This design comes from an exercise in tuning for small area on the open sky130 flow, not from production work. Function was checked by simulation only, so behaviour that the tests miss may differ from the original. Not every run is shown, and edits may drop behaviour that the tests do not exercise.

[run.sh]
#!/bin/bash
# synth_recipe.tcl (not shown) runs the flow's synth.tcl, then flattens the netlist and writes it again
# the make line also repeats each setting of config.mk as NAME=value (left out here)
make -C /OpenROAD-flow-scripts/flow DESIGN_CONFIG=/design/flow/config.mk WORK_HOME=/design/flow/orfs CLKGATE_MAP_FILE= SYNTH_SCRIPT=/design/flow/synth_recipe.tcl finish
[config.mk]
export PLATFORM = sky130hd
export DESIGN_NAME = clutchcamassy
export DESIGN_NICKNAME = clutchcamassy
export VERILOG_FILES = /design/flow/design.v
export SDC_FILE = /design/flow/constraint.sdc
export NUM_CORES = 4
export LEC_CHECK = 0
export CAP_MARGIN = 20
export CORE_MARGIN = 2
export CORE_UTILIZATION = 40
export SLEW_MARGIN = 20
[constraint.sdc]
create_clock -name core_clock -period 35.0 [get_ports {clk}]
set_input_delay 7.0000 -clock core_clock [delete_from_list [all_inputs] [get_ports {clk}]]
set_output_delay 7.0000 -clock core_clock [all_outputs]
set_load 0.01 [all_outputs]
[design.v]
module clutchcamassy(clk, rst, clch_latch, power, cont_angle, clch_angle, rc1, rc2, rc3, rc4, rc5, rc6, rc7, rc8, rc9, rc12, rl1, rl2, rl3, rl10, sccb);
input logic clk;
input logic rst;
input logic clch_latch;
input logic power;
output int cont_angle;
output int clch_angle;
output logic rc1;
output logic rc2;
output logic rc3;
output logic rc4;
output logic rc5;
output logic rc6;
output logic rc7;
output logic rc8;
output logic rc9;
output logic rc12;
output logic rl1;
output logic rl2;
output logic rl3;
output logic rl10;
output logic sccb;
logic latched;
always @(posedge clk) begin
   if (rst) begin
      cont_angle <= 0;
      clch_angle <= 315;  
      latched = 0;
   end else begin
      if ((clch_angle == 315) && (
         cont_angle == 75 ||     
         cont_angle == 195 ||    
         cont_angle == 315)
      ) begin
            latched = clch_latch;
      end
      if (power) begin
         cont_angle <= (cont_angle + 1) % 360;
         if (latched)
            clch_angle <= (clch_angle + 1) % 360;
      end
   end
end
assign rc1 =
   (((cont_angle >= 8) && (cont_angle < 93))    ||
    ((cont_angle >= 128) && (cont_angle < 213)) ||
    ((cont_angle >= 248) && (cont_angle < 333)))
    ? 1'b1 : 1'b0;
assign rc2 =
    ((cont_angle >= 340) || (cont_angle < 65)   ||
    ((cont_angle >= 100) && (cont_angle < 195)) ||
    ((cont_angle >= 220) && (cont_angle < 306)))
    ? 1'b1 : 1'b0;
assign rc3 =
    ((cont_angle >= 342) || (cont_angle < 27)   ||
    ((cont_angle >= 102) && (cont_angle < 147)) ||
    ((cont_angle >= 222) && (cont_angle < 267)))
    ? 1'b1 : 1'b0;
assign rc4 =
   (((cont_angle >= 22) && (cont_angle < 107))  ||
    ((cont_angle >= 142) && (cont_angle < 227)) ||
    ((cont_angle >= 262) && (cont_angle < 347)))
    ? 1'b1 : 1'b0;
assign rc5 =
    ((cont_angle >= 272) && (cont_angle < 342))
    ? 1'b1 : 1'b0;
assign rc6 =
   (((cont_angle >= 32) && (cont_angle < 102))  ||
    ((cont_angle >= 152) && (cont_angle < 222)) ||
    ((cont_angle >= 272) && (cont_angle < 342)))
    ? 1'b1 : 1'b0;
assign rc7 =
    ((cont_angle >= 347) || (cont_angle < 22)   ||
    ((cont_angle >= 107) && (cont_angle < 142)) ||
    ((cont_angle >= 227) && (cont_angle < 262)))
    ? 1'b1 : 1'b0;
assign rc8 =
   (((cont_angle >= 32) && (cont_angle < 117))  ||
    ((cont_angle >= 152) && (cont_angle < 237)) ||
    ((cont_angle >= 272) && (cont_angle < 357)))
    ? 1'b1 : 1'b0;
assign rc9 =
    ((cont_angle >= 305) || (cont_angle < 15)   ||
    ((cont_angle >= 65) && (cont_angle < 135))  ||
    ((cont_angle >= 185) && (cont_angle < 265)))
    ? 1'b1 : 1'b0;
assign rc12 =
    ((cont_angle >= 331) || (cont_angle < 6)    ||
    ((cont_angle >= 91) && (cont_angle < 126))  ||
    ((cont_angle >= 211) && (cont_angle < 246)))
    ? 1'b1 : 1'b0;
assign rl1 =
   (((clch_angle >= 155) && (clch_angle < 185)) ||
    ((clch_angle >= 242) && (clch_angle < 307)))
    ? 1'b1 : 1'b0;
assign rl2 =
     (clch_angle >= 325) || (clch_angle < 155)
    ? 1'b1 : 1'b0;
assign rl3 =
    ((clch_angle >= 155) && (clch_angle < 277))
    ? 1'b1 : 1'b0;
assign rl10 =
    ((clch_angle >= 272) && (clch_angle < 342))
    ? 1'b1 : 1'b0;
assign sccb =
   (((clch_angle >= 12) && (clch_angle < 14)  ) ||
    ((clch_angle >= 30) && (clch_angle < 32))   ||
    ((clch_angle >= 48) && (clch_angle < 50))   ||
    ((clch_angle >= 66) && (clch_angle < 68))   ||
    ((clch_angle >= 84) && (clch_angle < 86))   ||
    ((clch_angle >= 102) && (clch_angle < 104)) ||
    ((clch_angle >= 120) && (clch_angle < 122)) ||
    ((clch_angle >= 138) && (clch_angle < 140)) ||
    ((clch_angle >= 156) && (clch_angle < 158)) ||
    ((clch_angle >= 174) && (clch_angle < 176)) ||
    ((clch_angle >= 192) && (clch_angle < 194)) ||
    ((clch_angle >= 210) && (clch_angle < 212)))
    ? 1'b1 : 1'b0;
endmodule
### Signal wires by layer, run 1

(2 px per um)
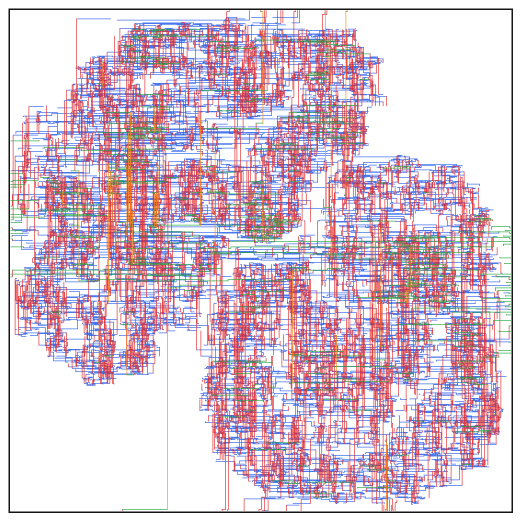
M2 -> red  # wire length 34.9 mm
M4 -> orange  # wire length 1,550 um
M3 -> green  # wire length 4,760 um
M1 -> blue  # wire length 37.4 mm

### A small window of the routed layout, run 1

Window x 115 to 135, y 65 to 85 um. Cells in gray, sequential cells in the stronger gray; small squares are vias.
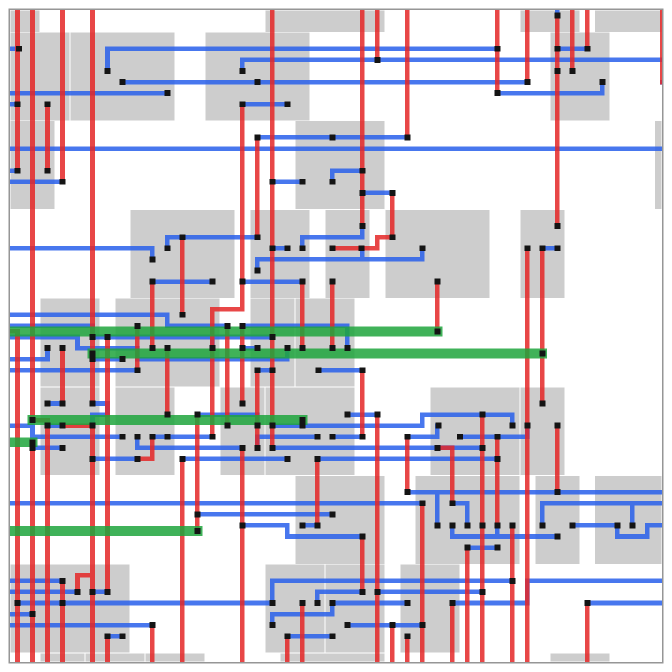
M1 -> blue
M3 -> green
M2 -> red
most frequent = nor2_1 (4), nor3_1 (4)
sequential cells in the window = 0
cells with their middle in the window = 28

### Wire density map, run 1

(1.5 px per um) The die is cut into 25 by 25 equal tiles; white is low, dark blue is high, scaled to the fullest tile. Values are wire area over tile area, all layers added.
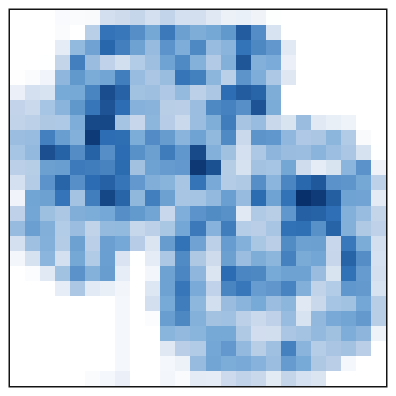
emptiest ninth of the die = lower left
fullest tile = 0.58
tiles over half the peak = 30%
nearly empty tiles = 21%
mean over tiles = 0.20
final WL: 78,600 um
final routed wire length divided by cell count: 19.0 um

### Cell outlines without signal wires, run 1

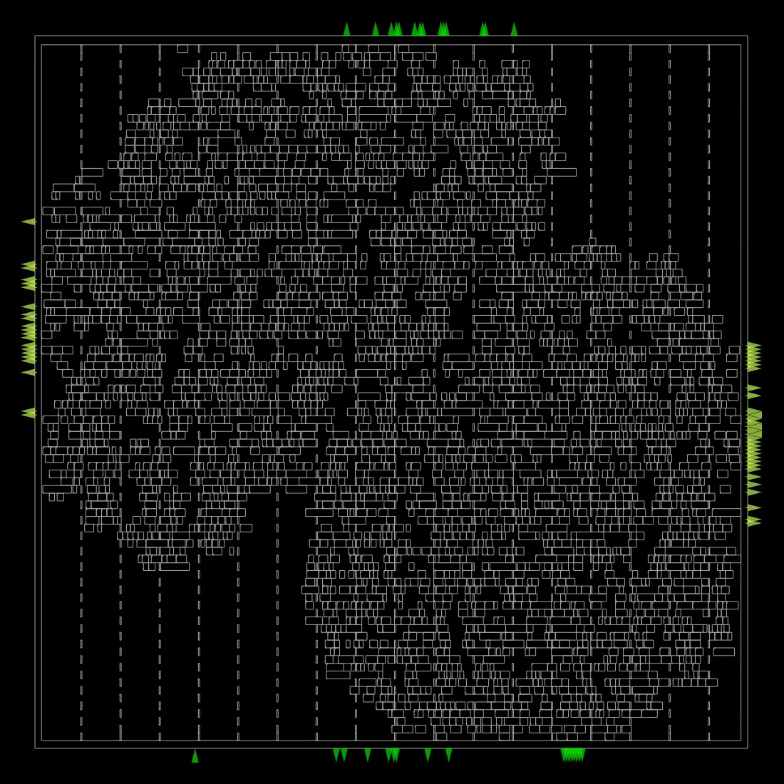
layout sequential cell count: 65
share of the final layout cell area in sequential cells: 0.0515
row count: 90

-- run 1: logic make-up after synthesis --
family          Yosys count
compound gates         1112
xor+xnor                327
buf+inv                 262
fa+ha+maj                28
mux                     140
flops                    65
simple gates           1482
-- run 1: cell type report --
type | instances | share of cell area
Multi-Input combinational cell | 3089 | 0.839
Inverter | 52 | 0.00772
Tap cell | 782 | 0.0387
Clock inverter | 6 | 0.00257
Timing Repair Buffer | 143 | 0.0506
Sequential cell | 65 | 0.0515
Clock buffer | 10 | 0.00946
-- run 1: worst max-delay path: cells and delay by family (launching register included) --
| kind | cells | cell delay [ns] |
|---|---|---|
| AND/OR/NAND/NOR | 15 | 4.08 |
| multiplexers | 3 | 1.05 |
| XOR/XNOR | 7 | 2.63 |
| AO/OA/AOI/OAI | 46 | 17.54 |
| adder cells (fa/ha/maj) | 1 | 0.55 |
| flip-flops | 1 | 0.77 |
-- run 1: cell usage after synthesis (all sizes together) (64+ instances only) --
master | number | area (um^2)
clkbuf | 125 | 981
dfxtp | 65 | 1300
nor3 | 148 | 807
xor2 | 89 | 840
xnor2 | 238 | 2190
buf | 82 | 676
nand2 | 351 | 1380
nand3 | 145 | 763
o21ai | 201 | 1100
nor4 | 64 | 449
nor2 | 374 | 1460
nand4 | 68 | 465
a21oi | 218 | 1170
mux2i | 98 | 1030
-- run 1: sequential cells by signal, indices dropped and copies added, names as in the netlist --
signal	count
clch_angle	32
cont_angle	32
latched	1
-- run 1: per-stage QoR --
stage	utilization	worst slack [ns]
4_1_cts	0.419	8.18
2_1_floorplan	-	14.90
6_report	0.419	8.17
5_1_grt	0.419	5.95
3_5_place_dp	0.414	8.24
3_3_place_gp	0.414	8.87
-- run 1: metal layers --
metal,vias to the layer above,global-route usage,wire [um]
met5,-,0,0
met4,0,0.0558,1550
met3,95,0.0213,4760
met2,927,0.376,34900
met1,12532,0.344,37400
li1,12947,-,-
-- run 1: how the worst min path moves through the flow --
stage / from / to / slack [ns] / cells past startpoint
after floorplan: latched / latched / 0.46 / 2
after global routing: latched / latched / 0.57 / 2
after detailed placement: latched / latched / 0.54 / 2
final: latched / latched / 0.55 / 2
after CTS: cont_angle[30] / cont_angle[30] / 0.55 / 2
after global placement: latched / latched / 0.53 / 2
==> results.tsv, run 1 <==
metric	value	unit
outcome	no timing/DRC/antenna violations	
floorplan.core_area	60200	um^2
synth_adder_area_share	0.0127	
postCtsResizedCells	0	
holdBufCountCts	0	
area_overhead_vs_synth	3.78	%
post_route_cells_drive_above_1_share	0.141	
max_slew.worst_pin.slew	1.06	ns
synth-warning-count	1	
final_cells	4147	
mostFrequentLayoutCells	364 x sky130_fd_sc_hd__nor2_1, 327 x sky130_fd_sc_hd__nand2_1, 222 x sky130_fd_sc_hd__xnor2_1	
max-cap-violations	0	
beginning_of_the_critical_path	clch_angle[1]	
timing.final.hold_violations	0	
setup-tns-final	0	ns
crit_required	35.23	ns
drt_pass1_iterations	6	
grt_start_max_net_pins	40	
finalNetCount	3374	
period_share	0.767	
post_synth_xor_area_fraction	0.125	
pin_count	83	
--- run 2 (changed files replaced; the others as in run 1) ---
removed: run.sh
==> design.v <==
module clutchcamassy(clk, rst, clch_latch, power, cont_angle, clch_angle, rc1, rc2, rc3, rc4, rc5, rc6, rc7, rc8, rc9, rc12, rl1, rl2, rl3, rl10, sccb);
input wire clk;
input wire rst;
input wire clch_latch;
input wire power;
output wire signed [31:0] cont_angle;
output wire signed [31:0] clch_angle;
output wire rc1, rc2, rc3, rc4, rc5, rc6, rc7, rc8, rc9, rc12;
output wire rl1, rl2, rl3, rl10, sccb;
  wire _0000_;
  wire _0001_;
  wire _0002_;
  wire _0003_;
  wire _0004_;
  wire _0005_;
  wire _0006_;
  wire _0007_;
  wire _0008_;
  wire _0009_;
  wire _0010_;
  wire _0011_;
  wire _0012_;
  wire _0013_;
  wire _0014_;
  wire _0015_;
  wire _0016_;
  wire _0017_;
  wire _0018_;
  wire _0019_;
  wire _0020_;
  wire _0021_;
  wire _0022_;
  wire _0023_;
  wire _0024_;
  wire _0025_;
  wire _0026_;
  wire _0027_;
  wire _0028_;
  wire _0029_;
  wire _0030_;
  wire _0031_;
  wire _0032_;
  wire _0033_;
  wire _0034_;
  wire _0035_;
  wire _0036_;
  wire _0037_;
  wire _0038_;
  wire _0039_;
  wire _0040_;
  wire _0041_;
  wire _0042_;
  wire _0043_;
  wire _0044_;
  wire _0045_;
  wire _0046_;
  wire _0047_;
  wire _0048_;
  wire _0049_;
  wire _0050_;
  wire _0051_;
  wire _0052_;
  wire _0053_;
  wire _0054_;
  wire _0055_;
  wire _0056_;
  wire _0057_;
  wire _0058_;
  wire _0059_;
  wire _0060_;
  wire _0061_;
  wire _0062_;
  wire _0063_;
  wire _0064_;
  wire _0065_;
  wire _0066_;
  wire _0067_;
  wire _0068_;
  wire _0069_;
  wire _0070_;
  wire _0071_;
  wire _0072_;
  wire _0073_;
  wire _0074_;
  wire _0075_;
  wire _0076_;
  wire _0077_;
  wire _0078_;
  wire _0079_;
  wire _0080_;
  wire _0081_;
  wire _0082_;
  wire _0083_;
  wire _0084_;
  wire _0085_;
  wire _0086_;
  wire _0087_;
  wire _0088_;
  wire _0089_;
  wire _0090_;
  wire _0091_;
  wire _0092_;
  wire _0093_;
  wire _0094_;
  wire _0095_;
  wire _0096_;
  wire _0097_;
  wire _0098_;
  wire _0099_;
  wire _0100_;
  wire _0101_;
  wire _0102_;
  wire _0103_;
  wire _0104_;
  wire _0105_;
  wire _0106_;
  wire _0107_;
  wire _0108_;
  wire _0109_;
  wire _0110_;
  wire _0111_;
  wire _0112_;
  wire _0113_;
  wire _0114_;
  wire _0115_;
  wire _0116_;
  wire _0117_;
  wire _0118_;
  wire _0119_;
  wire _0120_;
  wire _0121_;
  wire _0122_;
  wire _0123_;
  wire _0124_;
  wire _0125_;
  wire _0126_;
  wire _0127_;
  wire _0128_;
  wire _0129_;
  wire _0130_;
  wire _0131_;
  wire _0132_;
  wire _0133_;
  wire _0134_;
  wire _0135_;
  wire _0136_;
  wire _0137_;
  wire _0138_;
  wire _0139_;
  wire _0140_;
  wire _0141_;
  wire _0142_;
  wire _0143_;
  wire _0144_;
  wire _0145_;
  wire _0146_;
  wire _0147_;
  wire _0148_;
  wire _0149_;
  wire _0150_;
  wire _0151_;
  wire _0152_;
  wire _0153_;
  wire _0154_;
  wire _0155_;
  wire _0156_;
  wire _0157_;
  wire _0158_;
  wire _0159_;
  wire _0160_;
  wire _0161_;
  wire _0162_;
  wire _0163_;
  wire _0164_;
  wire _0165_;
  wire _0166_;
  wire _0167_;
  wire _0168_;
  wire _0169_;
  wire _0170_;
  wire _0171_;
  wire _0172_;
  wire _0173_;
  wire _0174_;
  wire _0175_;
  wire _0176_;
  wire _0177_;
  wire _0178_;
  wire _0179_;
  wire _0180_;
  wire _0181_;
  wire _0182_;
  wire _0183_;
  wire _0184_;
  wire _0185_;
  wire _0186_;
  wire _0187_;
  wire _0188_;
  wire _0189_;
  wire _0190_;
  wire _0191_;
  wire _0192_;
  wire _0193_;
  wire _0194_;
  wire _0195_;
  wire _0196_;
  wire _0197_;
  wire _0198_;
  wire _0199_;
  wire _0200_;
  wire _0201_;
  wire _0202_;
  wire _0203_;
  wire _0204_;
  wire _0205_;
  wire _0206_;
  wire _0207_;
  wire _0208_;
  wire _0209_;
  wire _0210_;
  wire _0211_;
  wire _0212_;
  wire _0213_;
  wire _0214_;
  wire _0215_;
  wire _0216_;
  wire _0217_;
  wire _0218_;
  wire _0219_;
  wire _0220_;
  wire _0221_;
  wire _0222_;
  wire _0223_;
  wire _0224_;
  wire _0225_;
  wire _0226_;
  wire _0227_;
  wire _0228_;
  wire _0229_;
  wire _0230_;
  wire _0231_;
  wire _0232_;
  wire _0233_;
  wire _0234_;
  wire _0235_;
  wire _0236_;
  wire _0237_;
  wire _0238_;
  wire _0239_;
  wire _0240_;
  wire _0241_;
  wire _0242_;
  wire _0243_;
  wire _0244_;
  wire _0245_;
  wire _0246_;
  wire _0247_;
  wire _0248_;
  wire _0249_;
  wire _0250_;
  wire _0251_;
  wire _0252_;
  wire _0253_;
  wire _0254_;
  wire _0255_;
  wire _0256_;
  wire _0257_;
  wire _0258_;
  wire _0259_;
  wire _0260_;
  wire _0261_;
  wire _0262_;
  wire _0263_;
  wire _0264_;
  wire _0265_;
  wire _0266_;
  wire _0267_;
  wire _0268_;
  wire _0269_;
  wire _0270_;
  wire _0271_;
  wire _0272_;
  wire _0273_;
  wire _0274_;
  wire _0275_;
  wire _0276_;
  wire _0277_;
  wire _0278_;
  wire _0279_;
  wire _0280_;
  wire _0281_;
  wire _0282_;
  wire _0283_;
  wire _0284_;
  wire _0285_;
  wire _0286_;
  wire _0287_;
  wire _0288_;
  wire _0289_;
  wire _0290_;
  wire _0291_;
  wire _0292_;
  wire _0293_;
  wire _0294_;
  wire _0295_;
  wire _0296_;
  wire _0297_;
  wire _0298_;
  wire _0299_;
  wire _0300_;
  wire _0301_;
  wire _0302_;
  wire _0303_;
  wire _0304_;
  wire _0305_;
  wire _0306_;
  wire _0307_;
  wire _0308_;
  wire _0309_;
  wire _0310_;
  wire _0311_;
  wire _0312_;
  wire _0313_;
  wire _0314_;
  wire _0315_;
  wire _0316_;
  wire _0317_;
  wire _0318_;
  wire _0319_;
  wire _0320_;
  wire _0321_;
  wire _0322_;
  wire _0323_;
  wire _0324_;
  wire _0325_;
  wire _0326_;
  wire _0327_;
  wire _0328_;
  wire _0329_;
  wire _0330_;
  wire _0331_;
  wire _0332_;
  wire _0333_;
  wire _0334_;
  wire _0335_;
  wire _0336_;
  wire _0337_;
  wire _0338_;
  wire _0339_;
  wire _0340_;
  wire _0341_;
  wire _0342_;
  wire _0343_;
  wire _0344_;
  wire _0345_;
  wire _0346_;
  wire _0347_;
  wire _0348_;
  wire _0349_;
  wire _0350_;
  wire _0351_;
  wire _0352_;
  wire _0353_;
  wire _0354_;
  wire _0355_;
  wire _0356_;
  wire _0357_;
  wire _0358_;
  wire _0359_;
  wire _0360_;
  wire _0361_;
  wire _0362_;
  wire _0363_;
  wire _0364_;
  wire _0365_;
  wire _0366_;
  wire _0367_;
  wire _0368_;
  wire _0369_;
  wire _0370_;
  wire _0371_;
  wire _0372_;
  wire _0373_;
  wire _0374_;
  wire _0375_;
  wire _0376_;
  wire _0377_;
  wire _0378_;
  wire _0379_;
  wire _0380_;
  wire _0381_;
  wire _0382_;
  wire _0383_;
  wire _0384_;
  wire _0385_;
  wire _0386_;
  wire _0387_;
  wire _0388_;
  wire _0389_;
  wire _0390_;
  wire _0391_;
  wire _0392_;
  wire _0393_;
  wire _0394_;
  wire _0395_;
  wire _0396_;
  wire _0397_;
  wire _0398_;
  wire _0399_;
  wire _0400_;
  wire _0401_;
  wire _0402_;
  wire _0403_;
  wire _0404_;
  wire _0405_;
  wire _0406_;
  wire _0407_;
  wire _0408_;
  wire _0409_;
  wire _0410_;
  wire _0411_;
  wire _0412_;
  wire _0413_;
  wire _0414_;
  wire _0415_;
  wire _0416_;
  wire _0417_;
  wire _0418_;
  wire _0419_;
  wire _0420_;
  wire _0421_;
  wire _0422_;
  wire _0423_;
  wire _0424_;
  wire _0425_;
  wire _0426_;
  wire _0427_;
  wire _0428_;
  wire _0429_;
  wire _0430_;
  wire _0431_;
  wire _0432_;
  wire _0433_;
  wire _0434_;
  wire _0435_;
  wire _0436_;
  wire _0437_;
  wire _0438_;
  wire _0439_;
  wire _0440_;
  wire _0441_;
  wire _0442_;
  wire _0443_;
  wire _0444_;
  wire _0445_;
  wire _0446_;
  wire _0447_;
  wire _0448_;
  wire _0449_;
  wire _0450_;
  wire _0451_;
  wire _0452_;
  wire _0453_;
  wire _0454_;
  wire _0455_;
  wire _0456_;
  wire _0457_;
  wire _0458_;
  wire _0459_;
  wire _0460_;
  wire _0461_;
  wire _0462_;
  wire _0463_;
  wire _0464_;
  wire _0465_;
  wire _0466_;
  wire _0467_;
  wire _0468_;
  wire _0469_;
  wire _0470_;
  wire _0471_;
  wire _0472_;
  wire _0473_;
  wire _0474_;
  wire _0475_;
  wire _0476_;
  wire _0477_;
  wire _0478_;
  wire _0479_;
  wire _0480_;
  wire _0481_;
  wire _0482_;
  wire _0483_;
  wire _0484_;
  wire _0485_;
  wire _0486_;
  wire _0487_;
  wire _0488_;
  wire _0489_;
  wire _0490_;
  wire _0491_;
  wire _0492_;
  wire _0493_;
  wire _0494_;
  wire _0495_;
  wire _0496_;
  wire _0497_;
  wire _0498_;
  wire _0499_;
  wire _0500_;
  wire _0501_;
  wire _0502_;
  wire _0503_;
  wire _0504_;
  wire _0505_;
  wire _0506_;
  wire _0507_;
  wire _0508_;
  wire _0509_;
  wire _0510_;
  wire _0511_;
  wire _0512_;
  wire _0513_;
  wire _0514_;
  wire _0515_;
  wire _0516_;
  wire _0517_;
  wire _0518_;
  wire _0519_;
  wire _0520_;
  wire _0521_;
  wire _0522_;
  wire _0523_;
  wire _0524_;
  wire _0525_;
  wire _0526_;
  wire _0527_;
  wire _0528_;
  wire _0529_;
  wire _0530_;
  wire _0531_;
  wire _0532_;
  wire _0533_;
  wire _0534_;
  wire _0535_;
  wire _0536_;
  wire _0537_;
  wire _0538_;
  wire _0539_;
  wire _0540_;
  wire _0541_;
  wire _0542_;
  wire _0543_;
  wire _0544_;
  wire _0545_;
  wire _0546_;
  wire _0547_;
  wire _0548_;
  wire _0549_;
  wire _0550_;
  wire _0551_;
  wire _0552_;
  wire _0553_;
  wire _0554_;
  wire _0555_;
  wire _0556_;
  wire _0557_;
  wire _0558_;
  wire _0559_;
  wire _0560_;
  wire _0561_;
  wire _0562_;
  wire _0563_;
  wire _0564_;
  wire _0565_;
  wire _0566_;
  wire _0567_;
  wire _0568_;
  wire _0569_;
  wire _0570_;
  wire _0571_;
  wire _0572_;
  wire _0573_;
  wire _0574_;
  wire _0575_;
  wire _0576_;
  wire _0577_;
  wire _0578_;
  wire _0579_;
  wire _0580_;
  wire _0581_;
  wire _0582_;
  wire _0583_;
  wire _0584_;
  wire _0585_;
  wire _0586_;
  wire _0587_;
  wire _0588_;
  wire _0589_;
  wire _0590_;
  wire _0591_;
  wire _0592_;
  wire _0593_;
  wire _0594_;
  wire _0595_;
  wire _0596_;
  wire _0597_;
  wire _0598_;
  wire _0599_;
  wire _0600_;
  wire _0601_;
  wire _0602_;
  wire _0603_;
  wire _0604_;
  wire _0605_;
  wire _0606_;
  wire _0607_;
  wire _0608_;
  wire _0609_;
  wire _0610_;
  wire _0611_;
  wire _0612_;
  wire _0613_;
  wire _0614_;
  wire _0615_;
  wire _0616_;
  wire _0617_;
  wire _0618_;
  wire _0619_;
  wire _0620_;
  wire _0621_;
  wire _0622_;
  wire _0623_;
  wire _0624_;
  wire _0625_;
  wire _0626_;
  wire _0627_;
  wire _0628_;
  wire _0629_;
  wire _0630_;
  wire _0631_;
  wire _0632_;
  wire _0633_;
  wire _0634_;
  wire _0635_;
  wire _0636_;
  wire _0637_;
  wire _0638_;
  wire _0639_;
  wire _0640_;
  wire _0641_;
  wire _0642_;
  wire _0643_;
  wire _0644_;
  wire _0645_;
  wire _0646_;
  wire _0647_;
  wire _0648_;
  wire _0649_;
  wire _0650_;
  wire _0651_;
  wire _0652_;
  wire _0653_;
  wire _0654_;
  wire _0655_;
  wire _0656_;
  wire _0657_;
  wire _0658_;
  wire _0659_;
  wire _0660_;
  wire _0661_;
  wire _0662_;
  wire _0663_;
  wire _0664_;
  wire _0665_;
  wire _0666_;
  wire _0667_;
  wire _0668_;
  wire _0669_;
  wire _0670_;
  wire _0671_;
  wire _0672_;
  wire _0673_;
  wire _0674_;
  wire _0675_;
  wire _0676_;
  wire _0677_;
  wire _0678_;
  wire _0679_;
  wire _0680_;
  wire _0681_;
  wire _0682_;
  wire _0683_;
  wire _0684_;
  wire _0685_;
  wire _0686_;
  wire _0687_;
  wire _0688_;
  wire _0689_;
  wire _0690_;
  wire _0691_;
  wire _0692_;
  wire _0693_;
  wire [8:0] cx;
  reg [1:0] mode;
  reg \cx_reg[7] ;
  always @(posedge clk)
    \cx_reg[7]  <= _0108_;
  assign cx[7] = \cx_reg[7] ;
  reg \cx_reg[8] ;
  always @(posedge clk)
    \cx_reg[8]  <= _0120_;
  assign cx[8] = \cx_reg[8] ;
  reg \cx_reg[3] ;
  always @(posedge clk)
    \cx_reg[3]  <= _0105_;
  assign cx[3] = \cx_reg[3] ;
  reg \cx_reg[4] ;
  always @(posedge clk)
    \cx_reg[4]  <= _0103_;
  assign cx[4] = \cx_reg[4] ;
  reg \cx_reg[5] ;
  always @(posedge clk)
    \cx_reg[5]  <= _0101_;
  assign cx[5] = \cx_reg[5] ;
  reg \cx_reg[6] ;
  always @(posedge clk)
    \cx_reg[6]  <= _0122_;
  assign cx[6] = \cx_reg[6] ;
  reg \cont_angle_reg[0] ;
  always @(posedge clk)
    \cont_angle_reg[0]  <= _0118_;
  assign cont_angle[0] = \cont_angle_reg[0] ;
  reg \cont_angle_reg[1] ;
  always @(posedge clk)
    \cont_angle_reg[1]  <= _0116_;
  assign cont_angle[1] = \cont_angle_reg[1] ;
  reg \cont_angle_reg[2] ;
  always @(posedge clk)
    \cont_angle_reg[2]  <= _0094_;
  assign cont_angle[2] = \cont_angle_reg[2] ;
  always @(posedge clk)
    mode[0] <= _0113_;
  always @(posedge clk)
    mode[1] <= _0115_;
  assign _0001_ = ~cont_angle[1];
  assign _0000_ = _0123_ & _0124_;
  assign _0123_ = ~mode[1];
  assign _0124_ = ~mode[0];
  assign _0002_ = ~_0000_;
  assign clch_angle[1] = _0125_ | _0126_;
  assign _0125_ = ~_0001_;
  assign _0126_ = ~_0002_;
  assign _0003_ = ~cont_angle[0];
  assign clch_angle[0] = _0127_ | _0128_;
  assign _0127_ = ~_0003_;
  assign _0128_ = ~_0002_;
  assign _0004_ = ~cx[3];
  assign _0133_ = _0129_ & _0130_;
  assign _0134_ = _0131_ & _0132_;
  assign _0005_ = _0133_ | _0134_;
  assign _0129_ = ~cont_angle[0];
  assign _0130_ = ~cont_angle[2];
  assign _0131_ = ~cont_angle[1];
  assign _0132_ = ~cont_angle[2];
  assign _0006_ = _0135_ & _0136_;
  assign _0135_ = ~_0004_;
  assign _0136_ = ~_0005_;
  assign _0015_ = _0137_ & _0138_;
  assign _0137_ = ~cx[4];
  assign _0138_ = ~_0006_;
  assign _0007_ = ~cx[6];
  assign _0008_ = ~cx[5];
  assign _0009_ = _0139_ & _0140_;
  assign _0139_ = ~_0007_;
  assign _0140_ = ~_0008_;
  assign _0016_ = ~_0009_;
  assign _0010_ = _0141_ & _0142_;
  assign _0141_ = ~cx[6];
  assign _0142_ = ~cx[5];
  assign _0017_ = ~_0010_;
  assign _0013_ = ~cx[4];
  assign _0011_ = ~cont_angle[2];
  assign _0012_ = _0143_ & _0144_;
  assign _0143_ = ~_0001_;
  assign _0144_ = ~_0011_;
  assign _0014_ = _0145_ & _0146_;
  assign _0145_ = ~cx[3];
  assign _0146_ = ~_0012_;
  assign _0018_ = _0147_ & _0148_;
  assign _0147_ = ~_0013_;
  assign _0148_ = ~_0014_;
  assign _0153_ = _0149_ & _0150_;
  assign _0154_ = _0151_ & _0152_;
  assign rc7 = _0153_ | _0154_;
  assign _0149_ = ~_0017_;
  assign _0150_ = ~_0018_;
  assign _0151_ = ~_0015_;
  assign _0152_ = ~_0016_;
  assign clch_angle[2] = _0155_ & _0156_;
  assign _0155_ = ~_0011_;
  assign _0156_ = ~_0000_;
  assign _0160_ = _0157_ | _0158_;
  assign _0020_ = _0160_ | _0159_;
  assign _0157_ = ~_0004_;
  assign _0158_ = ~_0013_;
  assign _0159_ = ~cx[6];
  assign _0019_ = _0161_ & _0162_;
  assign _0161_ = ~_0009_;
  assign _0162_ = ~_0010_;
  assign _0021_ = ~_0019_;
  assign _0166_ = _0163_ & _0164_;
  assign rc6 = _0166_ | _0165_;
  assign _0163_ = ~_0012_;
  assign _0164_ = ~_0020_;
  assign _0165_ = ~_0021_;
  assign _0028_ = ~rc6;
  assign _0022_ = ~mode[0];
  assign _0025_ = ~cx[7];
  assign _0023_ = ~mode[1];
  assign _0170_ = _0167_ & _0168_;
  assign _0026_ = _0170_ & _0169_;
  assign _0167_ = ~cx[8];
  assign _0168_ = ~_0022_;
  assign _0169_ = ~_0023_;
  assign _0024_ = ~cx[8];
  assign _0175_ = _0171_ & _0172_;
  assign _0176_ = _0173_ & _0174_;
  assign _0027_ = _0175_ | _0176_;
  assign _0171_ = ~_0024_;
  assign _0172_ = ~mode[1];
  assign _0173_ = ~mode[0];
  assign _0174_ = ~mode[1];
  assign _0189_ = _0177_ & _0178_;
  assign _0190_ = _0189_ & _0179_;
  assign _0191_ = _0180_ & _0181_;
  assign _0192_ = _0191_ & _0182_;
  assign _0193_ = _0183_ & _0184_;
  assign _0194_ = _0193_ & _0185_;
  assign _0195_ = _0186_ & _0187_;
  assign _0196_ = _0195_ & _0188_;
  assign _0197_ = _0190_ | _0192_;
  assign _0198_ = _0197_ | _0194_;
  assign _0029_ = _0198_ | _0196_;
  assign _0177_ = ~_0022_;
  assign _0178_ = ~_0025_;
  assign _0179_ = ~_0027_;
  assign _0180_ = ~_0022_;
  assign _0181_ = ~_0026_;
  assign _0182_ = ~_0027_;
  assign _0183_ = ~cx[7];
  assign _0184_ = ~_0025_;
  assign _0185_ = ~_0027_;
  assign _0186_ = ~cx[7];
  assign _0187_ = ~_0026_;
  assign _0188_ = ~_0027_;
  assign _0203_ = _0199_ & _0200_;
  assign _0204_ = _0201_ & _0202_;
  assign rl10 = _0203_ | _0204_;
  assign _0199_ = ~_0002_;
  assign _0200_ = ~_0029_;
  assign _0201_ = ~_0028_;
  assign _0202_ = ~_0029_;
  assign rc5 = _0205_ & _0206_;
  assign _0205_ = ~_0024_;
  assign _0206_ = ~_0028_;
  assign _0030_ = ~_0029_;
  assign _0037_ = _0207_ | _0208_;
  assign _0207_ = ~_0002_;
  assign _0208_ = ~_0030_;
  assign _0031_ = _0209_ & _0210_;
  assign _0209_ = ~cont_angle[0];
  assign _0210_ = ~cont_angle[1];
  assign _0032_ = _0211_ & _0212_;
  assign _0211_ = ~_0011_;
  assign _0212_ = ~_0031_;
  assign _0216_ = _0213_ & _0214_;
  assign _0033_ = _0216_ & _0215_;
  assign _0213_ = ~cx[3];
  assign _0214_ = ~cx[4];
  assign _0215_ = ~_0032_;
  assign _0220_ = _0217_ & _0218_;
  assign _0038_ = _0220_ | _0219_;
  assign _0217_ = ~_0008_;
  assign _0218_ = ~_0033_;
  assign _0219_ = ~_0007_;
  assign _0224_ = _0221_ | _0222_;
  assign _0035_ = _0224_ | _0223_;
  assign _0221_ = ~_0004_;
  assign _0222_ = ~_0013_;
  assign _0223_ = ~_0005_;
  assign _0034_ = _0225_ | _0226_;
  assign _0225_ = ~_0024_;
  assign _0226_ = ~_0025_;
  assign _0239_ = _0227_ & _0228_;
  assign _0240_ = _0239_ & _0229_;
  assign _0241_ = _0230_ & _0231_;
  assign _0242_ = _0241_ & _0232_;
  assign _0243_ = _0233_ & _0234_;
  assign _0244_ = _0243_ & _0235_;
  assign _0245_ = _0236_ & _0237_;
  assign _0246_ = _0245_ & _0238_;
  assign _0247_ = _0240_ | _0242_;
  assign _0248_ = _0247_ | _0244_;
  assign _0036_ = _0248_ | _0246_;
  assign _0227_ = ~_0022_;
  assign _0228_ = ~_0023_;
  assign _0229_ = ~_0026_;
  assign _0230_ = ~_0022_;
  assign _0231_ = ~_0025_;
  assign _0232_ = ~_0026_;
  assign _0233_ = ~_0034_;
  assign _0234_ = ~_0023_;
  assign _0235_ = ~_0026_;
  assign _0236_ = ~_0034_;
  assign _0237_ = ~_0025_;
  assign _0238_ = ~_0026_;
  assign _0253_ = _0249_ & _0250_;
  assign _0254_ = _0253_ | _0251_;
  assign _0039_ = _0254_ | _0252_;
  assign _0249_ = ~cx[6];
  assign _0250_ = ~_0035_;
  assign _0251_ = ~_0036_;
  assign _0252_ = ~_0017_;
  assign _0258_ = _0255_ & _0256_;
  assign rl3 = _0258_ | _0257_;
  assign _0255_ = ~_0037_;
  assign _0256_ = ~_0038_;
  assign _0257_ = ~_0039_;
  assign _0040_ = _0259_ | _0260_;
  assign _0259_ = ~cx[3];
  assign _0260_ = ~cx[4];
  assign rc4 = _0261_ | _0262_;
  assign _0261_ = ~_0040_;
  assign _0262_ = ~rc7;
  assign _0042_ = _0263_ | _0264_;
  assign _0263_ = ~cx[4];
  assign _0264_ = ~_0006_;
  assign _0041_ = _0265_ & _0266_;
  assign _0265_ = ~cx[4];
  assign _0266_ = ~_0017_;
  assign _0043_ = _0267_ | _0268_;
  assign _0267_ = ~_0014_;
  assign _0268_ = ~_0041_;
  assign _0273_ = _0269_ & _0270_;
  assign _0274_ = _0273_ | _0271_;
  assign rc12 = _0274_ | _0272_;
  assign _0269_ = ~_0007_;
  assign _0270_ = ~_0042_;
  assign _0271_ = ~_0016_;
  assign _0272_ = ~_0043_;
  assign _0278_ = _0275_ & _0276_;
  assign _0044_ = _0278_ | _0277_;
  assign _0275_ = ~cx[5];
  assign _0276_ = ~_0042_;
  assign _0277_ = ~_0028_;
  assign rc3 = ~_0044_;
  assign _0283_ = _0279_ | _0280_;
  assign _0284_ = _0283_ | _0281_;
  assign _0045_ = _0284_ | _0282_;
  assign _0279_ = ~_0001_;
  assign _0280_ = ~_0013_;
  assign _0281_ = ~_0004_;
  assign _0282_ = ~_0011_;
  assign _0289_ = _0285_ & _0286_;
  assign _0290_ = _0287_ & _0288_;
  assign _0046_ = _0289_ | _0290_;
  assign _0285_ = ~_0024_;
  assign _0286_ = ~_0045_;
  assign _0287_ = ~cont_angle[0];
  assign _0288_ = ~_0045_;
  assign _0047_ = _0291_ | _0292_;
  assign _0291_ = ~cx[6];
  assign _0292_ = ~_0008_;
  assign _0296_ = _0293_ & _0294_;
  assign _0048_ = _0296_ & _0295_;
  assign _0293_ = ~cx[4];
  assign _0294_ = ~_0006_;
  assign _0295_ = ~_0025_;
  assign _0049_ = _0297_ | _0298_;
  assign _0297_ = ~cx[5];
  assign _0298_ = ~_0011_;
  assign _0299_ = _0046_ & _0020_;
  assign _0300_ = _0046_ & _0049_;
  assign _0301_ = _0047_ & _0020_;
  assign _0302_ = _0048_ & _0020_;
  assign _0303_ = _0047_ & _0049_;
  assign _0304_ = _0048_ & _0049_;
  assign _0305_ = _0299_ | _0300_;
  assign _0306_ = _0305_ | _0301_;
  assign _0307_ = _0306_ | _0302_;
  assign _0308_ = _0307_ | _0303_;
  assign rc2 = _0308_ | _0304_;
  assign _0050_ = ~_0036_;
  assign _0051_ = _0309_ & _0310_;
  assign _0309_ = ~_0004_;
  assign _0310_ = ~_0050_;
  assign _0315_ = _0311_ & _0312_;
  assign _0316_ = _0313_ & _0314_;
  assign _0052_ = _0315_ | _0316_;
  assign _0311_ = ~_0050_;
  assign _0312_ = ~_0051_;
  assign _0313_ = ~_0037_;
  assign _0314_ = ~_0051_;
  assign _0320_ = _0317_ & _0318_;
  assign _0053_ = _0320_ | _0319_;
  assign _0317_ = ~_0027_;
  assign _0318_ = ~_0052_;
  assign _0319_ = ~_0013_;
  assign _0055_ = _0321_ & _0322_;
  assign _0321_ = ~cx[5];
  assign _0322_ = ~_0053_;
  assign _0054_ = _0323_ & _0324_;
  assign _0323_ = ~_0051_;
  assign _0324_ = ~_0053_;
  assign _0328_ = _0325_ | _0326_;
  assign _0056_ = _0328_ | _0327_;
  assign _0325_ = ~cx[6];
  assign _0326_ = ~_0008_;
  assign _0327_ = ~_0054_;
  assign _0333_ = _0329_ & _0330_;
  assign _0334_ = _0333_ | _0331_;
  assign _0059_ = _0334_ | _0332_;
  assign _0329_ = ~cx[6];
  assign _0330_ = ~_0055_;
  assign _0331_ = ~_0002_;
  assign _0332_ = ~_0056_;
  assign _0338_ = _0335_ & _0336_;
  assign _0057_ = _0338_ | _0337_;
  assign _0335_ = ~cx[5];
  assign _0336_ = ~_0018_;
  assign _0337_ = ~_0050_;
  assign _0339_ = _0003_ & _0057_;
  assign _0340_ = _0013_ & _0057_;
  assign _0341_ = _0011_ & _0057_;
  assign _0342_ = _0029_ & _0057_;
  assign _0343_ = _0339_ | _0340_;
  assign _0344_ = _0343_ | _0341_;
  assign _0060_ = _0344_ | _0342_;
  assign _0349_ = _0345_ & _0346_;
  assign _0350_ = _0347_ & _0348_;
  assign _0058_ = _0349_ | _0350_;
  assign _0345_ = ~cont_angle[0];
  assign _0346_ = ~_0050_;
  assign _0347_ = ~cx[5];
  assign _0348_ = ~_0050_;
  assign _0354_ = _0351_ & _0352_;
  assign _0061_ = _0354_ | _0353_;
  assign _0351_ = ~_0029_;
  assign _0352_ = ~_0058_;
  assign _0353_ = ~_0039_;
  assign _0358_ = _0355_ & _0356_;
  assign rl2 = _0358_ | _0357_;
  assign _0355_ = ~_0059_;
  assign _0356_ = ~_0060_;
  assign _0357_ = ~_0061_;
  assign _0062_ = ~_0041_;
  assign _0064_ = _0359_ & _0360_;
  assign _0359_ = ~cx[3];
  assign _0360_ = ~_0062_;
  assign _0365_ = _0361_ & _0362_;
  assign _0366_ = _0363_ & _0364_;
  assign _0063_ = _0365_ | _0366_;
  assign _0361_ = ~_0017_;
  assign _0362_ = ~cont_angle[2];
  assign _0363_ = ~_0040_;
  assign _0364_ = ~cont_angle[2];
  assign _0065_ = _0367_ & _0368_;
  assign _0367_ = ~_0016_;
  assign _0368_ = ~_0063_;
  assign _0375_ = _0369_ & _0370_;
  assign _0376_ = _0375_ & _0371_;
  assign _0377_ = _0372_ & _0373_;
  assign _0378_ = _0377_ & _0374_;
  assign rc1 = _0376_ | _0378_;
  assign _0369_ = ~_0032_;
  assign _0370_ = ~_0064_;
  assign _0371_ = ~_0065_;
  assign _0372_ = ~rc12;
  assign _0373_ = ~_0064_;
  assign _0374_ = ~_0065_;
  assign _0385_ = _0379_ & _0380_;
  assign _0386_ = _0381_ & _0382_;
  assign _0387_ = _0383_ & _0384_;
  assign _0388_ = _0385_ | _0386_;
  assign clch_angle[8] = _0388_ | _0387_;
  assign _0379_ = ~_0002_;
  assign _0380_ = ~_0029_;
  assign _0381_ = ~_0030_;
  assign _0382_ = ~_0029_;
  assign _0383_ = ~_0041_;
  assign _0384_ = ~_0029_;
  assign _0393_ = _0389_ & _0390_;
  assign _0394_ = _0391_ & _0392_;
  assign clch_angle[7] = _0393_ | _0394_;
  assign _0389_ = ~_0050_;
  assign _0390_ = ~_0064_;
  assign _0391_ = ~_0037_;
  assign _0392_ = ~_0062_;
  assign clch_angle[6] = ~_0059_;
  assign _0401_ = _0395_ & _0396_;
  assign _0402_ = _0397_ & _0398_;
  assign _0403_ = _0399_ & _0400_;
  assign _0404_ = _0401_ | _0402_;
  assign rc8 = _0404_ | _0403_;
  assign _0395_ = ~cx[4];
  assign _0396_ = ~_0010_;
  assign _0397_ = ~_0009_;
  assign _0398_ = ~_0010_;
  assign _0399_ = ~_0032_;
  assign _0400_ = ~_0010_;
  assign _0066_ = _0405_ & _0406_;
  assign _0405_ = ~_0000_;
  assign _0406_ = ~_0055_;
  assign _0410_ = _0407_ & _0408_;
  assign clch_angle[5] = _0410_ | _0409_;
  assign _0407_ = ~_0008_;
  assign _0408_ = ~_0054_;
  assign _0409_ = ~_0066_;
  assign _0415_ = _0411_ & _0412_;
  assign _0416_ = _0413_ & _0414_;
  assign _0069_ = _0415_ | _0416_;
  assign _0411_ = ~cont_angle[1];
  assign _0412_ = ~cx[4];
  assign _0413_ = ~_0001_;
  assign _0414_ = ~_0013_;
  assign _0420_ = _0417_ & _0418_;
  assign _0067_ = _0420_ | _0419_;
  assign _0417_ = ~cx[5];
  assign _0418_ = ~_0011_;
  assign _0419_ = ~_0049_;
  assign _0068_ = ~_0067_;
  assign _0425_ = _0421_ & _0422_;
  assign _0426_ = _0425_ & _0423_;
  assign _0070_ = _0426_ & _0424_;
  assign _0421_ = ~cx[3];
  assign _0422_ = ~_0013_;
  assign _0423_ = ~_0021_;
  assign _0424_ = ~_0068_;
  assign _0071_ = _0427_ & _0428_;
  assign _0427_ = ~_0020_;
  assign _0428_ = ~_0067_;
  assign _0432_ = _0429_ & _0430_;
  assign _0077_ = _0432_ & _0431_;
  assign _0429_ = ~_0069_;
  assign _0430_ = ~_0070_;
  assign _0431_ = ~_0071_;
  assign _0072_ = _0433_ | _0434_;
  assign _0433_ = ~_0004_;
  assign _0434_ = ~_0011_;
  assign _0435_ = _0016_ & _0072_;
  assign _0436_ = _0435_ & _0068_;
  assign _0075_ = _0436_ | _0063_;
  assign _0073_ = _0437_ | _0438_;
  assign _0437_ = ~cx[3];
  assign _0438_ = ~cont_angle[2];
  assign _0439_ = _0017_ & _0069_;
  assign _0440_ = _0073_ & _0069_;
  assign _0074_ = _0439_ | _0440_;
  assign _0444_ = _0441_ & _0442_;
  assign _0076_ = _0444_ & _0443_;
  assign _0441_ = ~_0030_;
  assign _0442_ = ~_0074_;
  assign _0443_ = ~_0036_;
  assign _0449_ = _0445_ & _0446_;
  assign _0450_ = _0447_ & _0448_;
  assign _0078_ = _0449_ | _0450_;
  assign _0445_ = ~_0036_;
  assign _0446_ = ~_0076_;
  assign _0447_ = ~_0075_;
  assign _0448_ = ~_0076_;
  assign _0457_ = _0451_ & _0452_;
  assign _0458_ = _0457_ & _0453_;
  assign _0459_ = _0454_ & _0455_;
  assign _0460_ = _0459_ & _0456_;
  assign sccb = _0458_ | _0460_;
  assign _0451_ = ~_0007_;
  assign _0452_ = ~_0077_;
  assign _0453_ = ~_0078_;
  assign _0454_ = ~_0051_;
  assign _0455_ = ~_0077_;
  assign _0456_ = ~_0078_;
  assign _0464_ = _0461_ & _0462_;
  assign clch_angle[4] = _0464_ | _0463_;
  assign _0461_ = ~_0013_;
  assign _0462_ = ~_0052_;
  assign _0463_ = ~_0053_;
  assign _0468_ = _0465_ & _0466_;
  assign _0079_ = _0468_ | _0467_;
  assign _0465_ = ~cx[5];
  assign _0466_ = ~_0035_;
  assign _0467_ = ~cx[6];
  assign _0472_ = _0469_ & _0470_;
  assign _0080_ = _0472_ | _0471_;
  assign _0469_ = ~_0017_;
  assign _0470_ = ~_0045_;
  assign _0471_ = ~_0079_;
  assign _0081_ = _0473_ & _0474_;
  assign _0473_ = ~_0007_;
  assign _0474_ = ~_0031_;
  assign _0480_ = _0475_ & _0476_;
  assign _0481_ = _0480_ & _0477_;
  assign _0482_ = _0478_ & _0479_;
  assign rl1 = _0481_ | _0482_;
  assign _0475_ = ~_0080_;
  assign _0476_ = ~_0081_;
  assign _0477_ = ~_0039_;
  assign _0478_ = ~_0037_;
  assign _0479_ = ~_0080_;
  assign _0486_ = _0483_ & _0484_;
  assign _0082_ = _0486_ & _0485_;
  assign _0483_ = ~_0003_;
  assign _0484_ = ~_0001_;
  assign _0485_ = ~_0073_;
  assign _0490_ = _0487_ & _0488_;
  assign _0083_ = _0490_ | _0489_;
  assign _0487_ = ~cx[4];
  assign _0488_ = ~_0082_;
  assign _0489_ = ~_0024_;
  assign _0494_ = _0491_ & _0492_;
  assign _0084_ = _0494_ | _0493_;
  assign _0491_ = ~_0040_;
  assign _0492_ = ~_0031_;
  assign _0493_ = ~_0083_;
  assign _0085_ = _0495_ & _0496_;
  assign _0495_ = ~_0080_;
  assign _0496_ = ~_0081_;
  assign _0500_ = _0497_ & _0498_;
  assign rc9 = _0500_ | _0499_;
  assign _0497_ = ~_0044_;
  assign _0498_ = ~_0084_;
  assign _0499_ = ~_0085_;
  assign _0507_ = _0501_ & _0502_;
  assign _0508_ = _0503_ & _0504_;
  assign _0509_ = _0505_ & _0506_;
  assign _0510_ = _0507_ | _0508_;
  assign clch_angle[3] = _0510_ | _0509_;
  assign _0501_ = ~_0004_;
  assign _0502_ = ~_0051_;
  assign _0503_ = ~_0002_;
  assign _0504_ = ~_0051_;
  assign _0505_ = ~_0050_;
  assign _0506_ = ~_0051_;
  assign cont_angle[8] = _0511_ & _0512_;
  assign _0511_ = ~_0024_;
  assign _0512_ = ~_0041_;
  assign _0517_ = _0513_ & _0514_;
  assign _0518_ = _0515_ & _0516_;
  assign cont_angle[7] = _0517_ | _0518_;
  assign _0513_ = ~_0024_;
  assign _0514_ = ~_0062_;
  assign _0515_ = ~_0025_;
  assign _0516_ = ~_0064_;
  assign _0522_ = _0519_ & _0520_;
  assign _0086_ = _0522_ | _0521_;
  assign _0519_ = ~_0025_;
  assign _0520_ = ~_0004_;
  assign _0521_ = ~_0034_;
  assign _0087_ = ~_0086_;
  assign _0526_ = _0523_ & _0524_;
  assign _0088_ = _0526_ | _0525_;
  assign _0523_ = ~cx[8];
  assign _0524_ = ~_0087_;
  assign _0525_ = ~_0013_;
  assign _0089_ = _0527_ & _0528_;
  assign _0527_ = ~cx[4];
  assign _0528_ = ~_0086_;
  assign _0533_ = _0529_ & _0530_;
  assign _0534_ = _0531_ & _0532_;
  assign cont_angle[6] = _0533_ | _0534_;
  assign _0529_ = ~_0007_;
  assign _0530_ = ~_0089_;
  assign _0531_ = ~_0019_;
  assign _0532_ = ~_0088_;
  assign _0539_ = _0535_ & _0536_;
  assign _0540_ = _0537_ & _0538_;
  assign cont_angle[5] = _0539_ | _0540_;
  assign _0535_ = ~cx[5];
  assign _0536_ = ~_0088_;
  assign _0537_ = ~_0008_;
  assign _0538_ = ~_0089_;
  assign _0544_ = _0541_ & _0542_;
  assign cont_angle[4] = _0544_ | _0543_;
  assign _0541_ = ~_0013_;
  assign _0542_ = ~_0087_;
  assign _0543_ = ~_0088_;
  assign _0553_ = _0545_ & _0546_;
  assign _0554_ = _0547_ & _0548_;
  assign _0555_ = _0549_ & _0550_;
  assign _0556_ = _0551_ & _0552_;
  assign _0557_ = _0553_ | _0554_;
  assign _0558_ = _0557_ | _0555_;
  assign cont_angle[3] = _0558_ | _0556_;
  assign _0545_ = ~cx[7];
  assign _0546_ = ~_0025_;
  assign _0547_ = ~cx[7];
  assign _0548_ = ~_0004_;
  assign _0549_ = ~cx[3];
  assign _0550_ = ~_0025_;
  assign _0551_ = ~cx[3];
  assign _0552_ = ~_0004_;
  assign _0090_ = _0559_ | _0560_;
  assign _0559_ = ~cont_angle[0];
  assign _0560_ = ~power;
  assign _0091_ = _0561_ & _0562_;
  assign _0561_ = ~_0001_;
  assign _0562_ = ~_0090_;
  assign _0092_ = ~_0091_;
  assign _0093_ = _0563_ & _0564_;
  assign _0563_ = ~_0011_;
  assign _0564_ = ~_0092_;
  assign _0571_ = _0565_ & _0566_;
  assign _0572_ = _0571_ & _0567_;
  assign _0573_ = _0568_ & _0569_;
  assign _0574_ = _0573_ & _0570_;
  assign _0094_ = _0572_ | _0574_;
  assign _0565_ = ~_0011_;
  assign _0566_ = ~rst;
  assign _0567_ = ~_0093_;
  assign _0568_ = ~_0092_;
  assign _0569_ = ~rst;
  assign _0570_ = ~_0093_;
  assign _0095_ = _0575_ & _0576_;
  assign _0575_ = ~_0073_;
  assign _0576_ = ~_0092_;
  assign _0096_ = _0577_ | _0578_;
  assign _0577_ = ~cx[4];
  assign _0578_ = ~_0095_;
  assign _0099_ = _0579_ & _0580_;
  assign _0579_ = ~_0008_;
  assign _0580_ = ~_0096_;
  assign _0097_ = ~rst;
  assign _0584_ = _0581_ | _0582_;
  assign _0098_ = _0584_ | _0583_;
  assign _0581_ = ~cx[4];
  assign _0582_ = ~_0009_;
  assign _0583_ = ~_0093_;
  assign _0100_ = _0585_ | _0586_;
  assign _0585_ = ~_0097_;
  assign _0586_ = ~_0098_;
  assign _0593_ = _0587_ & _0588_;
  assign _0594_ = _0593_ & _0589_;
  assign _0595_ = _0590_ & _0591_;
  assign _0596_ = _0595_ & _0592_;
  assign _0101_ = _0594_ | _0596_;
  assign _0587_ = ~_0008_;
  assign _0588_ = ~_0099_;
  assign _0589_ = ~_0100_;
  assign _0590_ = ~_0096_;
  assign _0591_ = ~_0099_;
  assign _0592_ = ~_0100_;
  assign _0600_ = _0597_ & _0598_;
  assign _0102_ = _0600_ | _0599_;
  assign _0597_ = ~cx[4];
  assign _0598_ = ~_0095_;
  assign _0599_ = ~_0096_;
  assign _0103_ = _0601_ & _0602_;
  assign _0601_ = ~_0100_;
  assign _0602_ = ~_0102_;
  assign _0104_ = _0603_ & _0604_;
  assign _0603_ = ~cx[3];
  assign _0604_ = ~_0093_;
  assign _0608_ = _0605_ & _0606_;
  assign _0105_ = _0608_ & _0607_;
  assign _0605_ = ~_0100_;
  assign _0606_ = ~_0104_;
  assign _0607_ = ~_0095_;
  assign _0106_ = _0609_ & _0610_;
  assign _0609_ = ~cx[3];
  assign _0610_ = ~_0098_;
  assign _0107_ = ~_0106_;
  assign _0623_ = _0611_ & _0612_;
  assign _0624_ = _0623_ & _0613_;
  assign _0625_ = _0614_ & _0615_;
  assign _0626_ = _0625_ & _0616_;
  assign _0627_ = _0617_ & _0618_;
  assign _0628_ = _0627_ & _0619_;
  assign _0629_ = _0620_ & _0621_;
  assign _0630_ = _0629_ & _0622_;
  assign _0631_ = _0624_ | _0626_;
  assign _0632_ = _0631_ | _0628_;
  assign _0108_ = _0632_ | _0630_;
  assign _0611_ = ~_0025_;
  assign _0612_ = ~_0034_;
  assign _0613_ = ~rst;
  assign _0614_ = ~_0025_;
  assign _0615_ = ~_0106_;
  assign _0616_ = ~rst;
  assign _0617_ = ~_0107_;
  assign _0618_ = ~_0034_;
  assign _0619_ = ~rst;
  assign _0620_ = ~_0107_;
  assign _0621_ = ~_0106_;
  assign _0622_ = ~rst;
  assign _0110_ = _0633_ & _0634_;
  assign _0633_ = ~cx[8];
  assign _0634_ = ~_0025_;
  assign _0639_ = _0635_ & _0636_;
  assign _0640_ = _0639_ & _0637_;
  assign _0109_ = _0640_ & _0638_;
  assign _0635_ = ~_0004_;
  assign _0636_ = ~_0005_;
  assign _0637_ = ~cont_angle[2];
  assign _0638_ = ~_0056_;
  assign _0644_ = _0641_ | _0642_;
  assign _0111_ = _0644_ | _0643_;
  assign _0641_ = ~clch_latch;
  assign _0642_ = ~_0097_;
  assign _0643_ = ~_0109_;
  assign _0112_ = _0109_ | _0645_;
  assign _0645_ = ~_0097_;
  assign _0650_ = _0646_ & _0647_;
  assign _0651_ = _0648_ & _0649_;
  assign _0113_ = _0650_ | _0651_;
  assign _0646_ = ~_0022_;
  assign _0647_ = ~_0112_;
  assign _0648_ = ~_0110_;
  assign _0649_ = ~_0111_;
  assign _0114_ = ~cont_angle[6];
  assign _0656_ = _0652_ & _0653_;
  assign _0657_ = _0654_ & _0655_;
  assign _0115_ = _0656_ | _0657_;
  assign _0652_ = ~_0023_;
  assign _0653_ = ~_0112_;
  assign _0654_ = ~_0114_;
  assign _0655_ = ~_0111_;
  assign _0664_ = _0658_ & _0659_;
  assign _0665_ = _0664_ & _0660_;
  assign _0666_ = _0661_ & _0662_;
  assign _0667_ = _0666_ & _0663_;
  assign _0116_ = _0665_ | _0667_;
  assign _0658_ = ~_0001_;
  assign _0659_ = ~rst;
  assign _0660_ = ~_0091_;
  assign _0661_ = ~_0090_;
  assign _0662_ = ~rst;
  assign _0663_ = ~_0091_;
  assign _0671_ = _0668_ & _0669_;
  assign _0117_ = _0671_ | _0670_;
  assign _0668_ = ~cont_angle[0];
  assign _0669_ = ~power;
  assign _0670_ = ~_0097_;
  assign _0676_ = _0672_ & _0673_;
  assign _0677_ = _0674_ & _0675_;
  assign _0118_ = _0676_ | _0677_;
  assign _0672_ = ~cont_angle[0];
  assign _0673_ = ~_0117_;
  assign _0674_ = ~power;
  assign _0675_ = ~_0117_;
  assign _0119_ = _0678_ & _0679_;
  assign _0678_ = ~_0107_;
  assign _0679_ = ~_0110_;
  assign _0686_ = _0680_ & _0681_;
  assign _0687_ = _0686_ & _0682_;
  assign _0688_ = _0683_ & _0684_;
  assign _0689_ = _0688_ & _0685_;
  assign _0120_ = _0687_ | _0689_;
  assign _0680_ = ~_0024_;
  assign _0681_ = ~rst;
  assign _0682_ = ~_0119_;
  assign _0683_ = ~_0107_;
  assign _0684_ = ~rst;
  assign _0685_ = ~_0119_;
  assign _0121_ = _0690_ & _0691_;
  assign _0690_ = ~cx[6];
  assign _0691_ = ~_0099_;
  assign _0122_ = _0692_ & _0693_;
  assign _0692_ = ~_0100_;
  assign _0693_ = ~_0121_;
  assign cx[2:0] = cont_angle[2:0];
  assign clch_angle[31:9] = 23'h000000;
  assign cont_angle[31:9] = 23'h000000;
endmodule
==> flow/run.sh <==
#!/bin/bash
# Own layout flow: the standard flow, with three changes that cut cell area.
#  1. After the standard synthesis, the combinational cells between the flip-flops are re-mapped
#     by Yosys/ABC for area (flow/reopt.tcl with flow/remap.abc). Every flip-flop keeps its cell
#     and its name.
#  2. Port buffers are buf_1 (BUFFER_PORTS_ARGS), not the larger cell buffer_ports picks itself.
#  3. The constant-0 outputs share one tie cell (SKIP_REPAIR_TIE_FANOUT) instead of one each.
# Each tool's full output goes to a log file in this folder.
set -euo pipefail
here=$(pwd)
res=$here/orfs/results/$FLOW_PLATFORM/clutchcamassy/base
YOSYS=${YOSYS_EXE:-$FLOW_HOME/../tools/install/yosys/bin/yosys}
[[ -x $YOSYS ]] || YOSYS=yosys

bash standard.sh synth > log_1_synth.txt 2>&1

cp $res/1_2_yosys.v $here/standard_synth.v
REOPT_IN=$here/standard_synth.v REOPT_OUT=$here/reopt.v REOPT_SCRIPT=$here/flow/remap.abc \
  $YOSYS -c $here/flow/reopt.tcl > log_2_reopt.txt 2>&1
cp $here/reopt.v $res/1_2_yosys.v
touch $res/1_2_yosys.v
rm -f $res/1_synth.odb $res/1_synth.sdc

export SKIP_REPAIR_TIE_FANOUT=1
export BUFFER_PORTS_ARGS="-buffer_cell sky130_fd_sc_hd__buf_1"
bash standard.sh > log_3_layout.txt 2>&1
==> flow/remap.abc <==
strash
dch -f
amap
topo
==> flow/reopt.tcl <==
# Re-map the combinational cells of the standard synthesis netlist for area. Every flip-flop
# instance is kept as it is (same cell, same name); only the logic between them is re-mapped.
yosys -import
set lib $::env(FLOW_HOME)/platforms/sky130hd/lib/sky130_fd_sc_hd__tt_025C_1v80.lib
set in $::env(REOPT_IN)
set out $::env(REOPT_OUT)
set script $::env(REOPT_SCRIPT)
read_liberty -ignore_miss_func $lib
read_verilog $in
hierarchy -top $::env(FLOW_TOP)
setattr -mod -set keep_hierarchy 1 sky130_fd_sc_hd__df* sky130_fd_sc_hd__edf* sky130_fd_sc_hd__sdf*
flatten
opt_clean -purge
# keep the nets into the flip-flops' pins, so ABC treats them as outputs of the logic
yosys cd $::env(FLOW_TOP)
setattr -set keep 1 t:sky130_fd_sc_hd__df* %x:+\[D\] t:sky130_fd_sc_hd__df* %d
yosys cd
tee -o reopt_pre_stat.txt stat -liberty $lib
abc -liberty $lib -script $script $::env(FLOW_TOP)
opt_clean -purge
hilomap -singleton -hicell sky130_fd_sc_hd__conb_1 HI -locell sky130_fd_sc_hd__conb_1 LO
splitnets
opt_clean -purge
insbuf -buf sky130_fd_sc_hd__buf_4 A X
yosys rename -hide w:*.*
opt_clean -purge
tee -o reopt_stat.txt stat -liberty $lib
read_liberty -lib -overwrite $lib
check -assert
select $::env(FLOW_TOP)
write_verilog -noattr -nohex -nodec -selected $out
==> standard.sh <==
#!/bin/bash
# synth_recipe.tcl (not shown) runs the flow's synth.tcl, then flattens the netlist and writes it again
# the make line also repeats each setting of config.mk as NAME=value (left out here)
make -C /OpenROAD-flow-scripts/flow DESIGN_CONFIG=/design/flow/config.mk WORK_HOME=/design/flow/orfs CLKGATE_MAP_FILE= SYNTH_SCRIPT=/design/flow/synth_recipe.tcl "${@:-finish}"
==> config.mk <==
export PLATFORM = sky130hd
export DESIGN_NAME = clutchcamassy
export DESIGN_NICKNAME = clutchcamassy
export VERILOG_FILES = /design/flow/design.v
export SDC_FILE = /design/flow/constraint.sdc
export NUM_CORES = 4
export LEC_CHECK = 0
export ABC_AREA = 1
export CAP_MARGIN = 20
export CORE_MARGIN = 2
export CORE_UTILIZATION = 40
export CTS_BUF_LIST = sky130_fd_sc_hd__clkbuf_2
export SLEW_MARGIN = 20
### Wire density map, run 2

(6 px per um) The die is cut into 12 by 12 equal tiles; white is low, dark blue is high, scaled to the fullest tile. Values are wire area over tile area, all layers added.
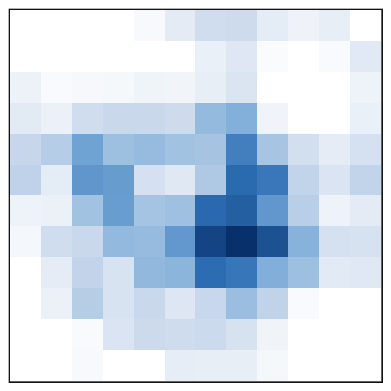
emptiest ninth of the die = upper right
tiles over half the peak = 11%
fullest tile = 0.72
mean over tiles = 0.15
densest ninth of the die = center

### A small window of the routed layout, run 2

Window x 21 to 41, y 9 to 29 um. Cells in gray, sequential cells in the stronger gray; small squares are vias.
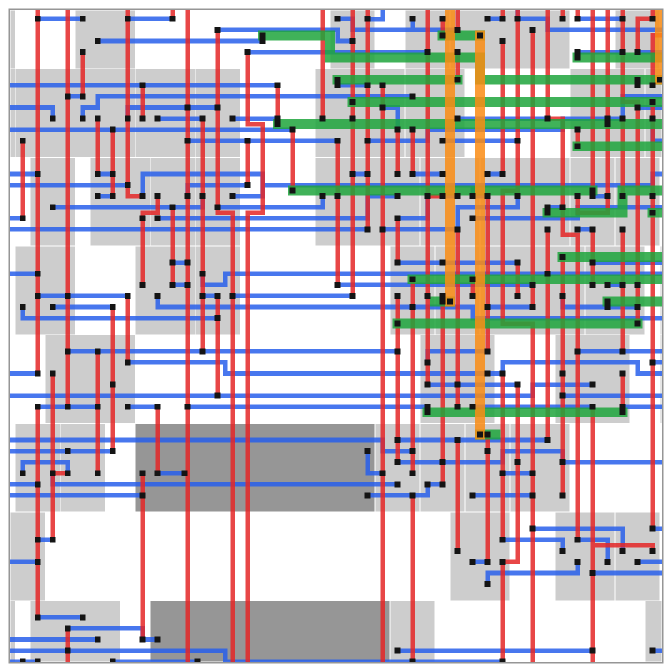
M3 -> green
M2 -> red
M1 -> blue
M4 -> orange
netlist names of flops here include = `cont_angle_reg` (2)
most frequent = nor2_1 (11), clkinv_1 (5), o21ai_0 (5)
cells with their middle in the window = 44
sequential cells in the window = 2

==> results.tsv, run 2 <==
metric	value	unit
outcome	no timing/DRC/antenna violations	
pin_count	83	
holdBufCountCts	0	
max-cap-violations	0	
timing.final.hold_violations	0	
post_route_cells_drive_above_1_share	0.0194	
drt_pass1_iterations	4	
maxSlewViolCount	0	
floorplan.core_area	3280	um^2
setup-tns-final	0	ns
route.detailed.wl_per_inst	13.6	um
numPortBuffers	36	
grt_start_max_net_pins	47	
grt.overflow.total	0	
cts_buffers	3	
worst_hold_startpoint	mode[1]	
netlist_area	1340	um^2
largest_reg_flops	6	
criticalPathCategory	flop to primary output	
max_slew.worst_pin.slew	0.606	ns
clock_tree.root_cell	sky130_fd_sc_hd__clkbuf_2	
min_path_type	flop to flop	
cp.arrival	2.87	ns
mostFrequentLayoutCells	42 x sky130_fd_sc_hd__nor2_1, 36 x sky130_fd_sc_hd__buf_1, 26 x sky130_fd_sc_hd__clkinv_1	
crit_required	28.00	ns
critPathMaxFanout	9	
hold_depth	2	
ff2ff_setup_slack	32.24	ns
postCtsResizedCells	0	
startpoint_type	flop	
area_overhead_vs_synth	-11.0	%
finalNetCount	211	
synth-warning-count	1	
beginning_of_the_critical_path	cx_reg[7]	
period_share	0.282	
route.final.wire_length	3430	um
holdPathEnd	mode[1]	
### Cell outlines without signal wires, run 2

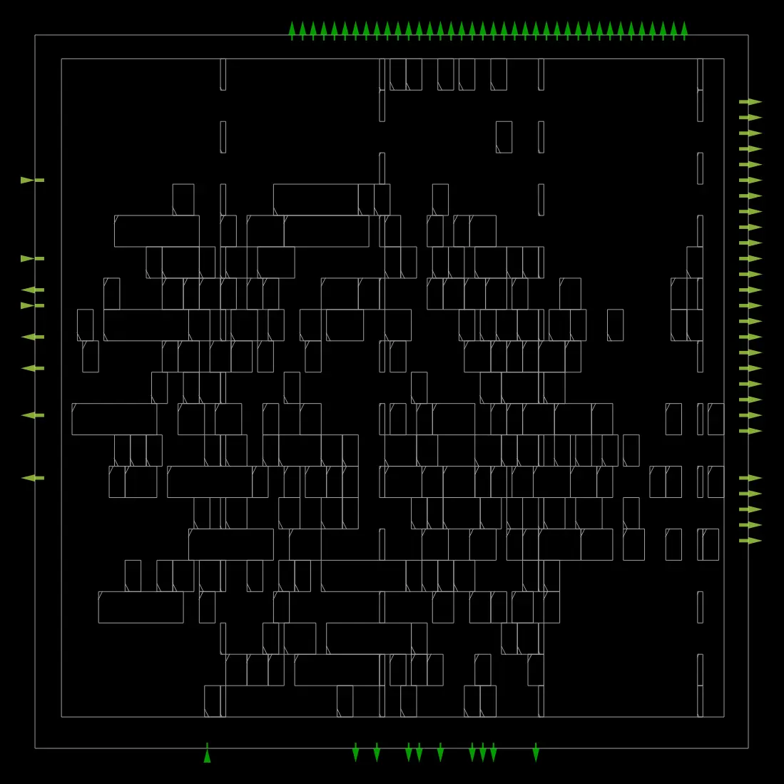
row count: 21
tap cells: 46
layout sequential cell count: 11

### Signal wires by layer, run 2

(10 px per um)
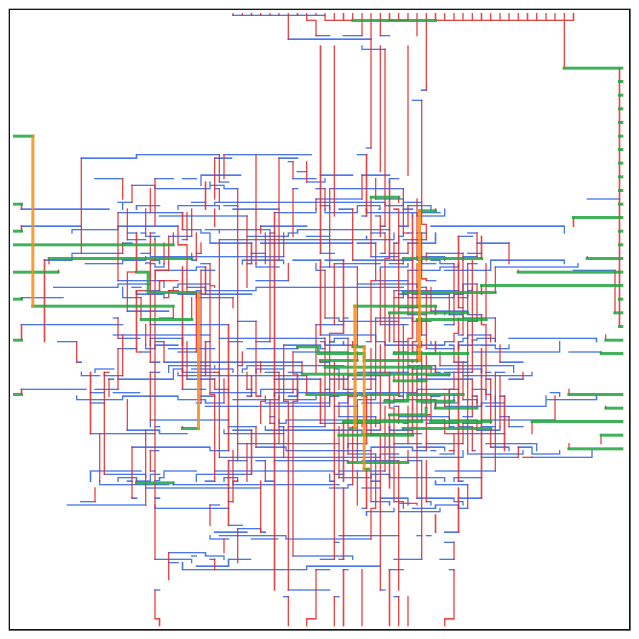
M1 -> blue  # wire length 1,550 um
M4 -> orange  # wire length 70.0 um
M2 -> red  # wire length 1,490 um
M3 -> green  # wire length 315 um

## run 2: cell types whose count changed in the layout (fill, tap and decap cells not counted), moves of 61 or more
cell                              change
sky130_fd_sc_hd__nand2_1            -314
sky130_fd_sc_hd__xnor2_1            -222
sky130_fd_sc_hd__xor2_1              -81
sky130_fd_sc_hd__a21oi_1            -197
sky130_fd_sc_hd__nand4_1             -63
sky130_fd_sc_hd__buf_4               -61
sky130_fd_sc_hd__clkdlybuf4s50_1     -82
sky130_fd_sc_hd__nor2_1             -322
sky130_fd_sc_hd__mux2i_1             -90
sky130_fd_sc_hd__nand3_1            -136
sky130_fd_sc_hd__nor3_1             -131
sky130_fd_sc_hd__o21ai_0            -120
## run 2: layout make-up
cell class,count,area share
tap,46,0.0482
inverter,26,0.0818
multi-input combinational,129,0.556
clock buffer,4,0.0168
sequential,11,0.184
timing repair buffer,36,0.113
## run 2: how the worst max path moves through the flow
stage / slack, ns / endpoint
3_3_place_gp: 25.44 / rl2
3_5_place_dp: 25.45 / rl2
2_1_floorplan: 25.92 / rl2
4_1_cts: 25.14 / rl2
5_1_grt: 24.81 / rl2
6_report: 25.13 / rl2
## run 2: worst max-delay path, stage by stage, from the launching register on
cell	delay, ns
sky130_fd_sc_hd__dfxtp_1	0.41
sky130_fd_sc_hd__clkinv_1	0.23
sky130_fd_sc_hd__a221oi_1	0.62
sky130_fd_sc_hd__clkinv_1	0.33
sky130_fd_sc_hd__nor2_1	0.18
sky130_fd_sc_hd__o21ai_0	0.14
sky130_fd_sc_hd__nor2_1	0.16
sky130_fd_sc_hd__nand3_1	0.11
sky130_fd_sc_hd__o211ai_1	0.15
sky130_fd_sc_hd__o21ai_0	0.12
sky130_fd_sc_hd__buf_1	0.14
## run 2: per-stage QoR
step	setup WS (ns)	instances	util	area, um^2
after floorplan	25.92	214	-	1340
after global placement	25.44	248	0.357	1170
after detailed placement	25.45	248	0.357	1170
after CTS	25.14	252	0.363	1190
after global routing	24.81	252	0.363	1190
final	25.13	252	0.363	1190
## run 2: layer usage
| layer | part of all wire | vias to the layer above | GRT usage |
|---|---|---|---|
| li1 | - | 686 | - |
| met1 | 0.45 | 594 | 0.249 |
| met2 | 0.43 | 97 | 0.286 |
| met3 | 0.092 | 10 | 0.0373 |
| met4 | 0.020 | 0 | 0.0973 |
| met5 | 0 | - | 0 |
==> run 3: changes to the inputs <==
--- a/config.mk
+++ b/config.mk
@@ -12,2 +12,4 @@
 export CTS_BUF_LIST = sky130_fd_sc_hd__clkbuf_2
+export CTS_CLUSTER_DIAMETER = 200
+export CTS_CLUSTER_SIZE = 20
 export SLEW_MARGIN = 20
### Power grid, run 3

(8 px per um) Pins as bars on the die edge.
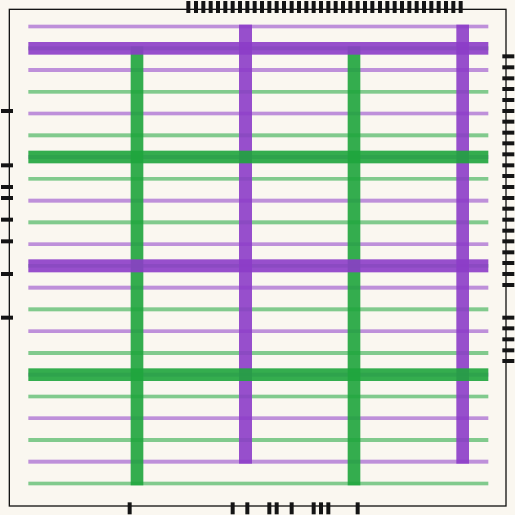
VDD -> purple
VSS -> green
met1 rails = 22
met5 straps = 4

==> results.tsv, run 3 <==
metric	value	unit
placedInstanceArea	1170	um^2
pin_count	83	
final_area	1190	um^2
route.final.wire_length	3430	um
outcome	no timing/DRC/antenna violations	
grt_start_max_net_pins	47	
clock_tree.root_cell	sky130_fd_sc_hd__clkbuf_2	
crit_required	28.00	ns
postCtsResizedCells	0	
area_overhead_vs_synth	-11.0	%
final_cells	252	
cts_buffers	3	
critPathMaxFanout	9	
startpoint_type	flop	
synth-warning-count	1	
min_path_type	flop to flop	
largest_reg_flops	6	
drt_pass1_iterations	4	
route.detailed.wl_per_inst	13.6	um
timing.final.hold_violations	0	
max_slew.worst_pin.slew	0.606	ns
placementRows	21	
numPortBuffers	36	
max-cap-violations	0	
==> run 3: how the worst min path moves through the flow <==
stage | startpoint | endpoint | slack [ns]
2_1_floorplan | cx_reg[7] | cx_reg[8] | 0.48
3_3_place_gp | mode[1] | mode[1] | 0.52
3_5_place_dp | mode[1] | mode[1] | 0.53
4_1_cts | mode[1] | mode[1] | 0.54
5_1_grt | mode[1] | mode[1] | 0.56
6_report | mode[1] | mode[1] | 0.53
==> run 3: layout make-up <==
class | instances | area [um^2]
fill | 378 | 2090
multi-input combinational | 129 | 663
sequential | 11 | 220
timing repair buffer | 36 | 135
inverter | 26 | 97.6
tap | 46 | 57.6
clock buffer | 4 | 20.0
==> run 3: critical path: stages (launching register included) <==
cell	delay [ns]
sky130_fd_sc_hd__dfxtp_1	0.41
sky130_fd_sc_hd__clkinv_1	0.23
sky130_fd_sc_hd__a221oi_1	0.62
sky130_fd_sc_hd__clkinv_1	0.33
sky130_fd_sc_hd__nor2_1	0.18
sky130_fd_sc_hd__o21ai_0	0.14
sky130_fd_sc_hd__nor2_1	0.16
sky130_fd_sc_hd__nand3_1	0.11
sky130_fd_sc_hd__o211ai_1	0.15
sky130_fd_sc_hd__o21ai_0	0.12
sky130_fd_sc_hd__buf_1	0.14
==> run 3: layer usage <==
| layer | wire (um) | vias to the layer above | global-route usage |
|---|---|---|---|
| met5 | 0 | - | 0 |
| met4 | 70 | 0 | 0.0973 |
| met3 | 314 | 10 | 0.0373 |
| met2 | 1490 | 97 | 0.286 |
| met1 | 1550 | 594 | 0.249 |
| li1 | - | 686 | - |
==> run 3: stage by stage <==
step / hold WS, ns / utilization / setup WS (ns)
3_5_place_dp: 0.526 / 0.357 / 25.45
5_1_grt: 0.563 / 0.363 / 24.81
2_1_floorplan: 0.483 / - / 25.92
4_1_cts: 0.542 / 0.363 / 25.14
3_3_place_gp: 0.518 / 0.357 / 25.44
6_report: 0.535 / 0.363 / 25.13
==> run 4: changes to the inputs <==
--- a/config.mk
+++ b/config.mk
@@ -11,3 +11,3 @@
 export CORE_UTILIZATION = 40
-export CTS_BUF_LIST = sky130_fd_sc_hd__clkbuf_2
+export CTS_BUF_LIST = sky130_fd_sc_hd__clkbuf_4
 export CTS_CLUSTER_DIAMETER = 200
### A small window of the routed layout, run 4

Window x 21 to 41, y 9 to 29 um. Cells in gray, sequential cells in the stronger gray; small squares are vias.
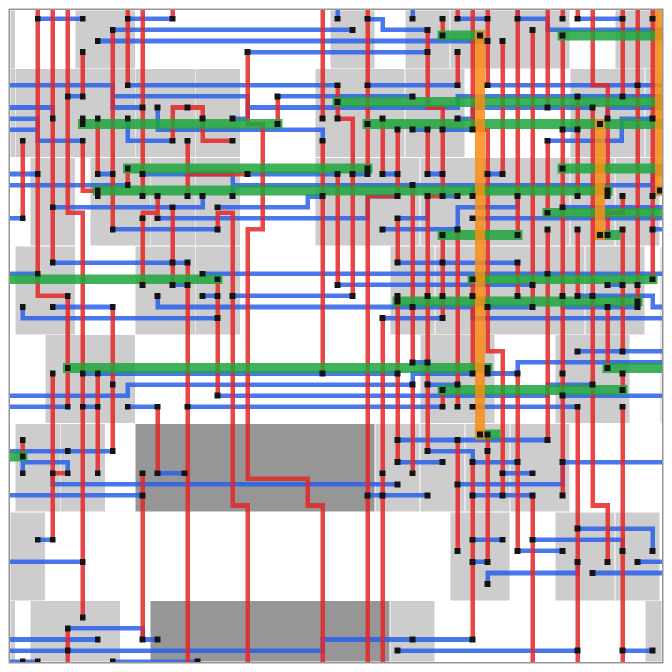
M3 -> green
M2 -> red
M4 -> orange
M1 -> blue
sequential cells in the window = 2
cells with their middle in the window = 44
most frequent = nor2_1 (11), clkinv_1 (5), o21ai_0 (5)
netlist names of flops here include = `cont_angle_reg` (2)

### Wire density map, run 4

(6 px per um) The die is cut into 12 by 12 equal tiles; white is low, dark blue is high, scaled to the fullest tile. Values are wire area over tile area, all layers added.
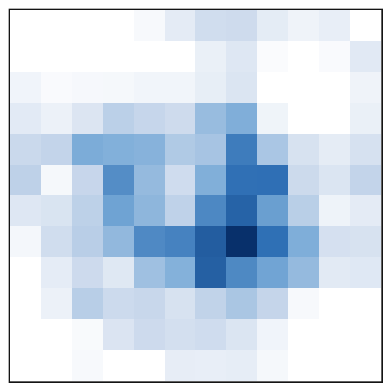
fullest tile = 0.72
emptiest ninth of the die = upper right
tiles over half the peak = 11%
densest ninth of the die = center

==> results.tsv, run 4 <==
metric	value	unit
outcome	no timing/DRC/antenna violations	
post-place-cells	248	
pin_count	83	
largest_reg_flops	6	
dr.first_iter.drc_count	106	
cts_buffers	3	
via_count	1400	
min_path_type	flop to flop	
synth_nets	218	
netlist_area	1340	um^2
grt_start_max_net_pins	47	
final_cells	252	
dpl_worst_slack	25.45	ns
criticalPathCategory	flop to primary output	
max-cap-violations	0	
max-clock-path-buffers	2	
post-cts-setup-buffers	0	
critPathMaxFanout	9	
timing.final.hold_violations	0	
mostFrequentLayoutCells	42 x sky130_fd_sc_hd__nor2_1, 36 x sky130_fd_sc_hd__buf_1, 26 x sky130_fd_sc_hd__clkinv_1	
max_slew.worst_pin.slew	0.663	ns
finalNetCount	211	
crit_required	28.00	ns
antenna_violating_nets_post_route	0	
first_global_vias	1226	
min_period	9.88	ns
setup-tns-final	0	ns
list_of_cells_traversed_by_the_critical_path	clkinv_1 -> a221oi_1 -> clkinv_1 -> nor2_1 -> o21ai_0 -> nor2_1 -> nand3_1 -> o211ai_1 -> o21ai_0 -> buf_1	
worst_slack	25.12	ns
startpoint_type	flop	
placementRows	21	
area_overhead_vs_synth	-10.3	%
holdBufCountCts	0	
postCtsResizedCells	0	
grt.overflow.total	0	
drt_pass1_iterations	5	
maxSlewViolCount	0	
cp.arrival	2.88	ns
period_share	0.282	
worst_path_largest_cell_delay	0.63	ns
drt_drc	0	
clock_tree.root_cell	sky130_fd_sc_hd__clkbuf_4	
numPortBuffers	36	
layout_commonest_cell	sky130_fd_sc_hd__nor2_1	
clock_insertion_delay_worst_skew	0.27	ns
post_route_cells_drive_above_1_share	0.0194	
critical_path.slowest_cell	sky130_fd_sc_hd__a221oi_1	
start_util	0.408	
synth-warning-count	1	
### Cell outlines without signal wires, run 4

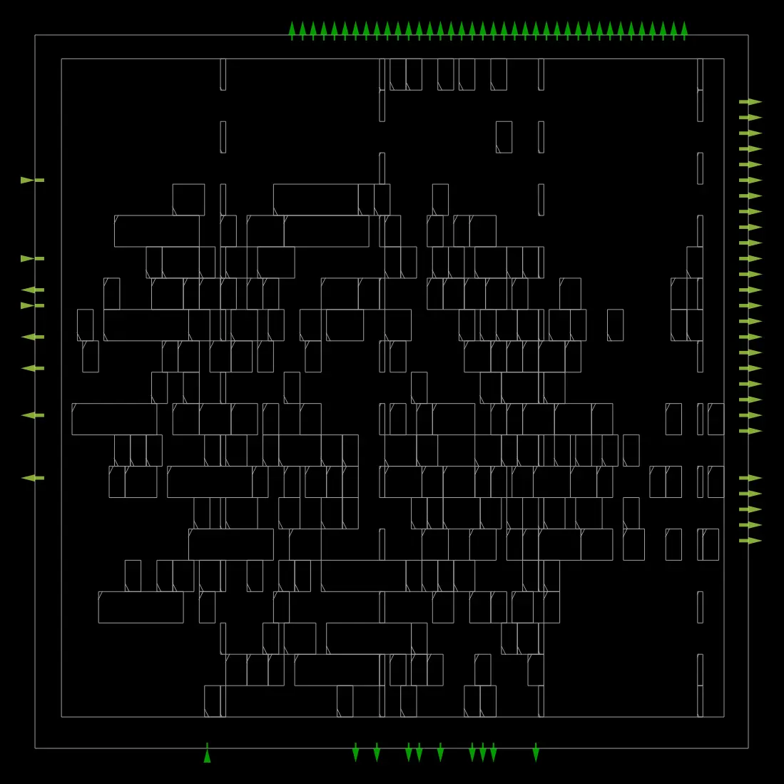
share of the final layout cell area in sequential cells: 0.183
number of filler instances in the final layout: 379
total core area: 3280 um^2

### Signal wires by layer, run 4

(10 px per um)
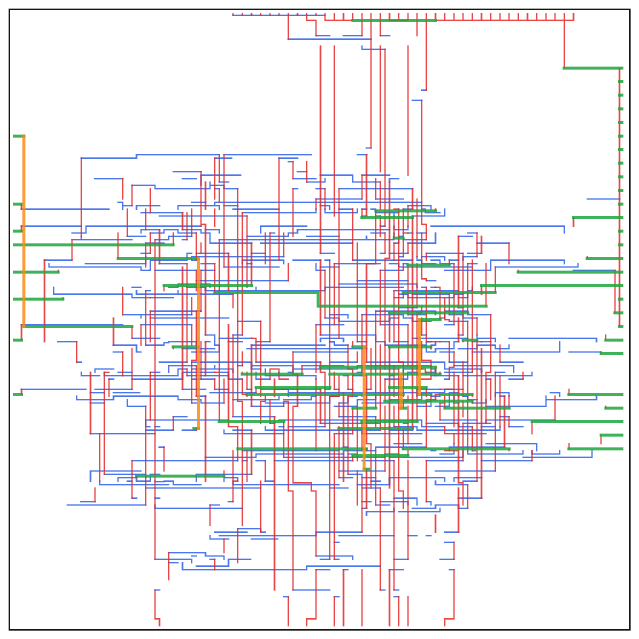
M1 -> blue  # wire length 1,550 um
M3 -> green  # wire length 342 um
M4 -> orange  # wire length 59.2 um
M2 -> red  # wire length 1,490 um
final routed wire length divided by cell count: 13.6 um
global router's overall resource usage: 0.188
final WL: 3440 um

==> run 4: cell type report <==
type                       instances  area (um^2)
tap                               46         57.6
fill                             379         2080
timing repair buffer              36          135
clock buffer                       4         30.0
multi-input combinational        129          663
inverter                          26         97.6
sequential                        11          220
==> run 4: worst max-delay path: cells and delay by family (launching register included) <==
family                 cells  cell delay [ns]
AOI/OAI and AO/OA          4             1.05
buffers and inverters      3             0.71
and+or+nand+nor            3             0.45
DFF                        1             0.40
==> run 4: per-stage QoR <==
stage | utilization | area [um^2] | hold WS [ns]
after floorplan | - | 1340 | 0.483
after global placement | 0.357 | 1170 | 0.518
after detailed placement | 0.357 | 1170 | 0.526
after CTS | 0.366 | 1200 | 0.536
after global routing | 0.366 | 1200 | 0.557
final | 0.366 | 1200 | 0.532
==> run 4: worst paths after layout <==
check        cells after the start  startpoint  slack (ns)       to
max                             10   cx_reg[7]       25.12      rl2
min                              2     mode[0]        0.53  mode[0]
max reg2reg                     10   cx_reg[7]       32.23  mode[0]
min reg2reg                      2     mode[0]        0.53  mode[0]
==> run 4: per-layer routing <==
metal | vias to the layer above | part of all wire | global-route usage
met2 | 104 | 0.43 | 0.286
met1 | 603 | 0.45 | 0.251
met4 | 0 | 0.017 | 0.0973
met3 | 11 | 0.099 | 0.0373
met5 | - | 0 | 0
li1 | 682 | - | -
==> run 5: changes to the inputs <==
--- a/flow/run.sh
+++ b/flow/run.sh
@@ -25,2 +25,3 @@
 export BUFFER_PORTS_ARGS="-buffer_cell sky130_fd_sc_hd__buf_1"
+export CTS_ARGS="-repair_clock_nets -buf_list sky130_fd_sc_hd__clkbuf_2 -dont_use_dummy_load"
 bash standard.sh > log_3_layout.txt 2>&1
--- a/config.mk
+++ b/config.mk
@@ -11,5 +11,3 @@
 export CORE_UTILIZATION = 40
-export CTS_BUF_LIST = sky130_fd_sc_hd__clkbuf_4
-export CTS_CLUSTER_DIAMETER = 200
-export CTS_CLUSTER_SIZE = 20
+export CTS_BUF_LIST = sky130_fd_sc_hd__clkbuf_2 sky130_fd_sc_hd__clkbuf_4
 export SLEW_MARGIN = 20
### Signal wires by layer, run 5

(10 px per um)
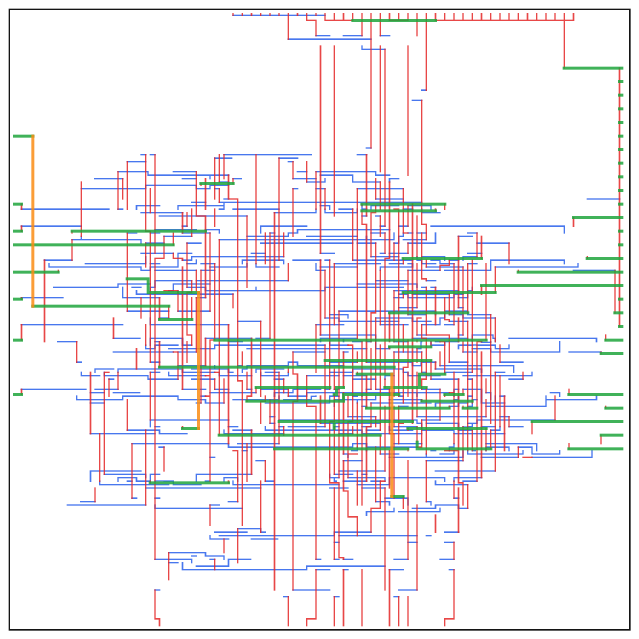
M3 -> green  # wire length 373 um
M4 -> orange  # wire length 42.8 um
M1 -> blue  # wire length 1,480 um
M2 -> red  # wire length 1,530 um
final WL: 3420 um
via count: 1,395
global router's overall resource usage: 0.187

### A small window of the routed layout, run 5

Window x 21 to 41, y 9 to 29 um. Cells in gray, sequential cells in the stronger gray; small squares are vias.
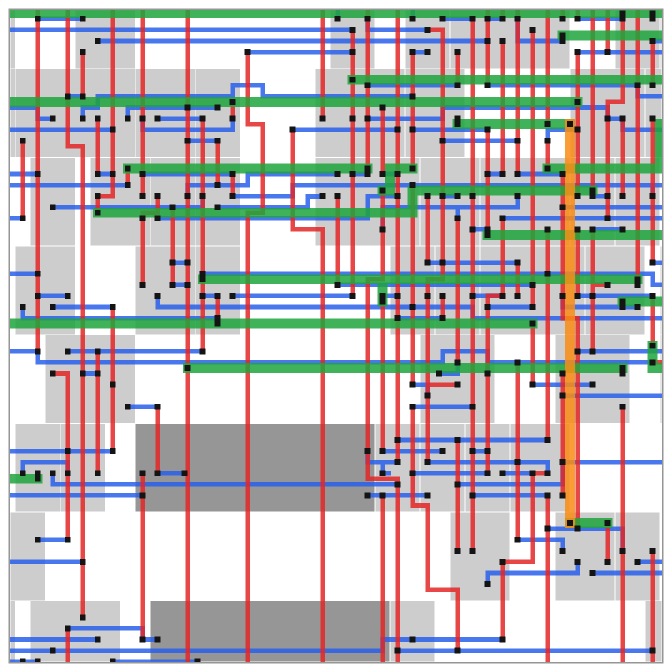
M4 -> orange
M2 -> red
M3 -> green
M1 -> blue
netlist names of flops here include = `cont_angle_reg` (2)
cells with their middle in the window = 44
sequential cells in the window = 2
most frequent = nor2_1 (11), clkinv_1 (5), o21ai_0 (5)

==> results.tsv, run 5 <==
metric	value	unit
synth-warning-count	1	
grt.overflow.total	0	
globalRouteMet1Util	0.252	
post-cts-setup-buffers	0	
placementRows	21	
numPortBuffers	36	
maxSlewViolCount	0	
hold_depth	2	
reg2reg_depth	10	
grt_start_max_net_pins	47	
max_slew.worst_pin.slew	0.637	ns
postCtsResizedCells	0	
outcome	no timing/DRC/antenna violations	
globalRouteMet2Util	0.286	
startpoint_type	flop	
max-cap-violations	0	
drt_drc	0	
netlist_area	1340	um^2
area_overhead_vs_synth	-11.4	%
min_path_type	flop to flop	
setup-tns-final	0	ns
period_share	0.283	
floorplan.core_area	3280	um^2
route.detailed.wl_per_inst	13.6	um
critPathMaxFanout	9	
pin_count	83	
first_global_vias	1210	
largest_reg_flops	6	
layout_commonest_cell	sky130_fd_sc_hd__nor2_1	
antenna_violating_nets_post_route	0	
finalNetCount	211	
max-clock-path-buffers	2	
start_util	0.408	
drt_pass1_iterations	4	
clock_tree.root_cell	sky130_fd_sc_hd__clkbuf_2	
post_route_cells_drive_above_1_share	0.0146	
timing.final.hold_violations	0	
ff2ff_setup_slack	32.21	ns
holdBufCountCts	0	
min_period	9.89	ns
grt_use_met3	0.0352	
cts_buffers	3	
dr.first_iter.drc_count	114	
critical_path.slowest_cell	sky130_fd_sc_hd__a221oi_1	
### Cell outlines without signal wires, run 5

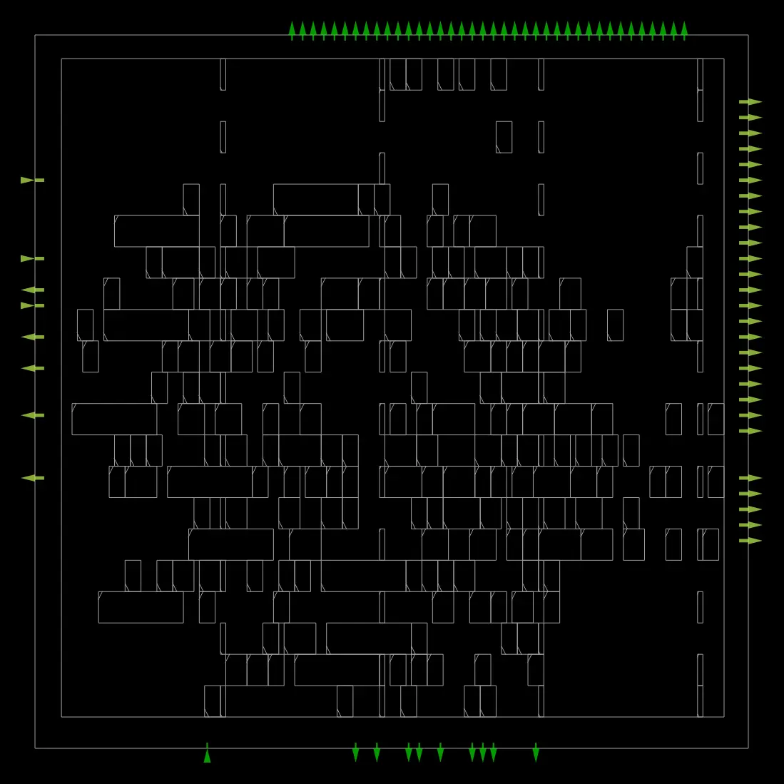
number of filler instances in the final layout: 380
share of the core filled with cells in the final layout: 0.362
share of the final layout cell area in sequential cells: 0.185
post-layout instance count excluding filler cells: 251

### Wire density map, run 5

(6 px per um) The die is cut into 12 by 12 equal tiles; white is low, dark blue is high, scaled to the fullest tile. Values are wire area over tile area, all layers added.
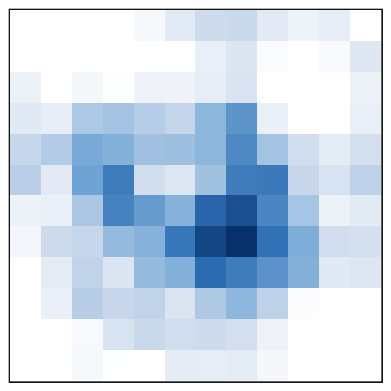
mean over tiles = 0.15
densest ninth of the die = center
emptiest ninth of the die = upper right

## run 5: worst paths after layout
check	from	endpoint
max reg2reg	cx_reg[7]	mode[0]
min reg2reg	mode[0]	mode[0]
max	cx_reg[7]	rl2
min	mode[0]	mode[0]
## run 5: layout make-up
class	count	area, um^2	area share
inverter	26	97.6	0.0821
tap	46	57.6	0.0484
sequential	11	220	0.185
clock buffer	3	15.0	0.0126
timing repair buffer	36	135	0.114
multi-input combinational	129	663	0.558
## run 5: per-stage QoR
| step | cell area (um^2) | setup WS, ns | hold WS (ns) | cells |
|---|---|---|---|---|
| after floorplan | 1340 | 25.92 | 0.483 | 214 |
| after global placement | 1170 | 25.44 | 0.518 | 248 |
| after detailed placement | 1170 | 25.45 | 0.526 | 248 |
| after CTS | 1190 | 25.14 | 0.540 | 251 |
| after global routing | 1190 | 24.82 | 0.561 | 251 |
| final | 1190 | 25.11 | 0.535 | 251 |
## run 5: per-layer routing
layer  part of all wire  up-vias
li1                   -      681
met2               0.45      104
met1               0.43      604
met5                  0        -
met3               0.11        6
met4              0.012        0
## run 5: critical path: cells and delay by family (launching register included)
kind / cells / cell delay (ns)
buffers and inverters: 3 / 0.72
and+or+nand+nor: 3 / 0.45
AOI/OAI and AO/OA: 4 / 1.05
DFF: 1 / 0.41
==> run 6: changes to the inputs <==
--- a/flow/run.sh
+++ b/flow/run.sh
@@ -25,3 +25,2 @@
 export BUFFER_PORTS_ARGS="-buffer_cell sky130_fd_sc_hd__buf_1"
-export CTS_ARGS="-repair_clock_nets -buf_list sky130_fd_sc_hd__clkbuf_2 -dont_use_dummy_load"
 bash standard.sh > log_3_layout.txt 2>&1
==> results.tsv, run 6 <==
metric	value	unit
hold_depth	2	
min_path_type	flop to flop	
worst_hold_startpoint	mode[0]	
worst_path_largest_cell_delay	0.63	ns
start_util	0.408	
post-cts-setup-buffers	0	
drt_drc	0	
drt_pass1_iterations	5	
holdBufCountCts	0	
postCtsResizedCells	0	
timing.final.hold_violations	0	
critPathMaxFanout	9	
finalNetCount	211	
max_slew.worst_pin.slew	0.663	ns
crit_required	28.00	ns
mostFrequentLayoutCells	42 x sky130_fd_sc_hd__nor2_1, 36 x sky130_fd_sc_hd__buf_1, 26 x sky130_fd_sc_hd__clkinv_1	
clock_tree.root_cell	sky130_fd_sc_hd__clkbuf_4	
largest_reg_flops	6	
first_global_vias	1226	
post-place-cells	248	
maxSlewViolCount	0	
area_taken_by_flip_flops_and_latches	220	um^2
synth-warning-count	1	
synth_nets	218	
cp.arrival	2.88	ns
dr.first_iter.drc_count	106	
max-clock-path-buffers	2	
critical_path.slowest_cell	sky130_fd_sc_hd__a221oi_1	
via_count	1400	
holdPathEnd	mode[0]	
numPortBuffers	36	
final_cells	252	
criticalPathCategory	flop to primary output	
pin_count	83	
min_period	9.88	ns
outcome	no timing/DRC/antenna violations	
antenna_violating_nets_post_route	0	
netlist_area	1340	um^2
cts_buffers	3	
period_share	0.282	
ff2ff_setup_slack	32.23	ns
post_route_cells_drive_above_1_share	0.0194	
clock_insertion_delay_worst_skew	0.27	ns
placementRows	21	
grt_start_max_net_pins	47	
layout_commonest_cell	sky130_fd_sc_hd__nor2_1	
grt.overflow.total	0	
fillerInstances	379	
startpoint_type	flop	
multiInputGateArea	663	um^2
==> run 6: worst max path at each step <==
stage                         start   to  cells past startpoint
final                     cx_reg[7]  rl2                     10
after detailed placement  cx_reg[7]  rl2                     10
after global placement    cx_reg[8]  rl2                     10
after global routing      cx_reg[8]  rl2                     11
after floorplan           cx_reg[7]  rl2                      8
after CTS                 cx_reg[7]  rl2                     10
==> run 6: area by class of cell <==
class                   count  area share
clock buffers               4      0.0249
inverters                  26      0.0811
multi-input cells         129       0.551
flip-flops and latches     11       0.183
well taps                  46      0.0478
repair buffers             36       0.112
==> run 6: metal layers <==
metal	GRT usage	wire length [um]	vias up
met5	0	0	-
met4	0.0973	59	0
met3	0.0373	341	11
met2	0.286	1490	104
met1	0.251	1550	603
li1	-	-	682
==> run 6: worst max-delay path, delay by kind of cell (launching register included) <==
kind                   cells  cell delay (ns)
AO/OA/AOI/OAI              4             1.05
buffers and inverters      3             0.71
flip-flops                 1             0.40
AND/OR/NAND/NOR            3             0.45
==> run 6: stage by stage <==
| step | area, um^2 | utilization | worst slack [ns] | hold WS (ns) |
|---|---|---|---|---|
| floorplan | 1340 | - | 25.92 | 0.483 |
| global placement | 1170 | 0.357 | 25.44 | 0.518 |
| detailed placement | 1170 | 0.357 | 25.45 | 0.526 |
| CTS | 1200 | 0.366 | 25.15 | 0.536 |
| global route | 1200 | 0.366 | 24.83 | 0.557 |
| finish | 1200 | 0.366 | 25.12 | 0.532 |
==> run 7: changes to the inputs <==
--- a/flow/run.sh
+++ b/flow/run.sh
@@ -25,2 +25,3 @@
 export BUFFER_PORTS_ARGS="-buffer_cell sky130_fd_sc_hd__buf_1"
+export CTS_ARGS="-repair_clock_nets -buf_list sky130_fd_sc_hd__clkbuf_4 -dont_use_dummy_load"
 bash standard.sh > log_3_layout.txt 2>&1
### A small window of the routed layout, run 7

Window x 21 to 41, y 9 to 29 um. Cells in gray, sequential cells in the stronger gray; small squares are vias.
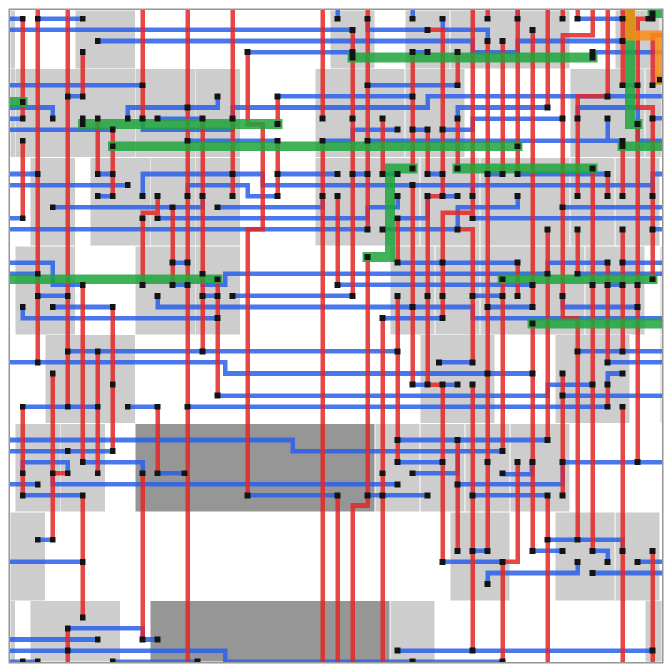
M2 -> red
M4 -> orange
M1 -> blue
M3 -> green
netlist names of flops here include = `cont_angle_reg` (2)
cells with their middle in the window = 44
most frequent = nor2_1 (11), clkinv_1 (5), o21ai_0 (5)
sequential cells in the window = 2

### Signal wires by layer, run 7

(10 px per um)
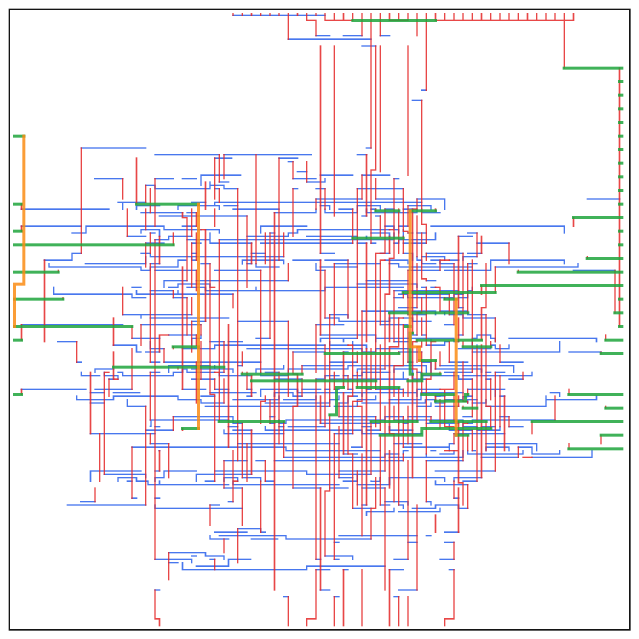
M1 -> blue  # wire length 1,550 um
M3 -> green  # wire length 259 um
M2 -> red  # wire length 1,490 um
M4 -> orange  # wire length 71.9 um

==> results.tsv, run 7 <==
metric	value	unit
start_util	0.408	
synth_nets	218	
met2_length	1490	um
max-cap-violations	0	
min_path_type	flop to flop	
antenna_violating_nets_post_route	0	
placementRows	21	
layout_commonest_cell	sky130_fd_sc_hd__nor2_1	
drt_pass1_iterations	4	
dpl_worst_slack	25.45	ns
clock_tree.root_cell	sky130_fd_sc_hd__clkbuf_4	
netlist_area	1340	um^2
floorplan.core_area	3280	um^2
min_period	9.85	ns
startpoint_type	flop	
cp.arrival	2.85	ns
finalNetCount	211	
max-clock-path-buffers	2	
fmax	102	MHz
final_cells	251	
post-cts-setup-buffers	0	
pin_count	83	
grt.overflow.total	0	
syn_inst	214	
max_slew.worst_pin.slew	0.614	ns
critPathMaxFanout	9	
synth-warning-count	1	
first_global_vias	1216	
period_share	0.281	
largest_reg_flops	6	
post-place-cells	248	
hold-worst-slack	0.529	ns
numPortBuffers	36	
worst_path_largest_cell_delay	0.62	ns
outcome	no timing/DRC/antenna violations	
setup-tns-final	0	ns
dr.first_iter.drc_count	85	
clock_insertion_delay_worst_skew	0.27	ns
criticalPathCategory	flop to primary output	
postCtsResizedCells	0	
area_overhead_vs_synth	-10.8	%
grt_start_max_net_pins	47	
list_of_cells_traversed_by_the_critical_path	clkinv_1 -> a221oi_1 -> clkinv_1 -> nor2_1 -> o21ai_0 -> nor2_1 -> nand3_1 -> o211ai_1 -> o21ai_0 -> buf_1	
mostFrequentLayoutCells	42 x sky130_fd_sc_hd__nor2_1, 36 x sky130_fd_sc_hd__buf_1, 26 x sky130_fd_sc_hd__clkinv_1	
post_route_cells_drive_above_1_share	0.0146	
holdBufCountCts	0	
timing.final.hold_violations	0	
worst_slack	25.15	ns
dr.max_layer_used	met4	
dr_wl_met3	258	um
maxSlewViolCount	0	
gp_routability_congestion	0.921	
met1Wirelength	1550	um
critical_path.slowest_cell	sky130_fd_sc_hd__a221oi_1	
crit_required	28.00	ns
cts_buffers	3	
drt_drc	0	
### Cell outlines without signal wires, run 7

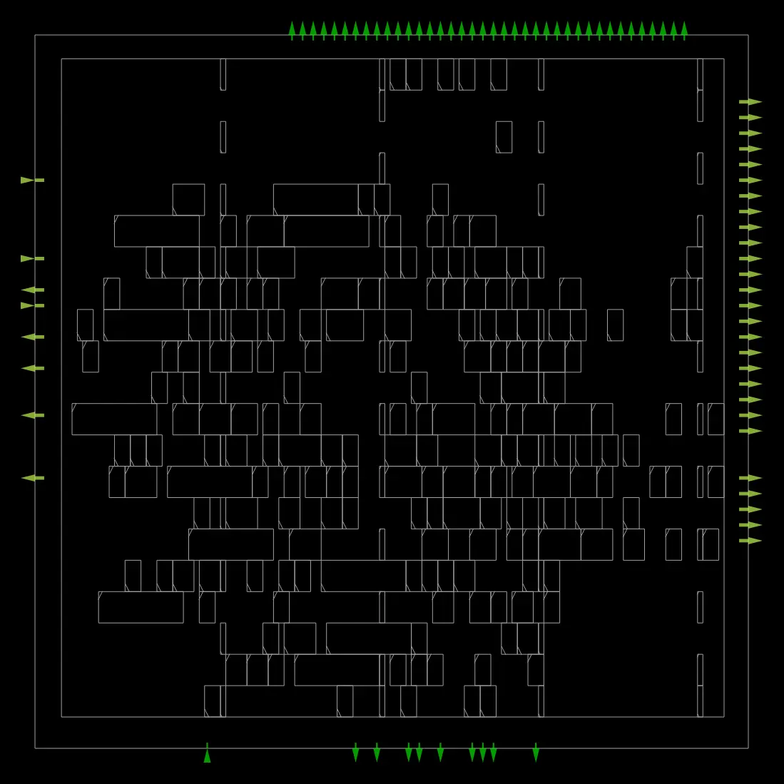
share of the core filled with cells in the final layout: 0.364
share of the final layout cell area in sequential cells: 0.184
number of filler instances in the final layout: 379

### Wire density map, run 7

(6 px per um) The die is cut into 12 by 12 equal tiles; white is low, dark blue is high, scaled to the fullest tile. Values are wire area over tile area, all layers added.
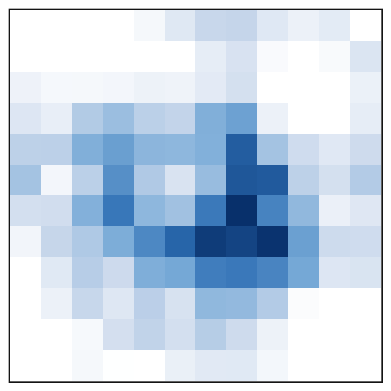
tiles over half the peak = 15%
densest ninth of the die = center
mean over tiles = 0.15
nearly empty tiles = 24%
via count: 1,390
global router's overall resource usage: 0.189
final WL: 3380 um
final routed wire length divided by cell count: 13.5 um

## run 7: changes by cell type in the layout (fill, tap and decap cells not counted), sizes merged
cell,delta
clkbuf,-1
## run 7: metrics by stage
step                area (um^2)  utilization
finish                     1200        0.364
global route               1200        0.364
global placement           1170        0.357
floorplan                  1340            -
detailed placement         1170        0.357
CTS                        1200        0.364
## run 7: critical path, delay by kind of cell, from the launching register on
family	cells	cell delay, ns
DFF	1	0.39
AOI/OAI and AO/OA	4	1.03
buffers and inverters	3	0.70
and+or+nand+nor	3	0.45
## run 7: path summary, 6_finish.rpt
check,start,endpoint,slack [ns],cells after the start
setup / recovery,cx_reg[7],rl2,25.15,10
hold reg to reg,mode[1],mode[1],0.53,2
hold / removal,mode[1],mode[1],0.53,2
setup reg to reg,cx_reg[7],mode[0],32.25,10
## run 7: layer usage
| layer | track usage | vias up |
|---|---|---|
| met5 | 0 | - |
| met4 | 0.100 | 0 |
| li1 | - | 684 |
| met2 | 0.287 | 92 |
| met1 | 0.253 | 604 |
| met3 | 0.0352 | 10 |
## run 7: area by class of cell
cell class              count  area, um^2
multi-input cells         129         663
fillers                   379        2090
well taps                  46        57.6
repair buffers             36         135
clock buffers               3        22.5
flip-flops and latches     11         220
inverters                  26        97.6
==> run 8: changes to the inputs <==
--- a/flow/run.sh
+++ b/flow/run.sh
@@ -25,3 +25,3 @@
 export BUFFER_PORTS_ARGS="-buffer_cell sky130_fd_sc_hd__buf_1"
-export CTS_ARGS="-repair_clock_nets -buf_list sky130_fd_sc_hd__clkbuf_4 -dont_use_dummy_load"
+export CTS_ARGS="-sink_clustering_enable -sink_clustering_size 12 -sink_clustering_max_diameter 500 -sink_buffer_max_cap_derate 1.0 -repair_clock_nets -buf_list sky130_fd_sc_hd__clkbuf_2 -dont_use_dummy_load"
 bash standard.sh > log_3_layout.txt 2>&1
==> results.tsv, run 8 <==
metric	value	unit
outcome	no timing/DRC/antenna violations	
grt_start_max_net_pins	47	
worst_path_largest_cell_delay	0.64	ns
critPathBufInv	3	
gp_routability_congestion	0.921	
max_slew.worst_pin.slew	0.637	ns
drt_drc	0	
finalNetCount	211	
largest_reg_flops	6	
postCtsResizedCells	0	
crit_required	28.00	ns
list_of_cells_traversed_by_the_critical_path	clkinv_1 -> a221oi_1 -> clkinv_1 -> nor2_1 -> o21ai_0 -> nor2_1 -> nand3_1 -> o211ai_1 -> o21ai_0 -> buf_1	
mostFrequentLayoutCells	42 x sky130_fd_sc_hd__nor2_1, 36 x sky130_fd_sc_hd__buf_1, 26 x sky130_fd_sc_hd__clkinv_1	
fmax	101	MHz
criticalPathCategory	flop to primary output	
via_count	1395	
area_taken_by_flip_flops_and_latches	220	um^2
antenna_violating_nets_post_route	0	
post_route_cells_drive_above_1_share	0.0146	
grt.total_usage	0.187	
timing.final.hold_violations	0	
first_global_vias	1210	
beginning_of_the_critical_path	cx_reg[7]	
setup-tns-final	0	ns
max-clock-path-buffers	2	
start_util	0.408	
synth-warning-count	1	
clock_insertion_delay_worst_skew	0.27	ns
layout_commonest_cell	sky130_fd_sc_hd__nor2_1	
worst_hold_startpoint	mode[0]	
maxSlewViolCount	0	
timing.rr.start	cx_reg[7]	
cts_buffers	3	
route.final.wire_length	3420	um
grt_use_met3	0.0352	
netlist_area	1340	um^2
globalRouteMet2Util	0.286	
min_path_type	flop to flop	
route.detailed.wl_per_inst	13.6	um
dr.first_iter.drc_count	114	
synth_nets	218	
critical_path.slowest_cell	sky130_fd_sc_hd__a221oi_1	
multiInputGateArea	663	um^2
critPathMaxFanout	9	
clock_tree.root_cell	sky130_fd_sc_hd__clkbuf_2	
period_share	0.283	
globalRouteMet1Util	0.252	
grt.overflow.total	0	
cpLargestDelayFamily	compound AO/OA/AOI/OAI gates	
fillerInstances	380	
drt_pass1_iterations	4	
## run 8: changes by cell type in the layout (fill, tap and decap cells not counted)
cell	previous run	this run
sky130_fd_sc_hd__clkbuf_2	0	3
sky130_fd_sc_hd__clkbuf_4	3	0
## run 8: path summary, 6_finish.rpt
| kind | end | slack, ns | depth (start not counted) |
|---|---|---|---|
| max | rl2 | 25.11 | 10 |
| min | mode[0] | 0.53 | 2 |
| max reg2reg | mode[0] | 32.21 | 10 |
| min reg2reg | mode[0] | 0.53 | 2 |
## run 8: layout make-up
cell class | instances | area share
inverter | 26 | 0.0821
tap | 46 | 0.0484
sequential | 11 | 0.185
multi-input combinational | 129 | 0.558
clock buffer | 3 | 0.0126
timing repair buffer | 36 | 0.114
## run 8: worst min-delay path, cell delays in order, from the launching register on
cell and delay [ns]:
sky130_fd_sc_hd__dfxtp_1 0.32, sky130_fd_sc_hd__clkinv_1 0.08, sky130_fd_sc_hd__o32ai_1 0.09
## run 8: per-stage QoR
step | cells | worst slack (ns) | util | cell area [um^2]
2_1_floorplan | 214 | 25.92 | - | 1340
3_3_place_gp | 248 | 25.44 | 0.357 | 1170
3_5_place_dp | 248 | 25.45 | 0.357 | 1170
4_1_cts | 251 | 25.14 | 0.362 | 1190
5_1_grt | 251 | 24.82 | 0.362 | 1190
6_report | 251 | 25.11 | 0.362 | 1190
## run 8: layer usage
| layer | up-vias | wire length, um |
|---|---|---|
| met1 | 604 | 1480 |
| met5 | - | 0 |
| met4 | 0 | 42 |
| met3 | 6 | 373 |
| met2 | 104 | 1530 |
| li1 | 681 | - |
==> run 9: changes to the inputs <==
--- a/flow/run.sh
+++ b/flow/run.sh
@@ -25,3 +25,3 @@
 export BUFFER_PORTS_ARGS="-buffer_cell sky130_fd_sc_hd__buf_1"
-export CTS_ARGS="-sink_clustering_enable -sink_clustering_size 12 -sink_clustering_max_diameter 500 -sink_buffer_max_cap_derate 1.0 -repair_clock_nets -buf_list sky130_fd_sc_hd__clkbuf_2 -dont_use_dummy_load"
+export CTS_ARGS="-sink_clustering_enable -sink_clustering_size 12 -sink_clustering_max_diameter 500 -sink_buffer_max_cap_derate 1.0 -repair_clock_nets -buf_list sky130_fd_sc_hd__clkbuf_4 -dont_use_dummy_load"
 bash standard.sh > log_3_layout.txt 2>&1
==> results.tsv, run 9 <==
metric	value	unit
ff2ff_setup_slack	32.25	ns
dr.first_iter.drc_count	85	
largest_reg_flops	6	
synth_nets	218	
syn_inst	214	
drt_pass1_iterations	4	
route.final.wire_length	3380	um
route.detailed.wl_per_inst	13.5	um
startpoint_type	flop	
beginning_of_the_critical_path	cx_reg[7]	
regToRegEndpoint	mode[0]	
mostFrequentLayoutCells	42 x sky130_fd_sc_hd__nor2_1, 36 x sky130_fd_sc_hd__buf_1, 26 x sky130_fd_sc_hd__clkinv_1	
clock_tree.root_cell	sky130_fd_sc_hd__clkbuf_4	
pin_count	83	
worst_slack	25.15	ns
first_global_vias	1216	
start_util	0.408	
max_slew.worst_pin.slew	0.614	ns
timing.rr.start	cx_reg[7]	
fmax	102	MHz
crit_required	28.00	ns
cp.arrival	2.85	ns
drt_drc	0	
timing.final.hold_violations	0	
criticalPathCategory	flop to primary output	
layout_commonest_cell	sky130_fd_sc_hd__nor2_1	
dpl_worst_slack	25.45	ns
post_route_cells_drive_above_1_share	0.0146	
period_share	0.281	
via_count	1390	
finalNetCount	211	
min_path_type	flop to flop	
maxSlewViolCount	0	
area_overhead_vs_synth	-10.8	%
endpoint	rl2	
max-cap-violations	0	
numPortBuffers	36	
antenna_violating_nets_post_route	0	
grt_start_max_net_pins	47	
grt.overflow.total	0	
cp-end-kind	primary output	
outcome	no timing/DRC/antenna violations	
post-cts-setup-buffers	0	
holdBufCountCts	0	
min_period	9.85	ns
cts_buffers	3	
grt.total_usage	0.189	
synth-warning-count	1	
placementRows	21	
netlist_area	1340	um^2
reg2reg_depth	10	
## run 9: per-stage QoR
stage	cell area (um^2)	std cells	util	hold slack (ns)
after floorplan	1340	214	-	0.483
after global placement	1170	248	0.357	0.518
after detailed placement	1170	248	0.357	0.526
after CTS	1200	251	0.364	0.535
after global routing	1200	251	0.364	0.556
final	1200	251	0.364	0.529
## run 9: worst min path at each step
stage	startpoint	endpoint	slack, ns	cells past startpoint
floorplan	cx_reg[7]	cx_reg[8]	0.48	2
global placement	mode[1]	mode[1]	0.52	2
detailed placement	mode[1]	mode[1]	0.53	2
CTS	mode[1]	mode[1]	0.54	2
global route	mode[1]	mode[1]	0.56	2
finish	mode[1]	mode[1]	0.53	2
## run 9: cell type report
type	count	area [um^2]
Clock buffer	3	22.5
Fill cell	379	2090
Timing Repair Buffer	36	135
Multi-Input combinational cell	129	663
Tap cell	46	57.6
Sequential cell	11	220
Inverter	26	97.6
## run 9: worst max-delay path: stages, from the launching register on
cell and delay, ns:
sky130_fd_sc_hd__dfxtp_1 0.39, sky130_fd_sc_hd__clkinv_1 0.23, sky130_fd_sc_hd__a221oi_1 0.62, sky130_fd_sc_hd__clkinv_1 0.33, sky130_fd_sc_hd__nor2_1 0.18, sky130_fd_sc_hd__o21ai_0 0.14
sky130_fd_sc_hd__nor2_1 0.16, sky130_fd_sc_hd__nand3_1 0.11, sky130_fd_sc_hd__o211ai_1 0.15, sky130_fd_sc_hd__o21ai_0 0.12, sky130_fd_sc_hd__buf_1 0.14
## run 9: routing by layer
layer | routed length (um) | GRT usage
met1 | 1550 | 0.253
met2 | 1490 | 0.287
met3 | 258 | 0.0352
met4 | 71 | 0.100
met5 | 0 | 0
==> run 10: too many edits to list; what changed since run 9 <==
design.v: 1473 -> 1398 lines; modules unchanged: 0
  clutchcamassy: edited, 1473 -> 1398 lines
==> flow/run.sh (replaced) <==
#!/bin/bash
# Own layout flow: the standard flow, with four changes that cut cell area.
#  1. After the standard synthesis, the combinational cells between the flip-flops are re-mapped
#     by Yosys/ABC for area (flow/reopt.tcl tries flow/remap_*.abc and keeps the smallest).
#     Every flip-flop keeps its cell and its name.
#  2. Port buffers are buf_1 (BUFFER_PORTS_ARGS), not the larger cell buffer_ports picks itself.
#  3. The constant-0 outputs share one tie cell (SKIP_REPAIR_TIE_FANOUT) instead of one each.
#  4. Clock tree: clkbuf_2 buffers only, without sink clustering or dummy loads (CTS_ARGS).
# Each tool's full output goes to a log file in this folder.
set -euo pipefail
here=$(pwd)
res=$here/orfs/results/$FLOW_PLATFORM/clutchcamassy/base
YOSYS=${YOSYS_EXE:-$FLOW_HOME/../tools/install/yosys/bin/yosys}
[[ -x $YOSYS ]] || YOSYS=yosys

bash standard.sh synth > log_1_synth.txt 2>&1

cp $res/1_2_yosys.v $here/standard_synth.v
REOPT_IN=$here/standard_synth.v REOPT_OUT=$here/reopt.v REOPT_DIR=$here/flow \
  $YOSYS -c $here/flow/reopt.tcl > log_2_reopt.txt 2>&1
cp $here/reopt.v $res/1_2_yosys.v
touch $res/1_2_yosys.v
rm -f $res/1_synth.odb $res/1_synth.sdc

export SKIP_REPAIR_TIE_FANOUT=1
export BUFFER_PORTS_ARGS="-buffer_cell sky130_fd_sc_hd__buf_1"
export CTS_ARGS="-repair_clock_nets -buf_list sky130_fd_sc_hd__clkbuf_2 -dont_use_dummy_load"
bash standard.sh > log_3_layout.txt 2>&1
==> flow/remap_1.abc (new file) <==
strash
dch -f
amap
topo
==> flow/remap_2.abc (new file) <==
strash
dch -f
amap
strash
dch -f
amap
topo
==> flow/remap_3.abc (new file) <==
strash
dch -f
amap
strash
dch -f
amap
strash
dch -f
amap
topo
==> flow/remap_4.abc (new file) <==
strash
dch -f
amap
strash
dch -f
amap
strash
dch -f
amap
strash
dch -f
amap
topo
==> flow/remap_5.abc (new file) <==
strash
dch -f
amap
strash
dch -f
amap
strash
dch -f
amap
strash
dch -f
amap
strash
dch -f
amap
topo
==> flow/remap_6.abc (new file) <==
strash
dch -f
amap
strash
dch -f
amap
strash
dch -f
amap
strash
dch -f
amap
strash
dch -f
amap
strash
dch -f
amap
topo
==> flow/reopt.tcl (replaced) <==
# Re-map the combinational cells of the standard synthesis netlist for area. Every flip-flop
# instance is kept as it is (same cell, same name); only the logic between them is re-mapped.
# Several ABC scripts (flow/remap_*.abc) are tried and the smallest result is kept.
yosys -import
set lib $::env(FLOW_HOME)/platforms/sky130hd/lib/sky130_fd_sc_hd__tt_025C_1v80.lib
set in $::env(REOPT_IN)
set out $::env(REOPT_OUT)
set top $::env(FLOW_TOP)
read_liberty -ignore_miss_func $lib
read_verilog $in
hierarchy -top $top
setattr -mod -set keep_hierarchy 1 sky130_fd_sc_hd__df* sky130_fd_sc_hd__edf* sky130_fd_sc_hd__sdf*
flatten
opt_clean -purge
# keep the nets into the flip-flops' pins, so ABC treats them as outputs of the logic
yosys cd $top
setattr -set keep 1 t:sky130_fd_sc_hd__df* %x:+\[D\] t:sky130_fd_sc_hd__df* %d
yosys cd
design -save base

# the platform's don't-use cells (DONT_USE_CELLS in its config.mk) must not be mapped to
set dont_use {}
set f [open $::env(FLOW_HOME)/platforms/sky130hd/config.mk r]
set cfg [read $f]
close $f
if {[regexp {DONT_USE_CELLS \+= \\(.*?)\n\s*\n} $cfg -> block]} {
  foreach c [regexp -all -inline {sky130_fd_sc_hd__\w+} $block] { lappend dont_use -dont_use $c }
}
if {[llength $dont_use] < 20} { error "could not read the platform's don't-use cells" }
puts "REOPT dont_use: [expr {[llength $dont_use] / 2}] cells"

proc area_of {lib top} {
  set s [tee -q -s result.string stat -liberty $lib $top]
  if {[regexp {Chip area for module '\\[^']+': ([0-9.]+)} $s -> a]} { return $a }
  return 1e9
}

set best 1e9
set best_script ""
foreach script [lsort [glob $::env(REOPT_DIR)/remap_*.abc]] {
  design -load base
  abc -liberty $lib {*}$dont_use -script $script $top
  opt_clean -purge
  set a [area_of $lib $top]
  puts "REOPT [file tail $script]: $a"
  if {$a < $best} {
    set best $a
    set best_script $script
    design -save best
  }
}
puts "REOPT best: [file tail $best_script] $best"
design -load best
hilomap -singleton -hicell sky130_fd_sc_hd__conb_1 HI -locell sky130_fd_sc_hd__conb_1 LO
splitnets
opt_clean -purge
insbuf -buf sky130_fd_sc_hd__buf_4 A X
yosys rename -hide w:*.*
opt_clean -purge
tee -o reopt_stat.txt stat -liberty $lib
read_liberty -lib -overwrite $lib
check -assert
select $top
write_verilog -noattr -nohex -nodec -selected $out
--- a/config.mk
+++ b/config.mk
@@ -10,4 +10,3 @@
 export CORE_MARGIN = 2
 export CORE_UTILIZATION = 40
-export CTS_BUF_LIST = sky130_fd_sc_hd__clkbuf_2 sky130_fd_sc_hd__clkbuf_4
 export SLEW_MARGIN = 20
removed: flow/remap.abc
### A small window of the routed layout, run 10

Window x 20 to 40, y 8 to 28 um. Cells in gray, sequential cells in the stronger gray; small squares are vias.
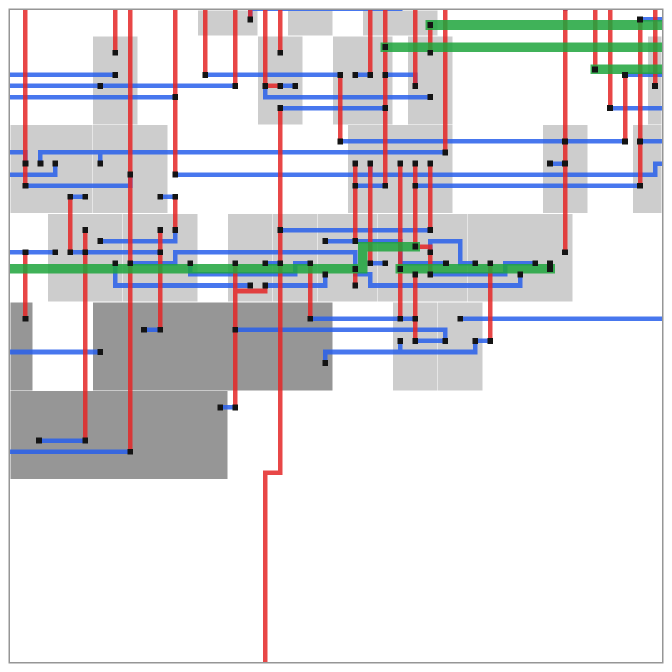
M3 -> green
M1 -> blue
M2 -> red
cells with their middle in the window = 19
most frequent = clkinv_1 (5)
netlist names of flops here include = `mode` (2)
sequential cells in the window = 2

### Wire density map, run 10

(6 px per um) The die is cut into 12 by 12 equal tiles; white is low, dark blue is high, scaled to the fullest tile. Values are wire area over tile area, all layers added.
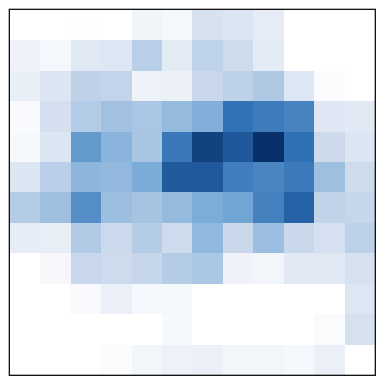
emptiest ninth of the die = lower left
tiles over half the peak = 13%
mean over tiles = 0.16
fullest tile = 0.70
nearly empty tiles = 24%
densest ninth of the die = center

==> results.tsv, run 10 <==
metric	value	unit
outcome	no timing/DRC/antenna violations	
syn_inst	198	
drt_drc	0	
hold-worst-slack	0.528	ns
holdBufCountCts	0	
grt.overflow.total	0	
dpl_worst_slack	25.53	ns
first_global_vias	1083	
netlist_area	1290	um^2
numPortBuffers	36	
post-cts-setup-buffers	0	
cts_buffers	3	
post_route_cells_drive_above_1_share	0.0159	
layout_commonest_cell	sky130_fd_sc_hd__buf_1	
globalRouteMet1Util	0.282	
drt_pass1_iterations	4	
globalRoute.busiestLayer	met1	
timing.final.hold_violations	0	
min_period	9.83	ns
setup-tns-final	0	ns
max_slew.worst_pin.slew	0.591	ns
final_cells	233	
critPathMaxFanout	9	
area_overhead_vs_synth	-12.0	%
min_path_type	flop to flop	
grt_use_met3	0.0341	
synth-warning-count	1	
synth_nets	202	
largest_reg_flops	2	
final_area	1130	um^2
gp_routability_congestion	0.965	
start_util	0.422	
finalNetCount	195	
via_count	1325	
route.detailed.wl_per_inst	14.4	um
placedInstanceArea	1120	um^2
globalRouteMet2Util	0.241	
grt.total_usage	0.181	
fillerInstances	354	
crit_required	28.00	ns
startpoint_type	flop	
dr.first_iter.drc_count	175	
maxSlewViolCount	0	
postCtsResizedCells	0	
### Power grid, run 10

(8 px per um) Pins as bars on the die edge.
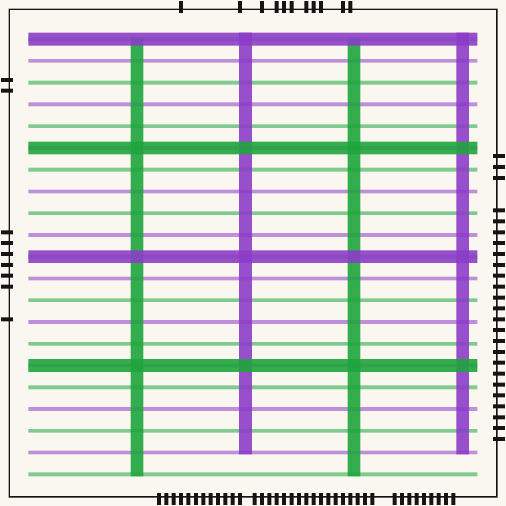
VSS -> green
VDD -> purple
signal pins = 83
met1 rails = 21
vertical die dimension: 60.8 um
die extent in x: 60.8 um

### Signal wires by layer, run 10

(10 px per um)
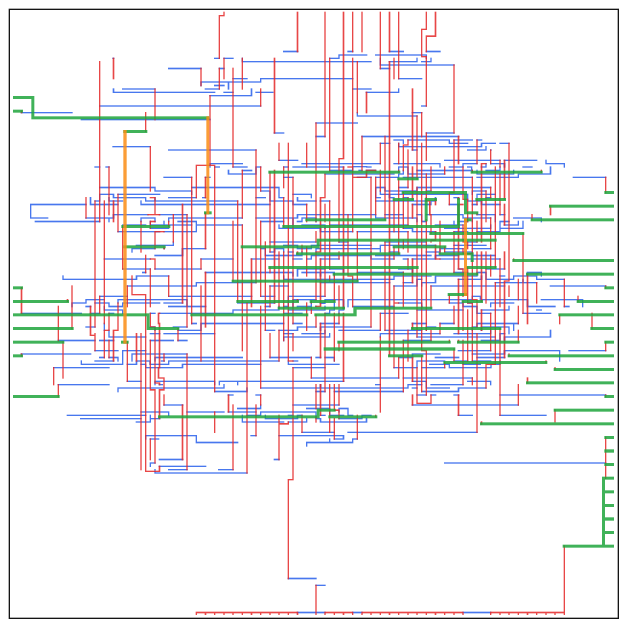
M1 -> blue  # wire length 1,470 um
M2 -> red  # wire length 1,380 um
M3 -> green  # wire length 462 um
M4 -> orange  # wire length 38.1 um

## run 10: critical path: stages, from the launching register on
cell and delay [ns]:
sky130_fd_sc_hd__dfxtp_1 0.41, sky130_fd_sc_hd__clkinv_1 0.25, sky130_fd_sc_hd__a221oi_1 0.61, sky130_fd_sc_hd__clkinv_1 0.34
sky130_fd_sc_hd__o21ai_0 0.35, sky130_fd_sc_hd__nor2_1 0.09, sky130_fd_sc_hd__nand2_1 0.15, sky130_fd_sc_hd__o21ai_0 0.10
sky130_fd_sc_hd__a21oi_1 0.12, sky130_fd_sc_hd__buf_1 0.16
## run 10: final timing paths
kind | from | endpoint | slack [ns] | depth (start not counted)
hold reg to reg | mode[0] | mode[0] | 0.53 | 2
setup / recovery | cx_reg_8 | clch_angle[6] | 25.17 | 9
setup reg to reg | cx_reg_8 | mode[0] | 32.28 | 9
hold / removal | mode[0] | mode[0] | 0.53 | 2
## run 10: area by class of cell
class                           count  area [um^2]  area share
Inverter                           22         82.6      0.0728
Multi-Input combinational cell    117          626       0.552
Timing Repair Buffer               36          135       0.119
Sequential cell                    11          220       0.194
Clock buffer                        3         15.0      0.0132
Tap cell                           44         55.1      0.0486
## run 10: per-layer routing
metal	vias up	routed length, um
li1	636	-
met1	574	1470
met2	108	1380
met3	7	462
met4	0	38
met5	-	0

port drivers added, routing unchanged:
How much do the figures lean on ideal ports? The routed layouts below were timed once more, with nothing changed but the port constraints.
Step 1 (the two cells are an assumption about what drives the block):
set clk [get_ports {clk}]
set_driving_cell -lib_cell sky130_fd_sc_hd__clkbuf_16 $clk
set_driving_cell -lib_cell sky130_fd_sc_hd__buf_2 [delete_from_list [all_inputs] $clk]
Step 2 moves the port delays by t, midway between the first and last clock arrival at a register: inputs arrive t later, outputs are due t later. That takes back most of the time a late clock gives input paths.
a / b / c = ideal / step 1 / step 2; a / b = the first two.
| run | t (ns) | setup WS [ns] | worst setup path after step 2 |
|---|---|---|---|
| run 1 | 0.410 | 8.165 / 8.165 / 8.165 | register to register |
| run 2 | 0.285 | 25.135 / 25.115 / 25.400 | register to output |
| run 3 | 0.285 | 25.135 / 25.115 / 25.400 | register to output |
| run 4 | 0.288 | 25.121 / 25.101 / 25.390 | register to output |
| run 5 | 0.279 | 25.111 / 25.092 / 25.371 | register to output |
| run 6 | 0.288 | 25.121 / 25.101 / 25.390 | register to output |
| run 7 | 0.288 | 25.151 / 25.131 / 25.419 | register to output |
| run 8 | 0.279 | 25.111 / 25.092 / 25.371 | register to output |
| run 9 | 0.288 | 25.151 / 25.131 / 25.419 | register to output |
| run 10 | 0.279 | 25.174 / 25.154 / 25.433 | register to output |
After both steps every run listed still meets setup and hold.
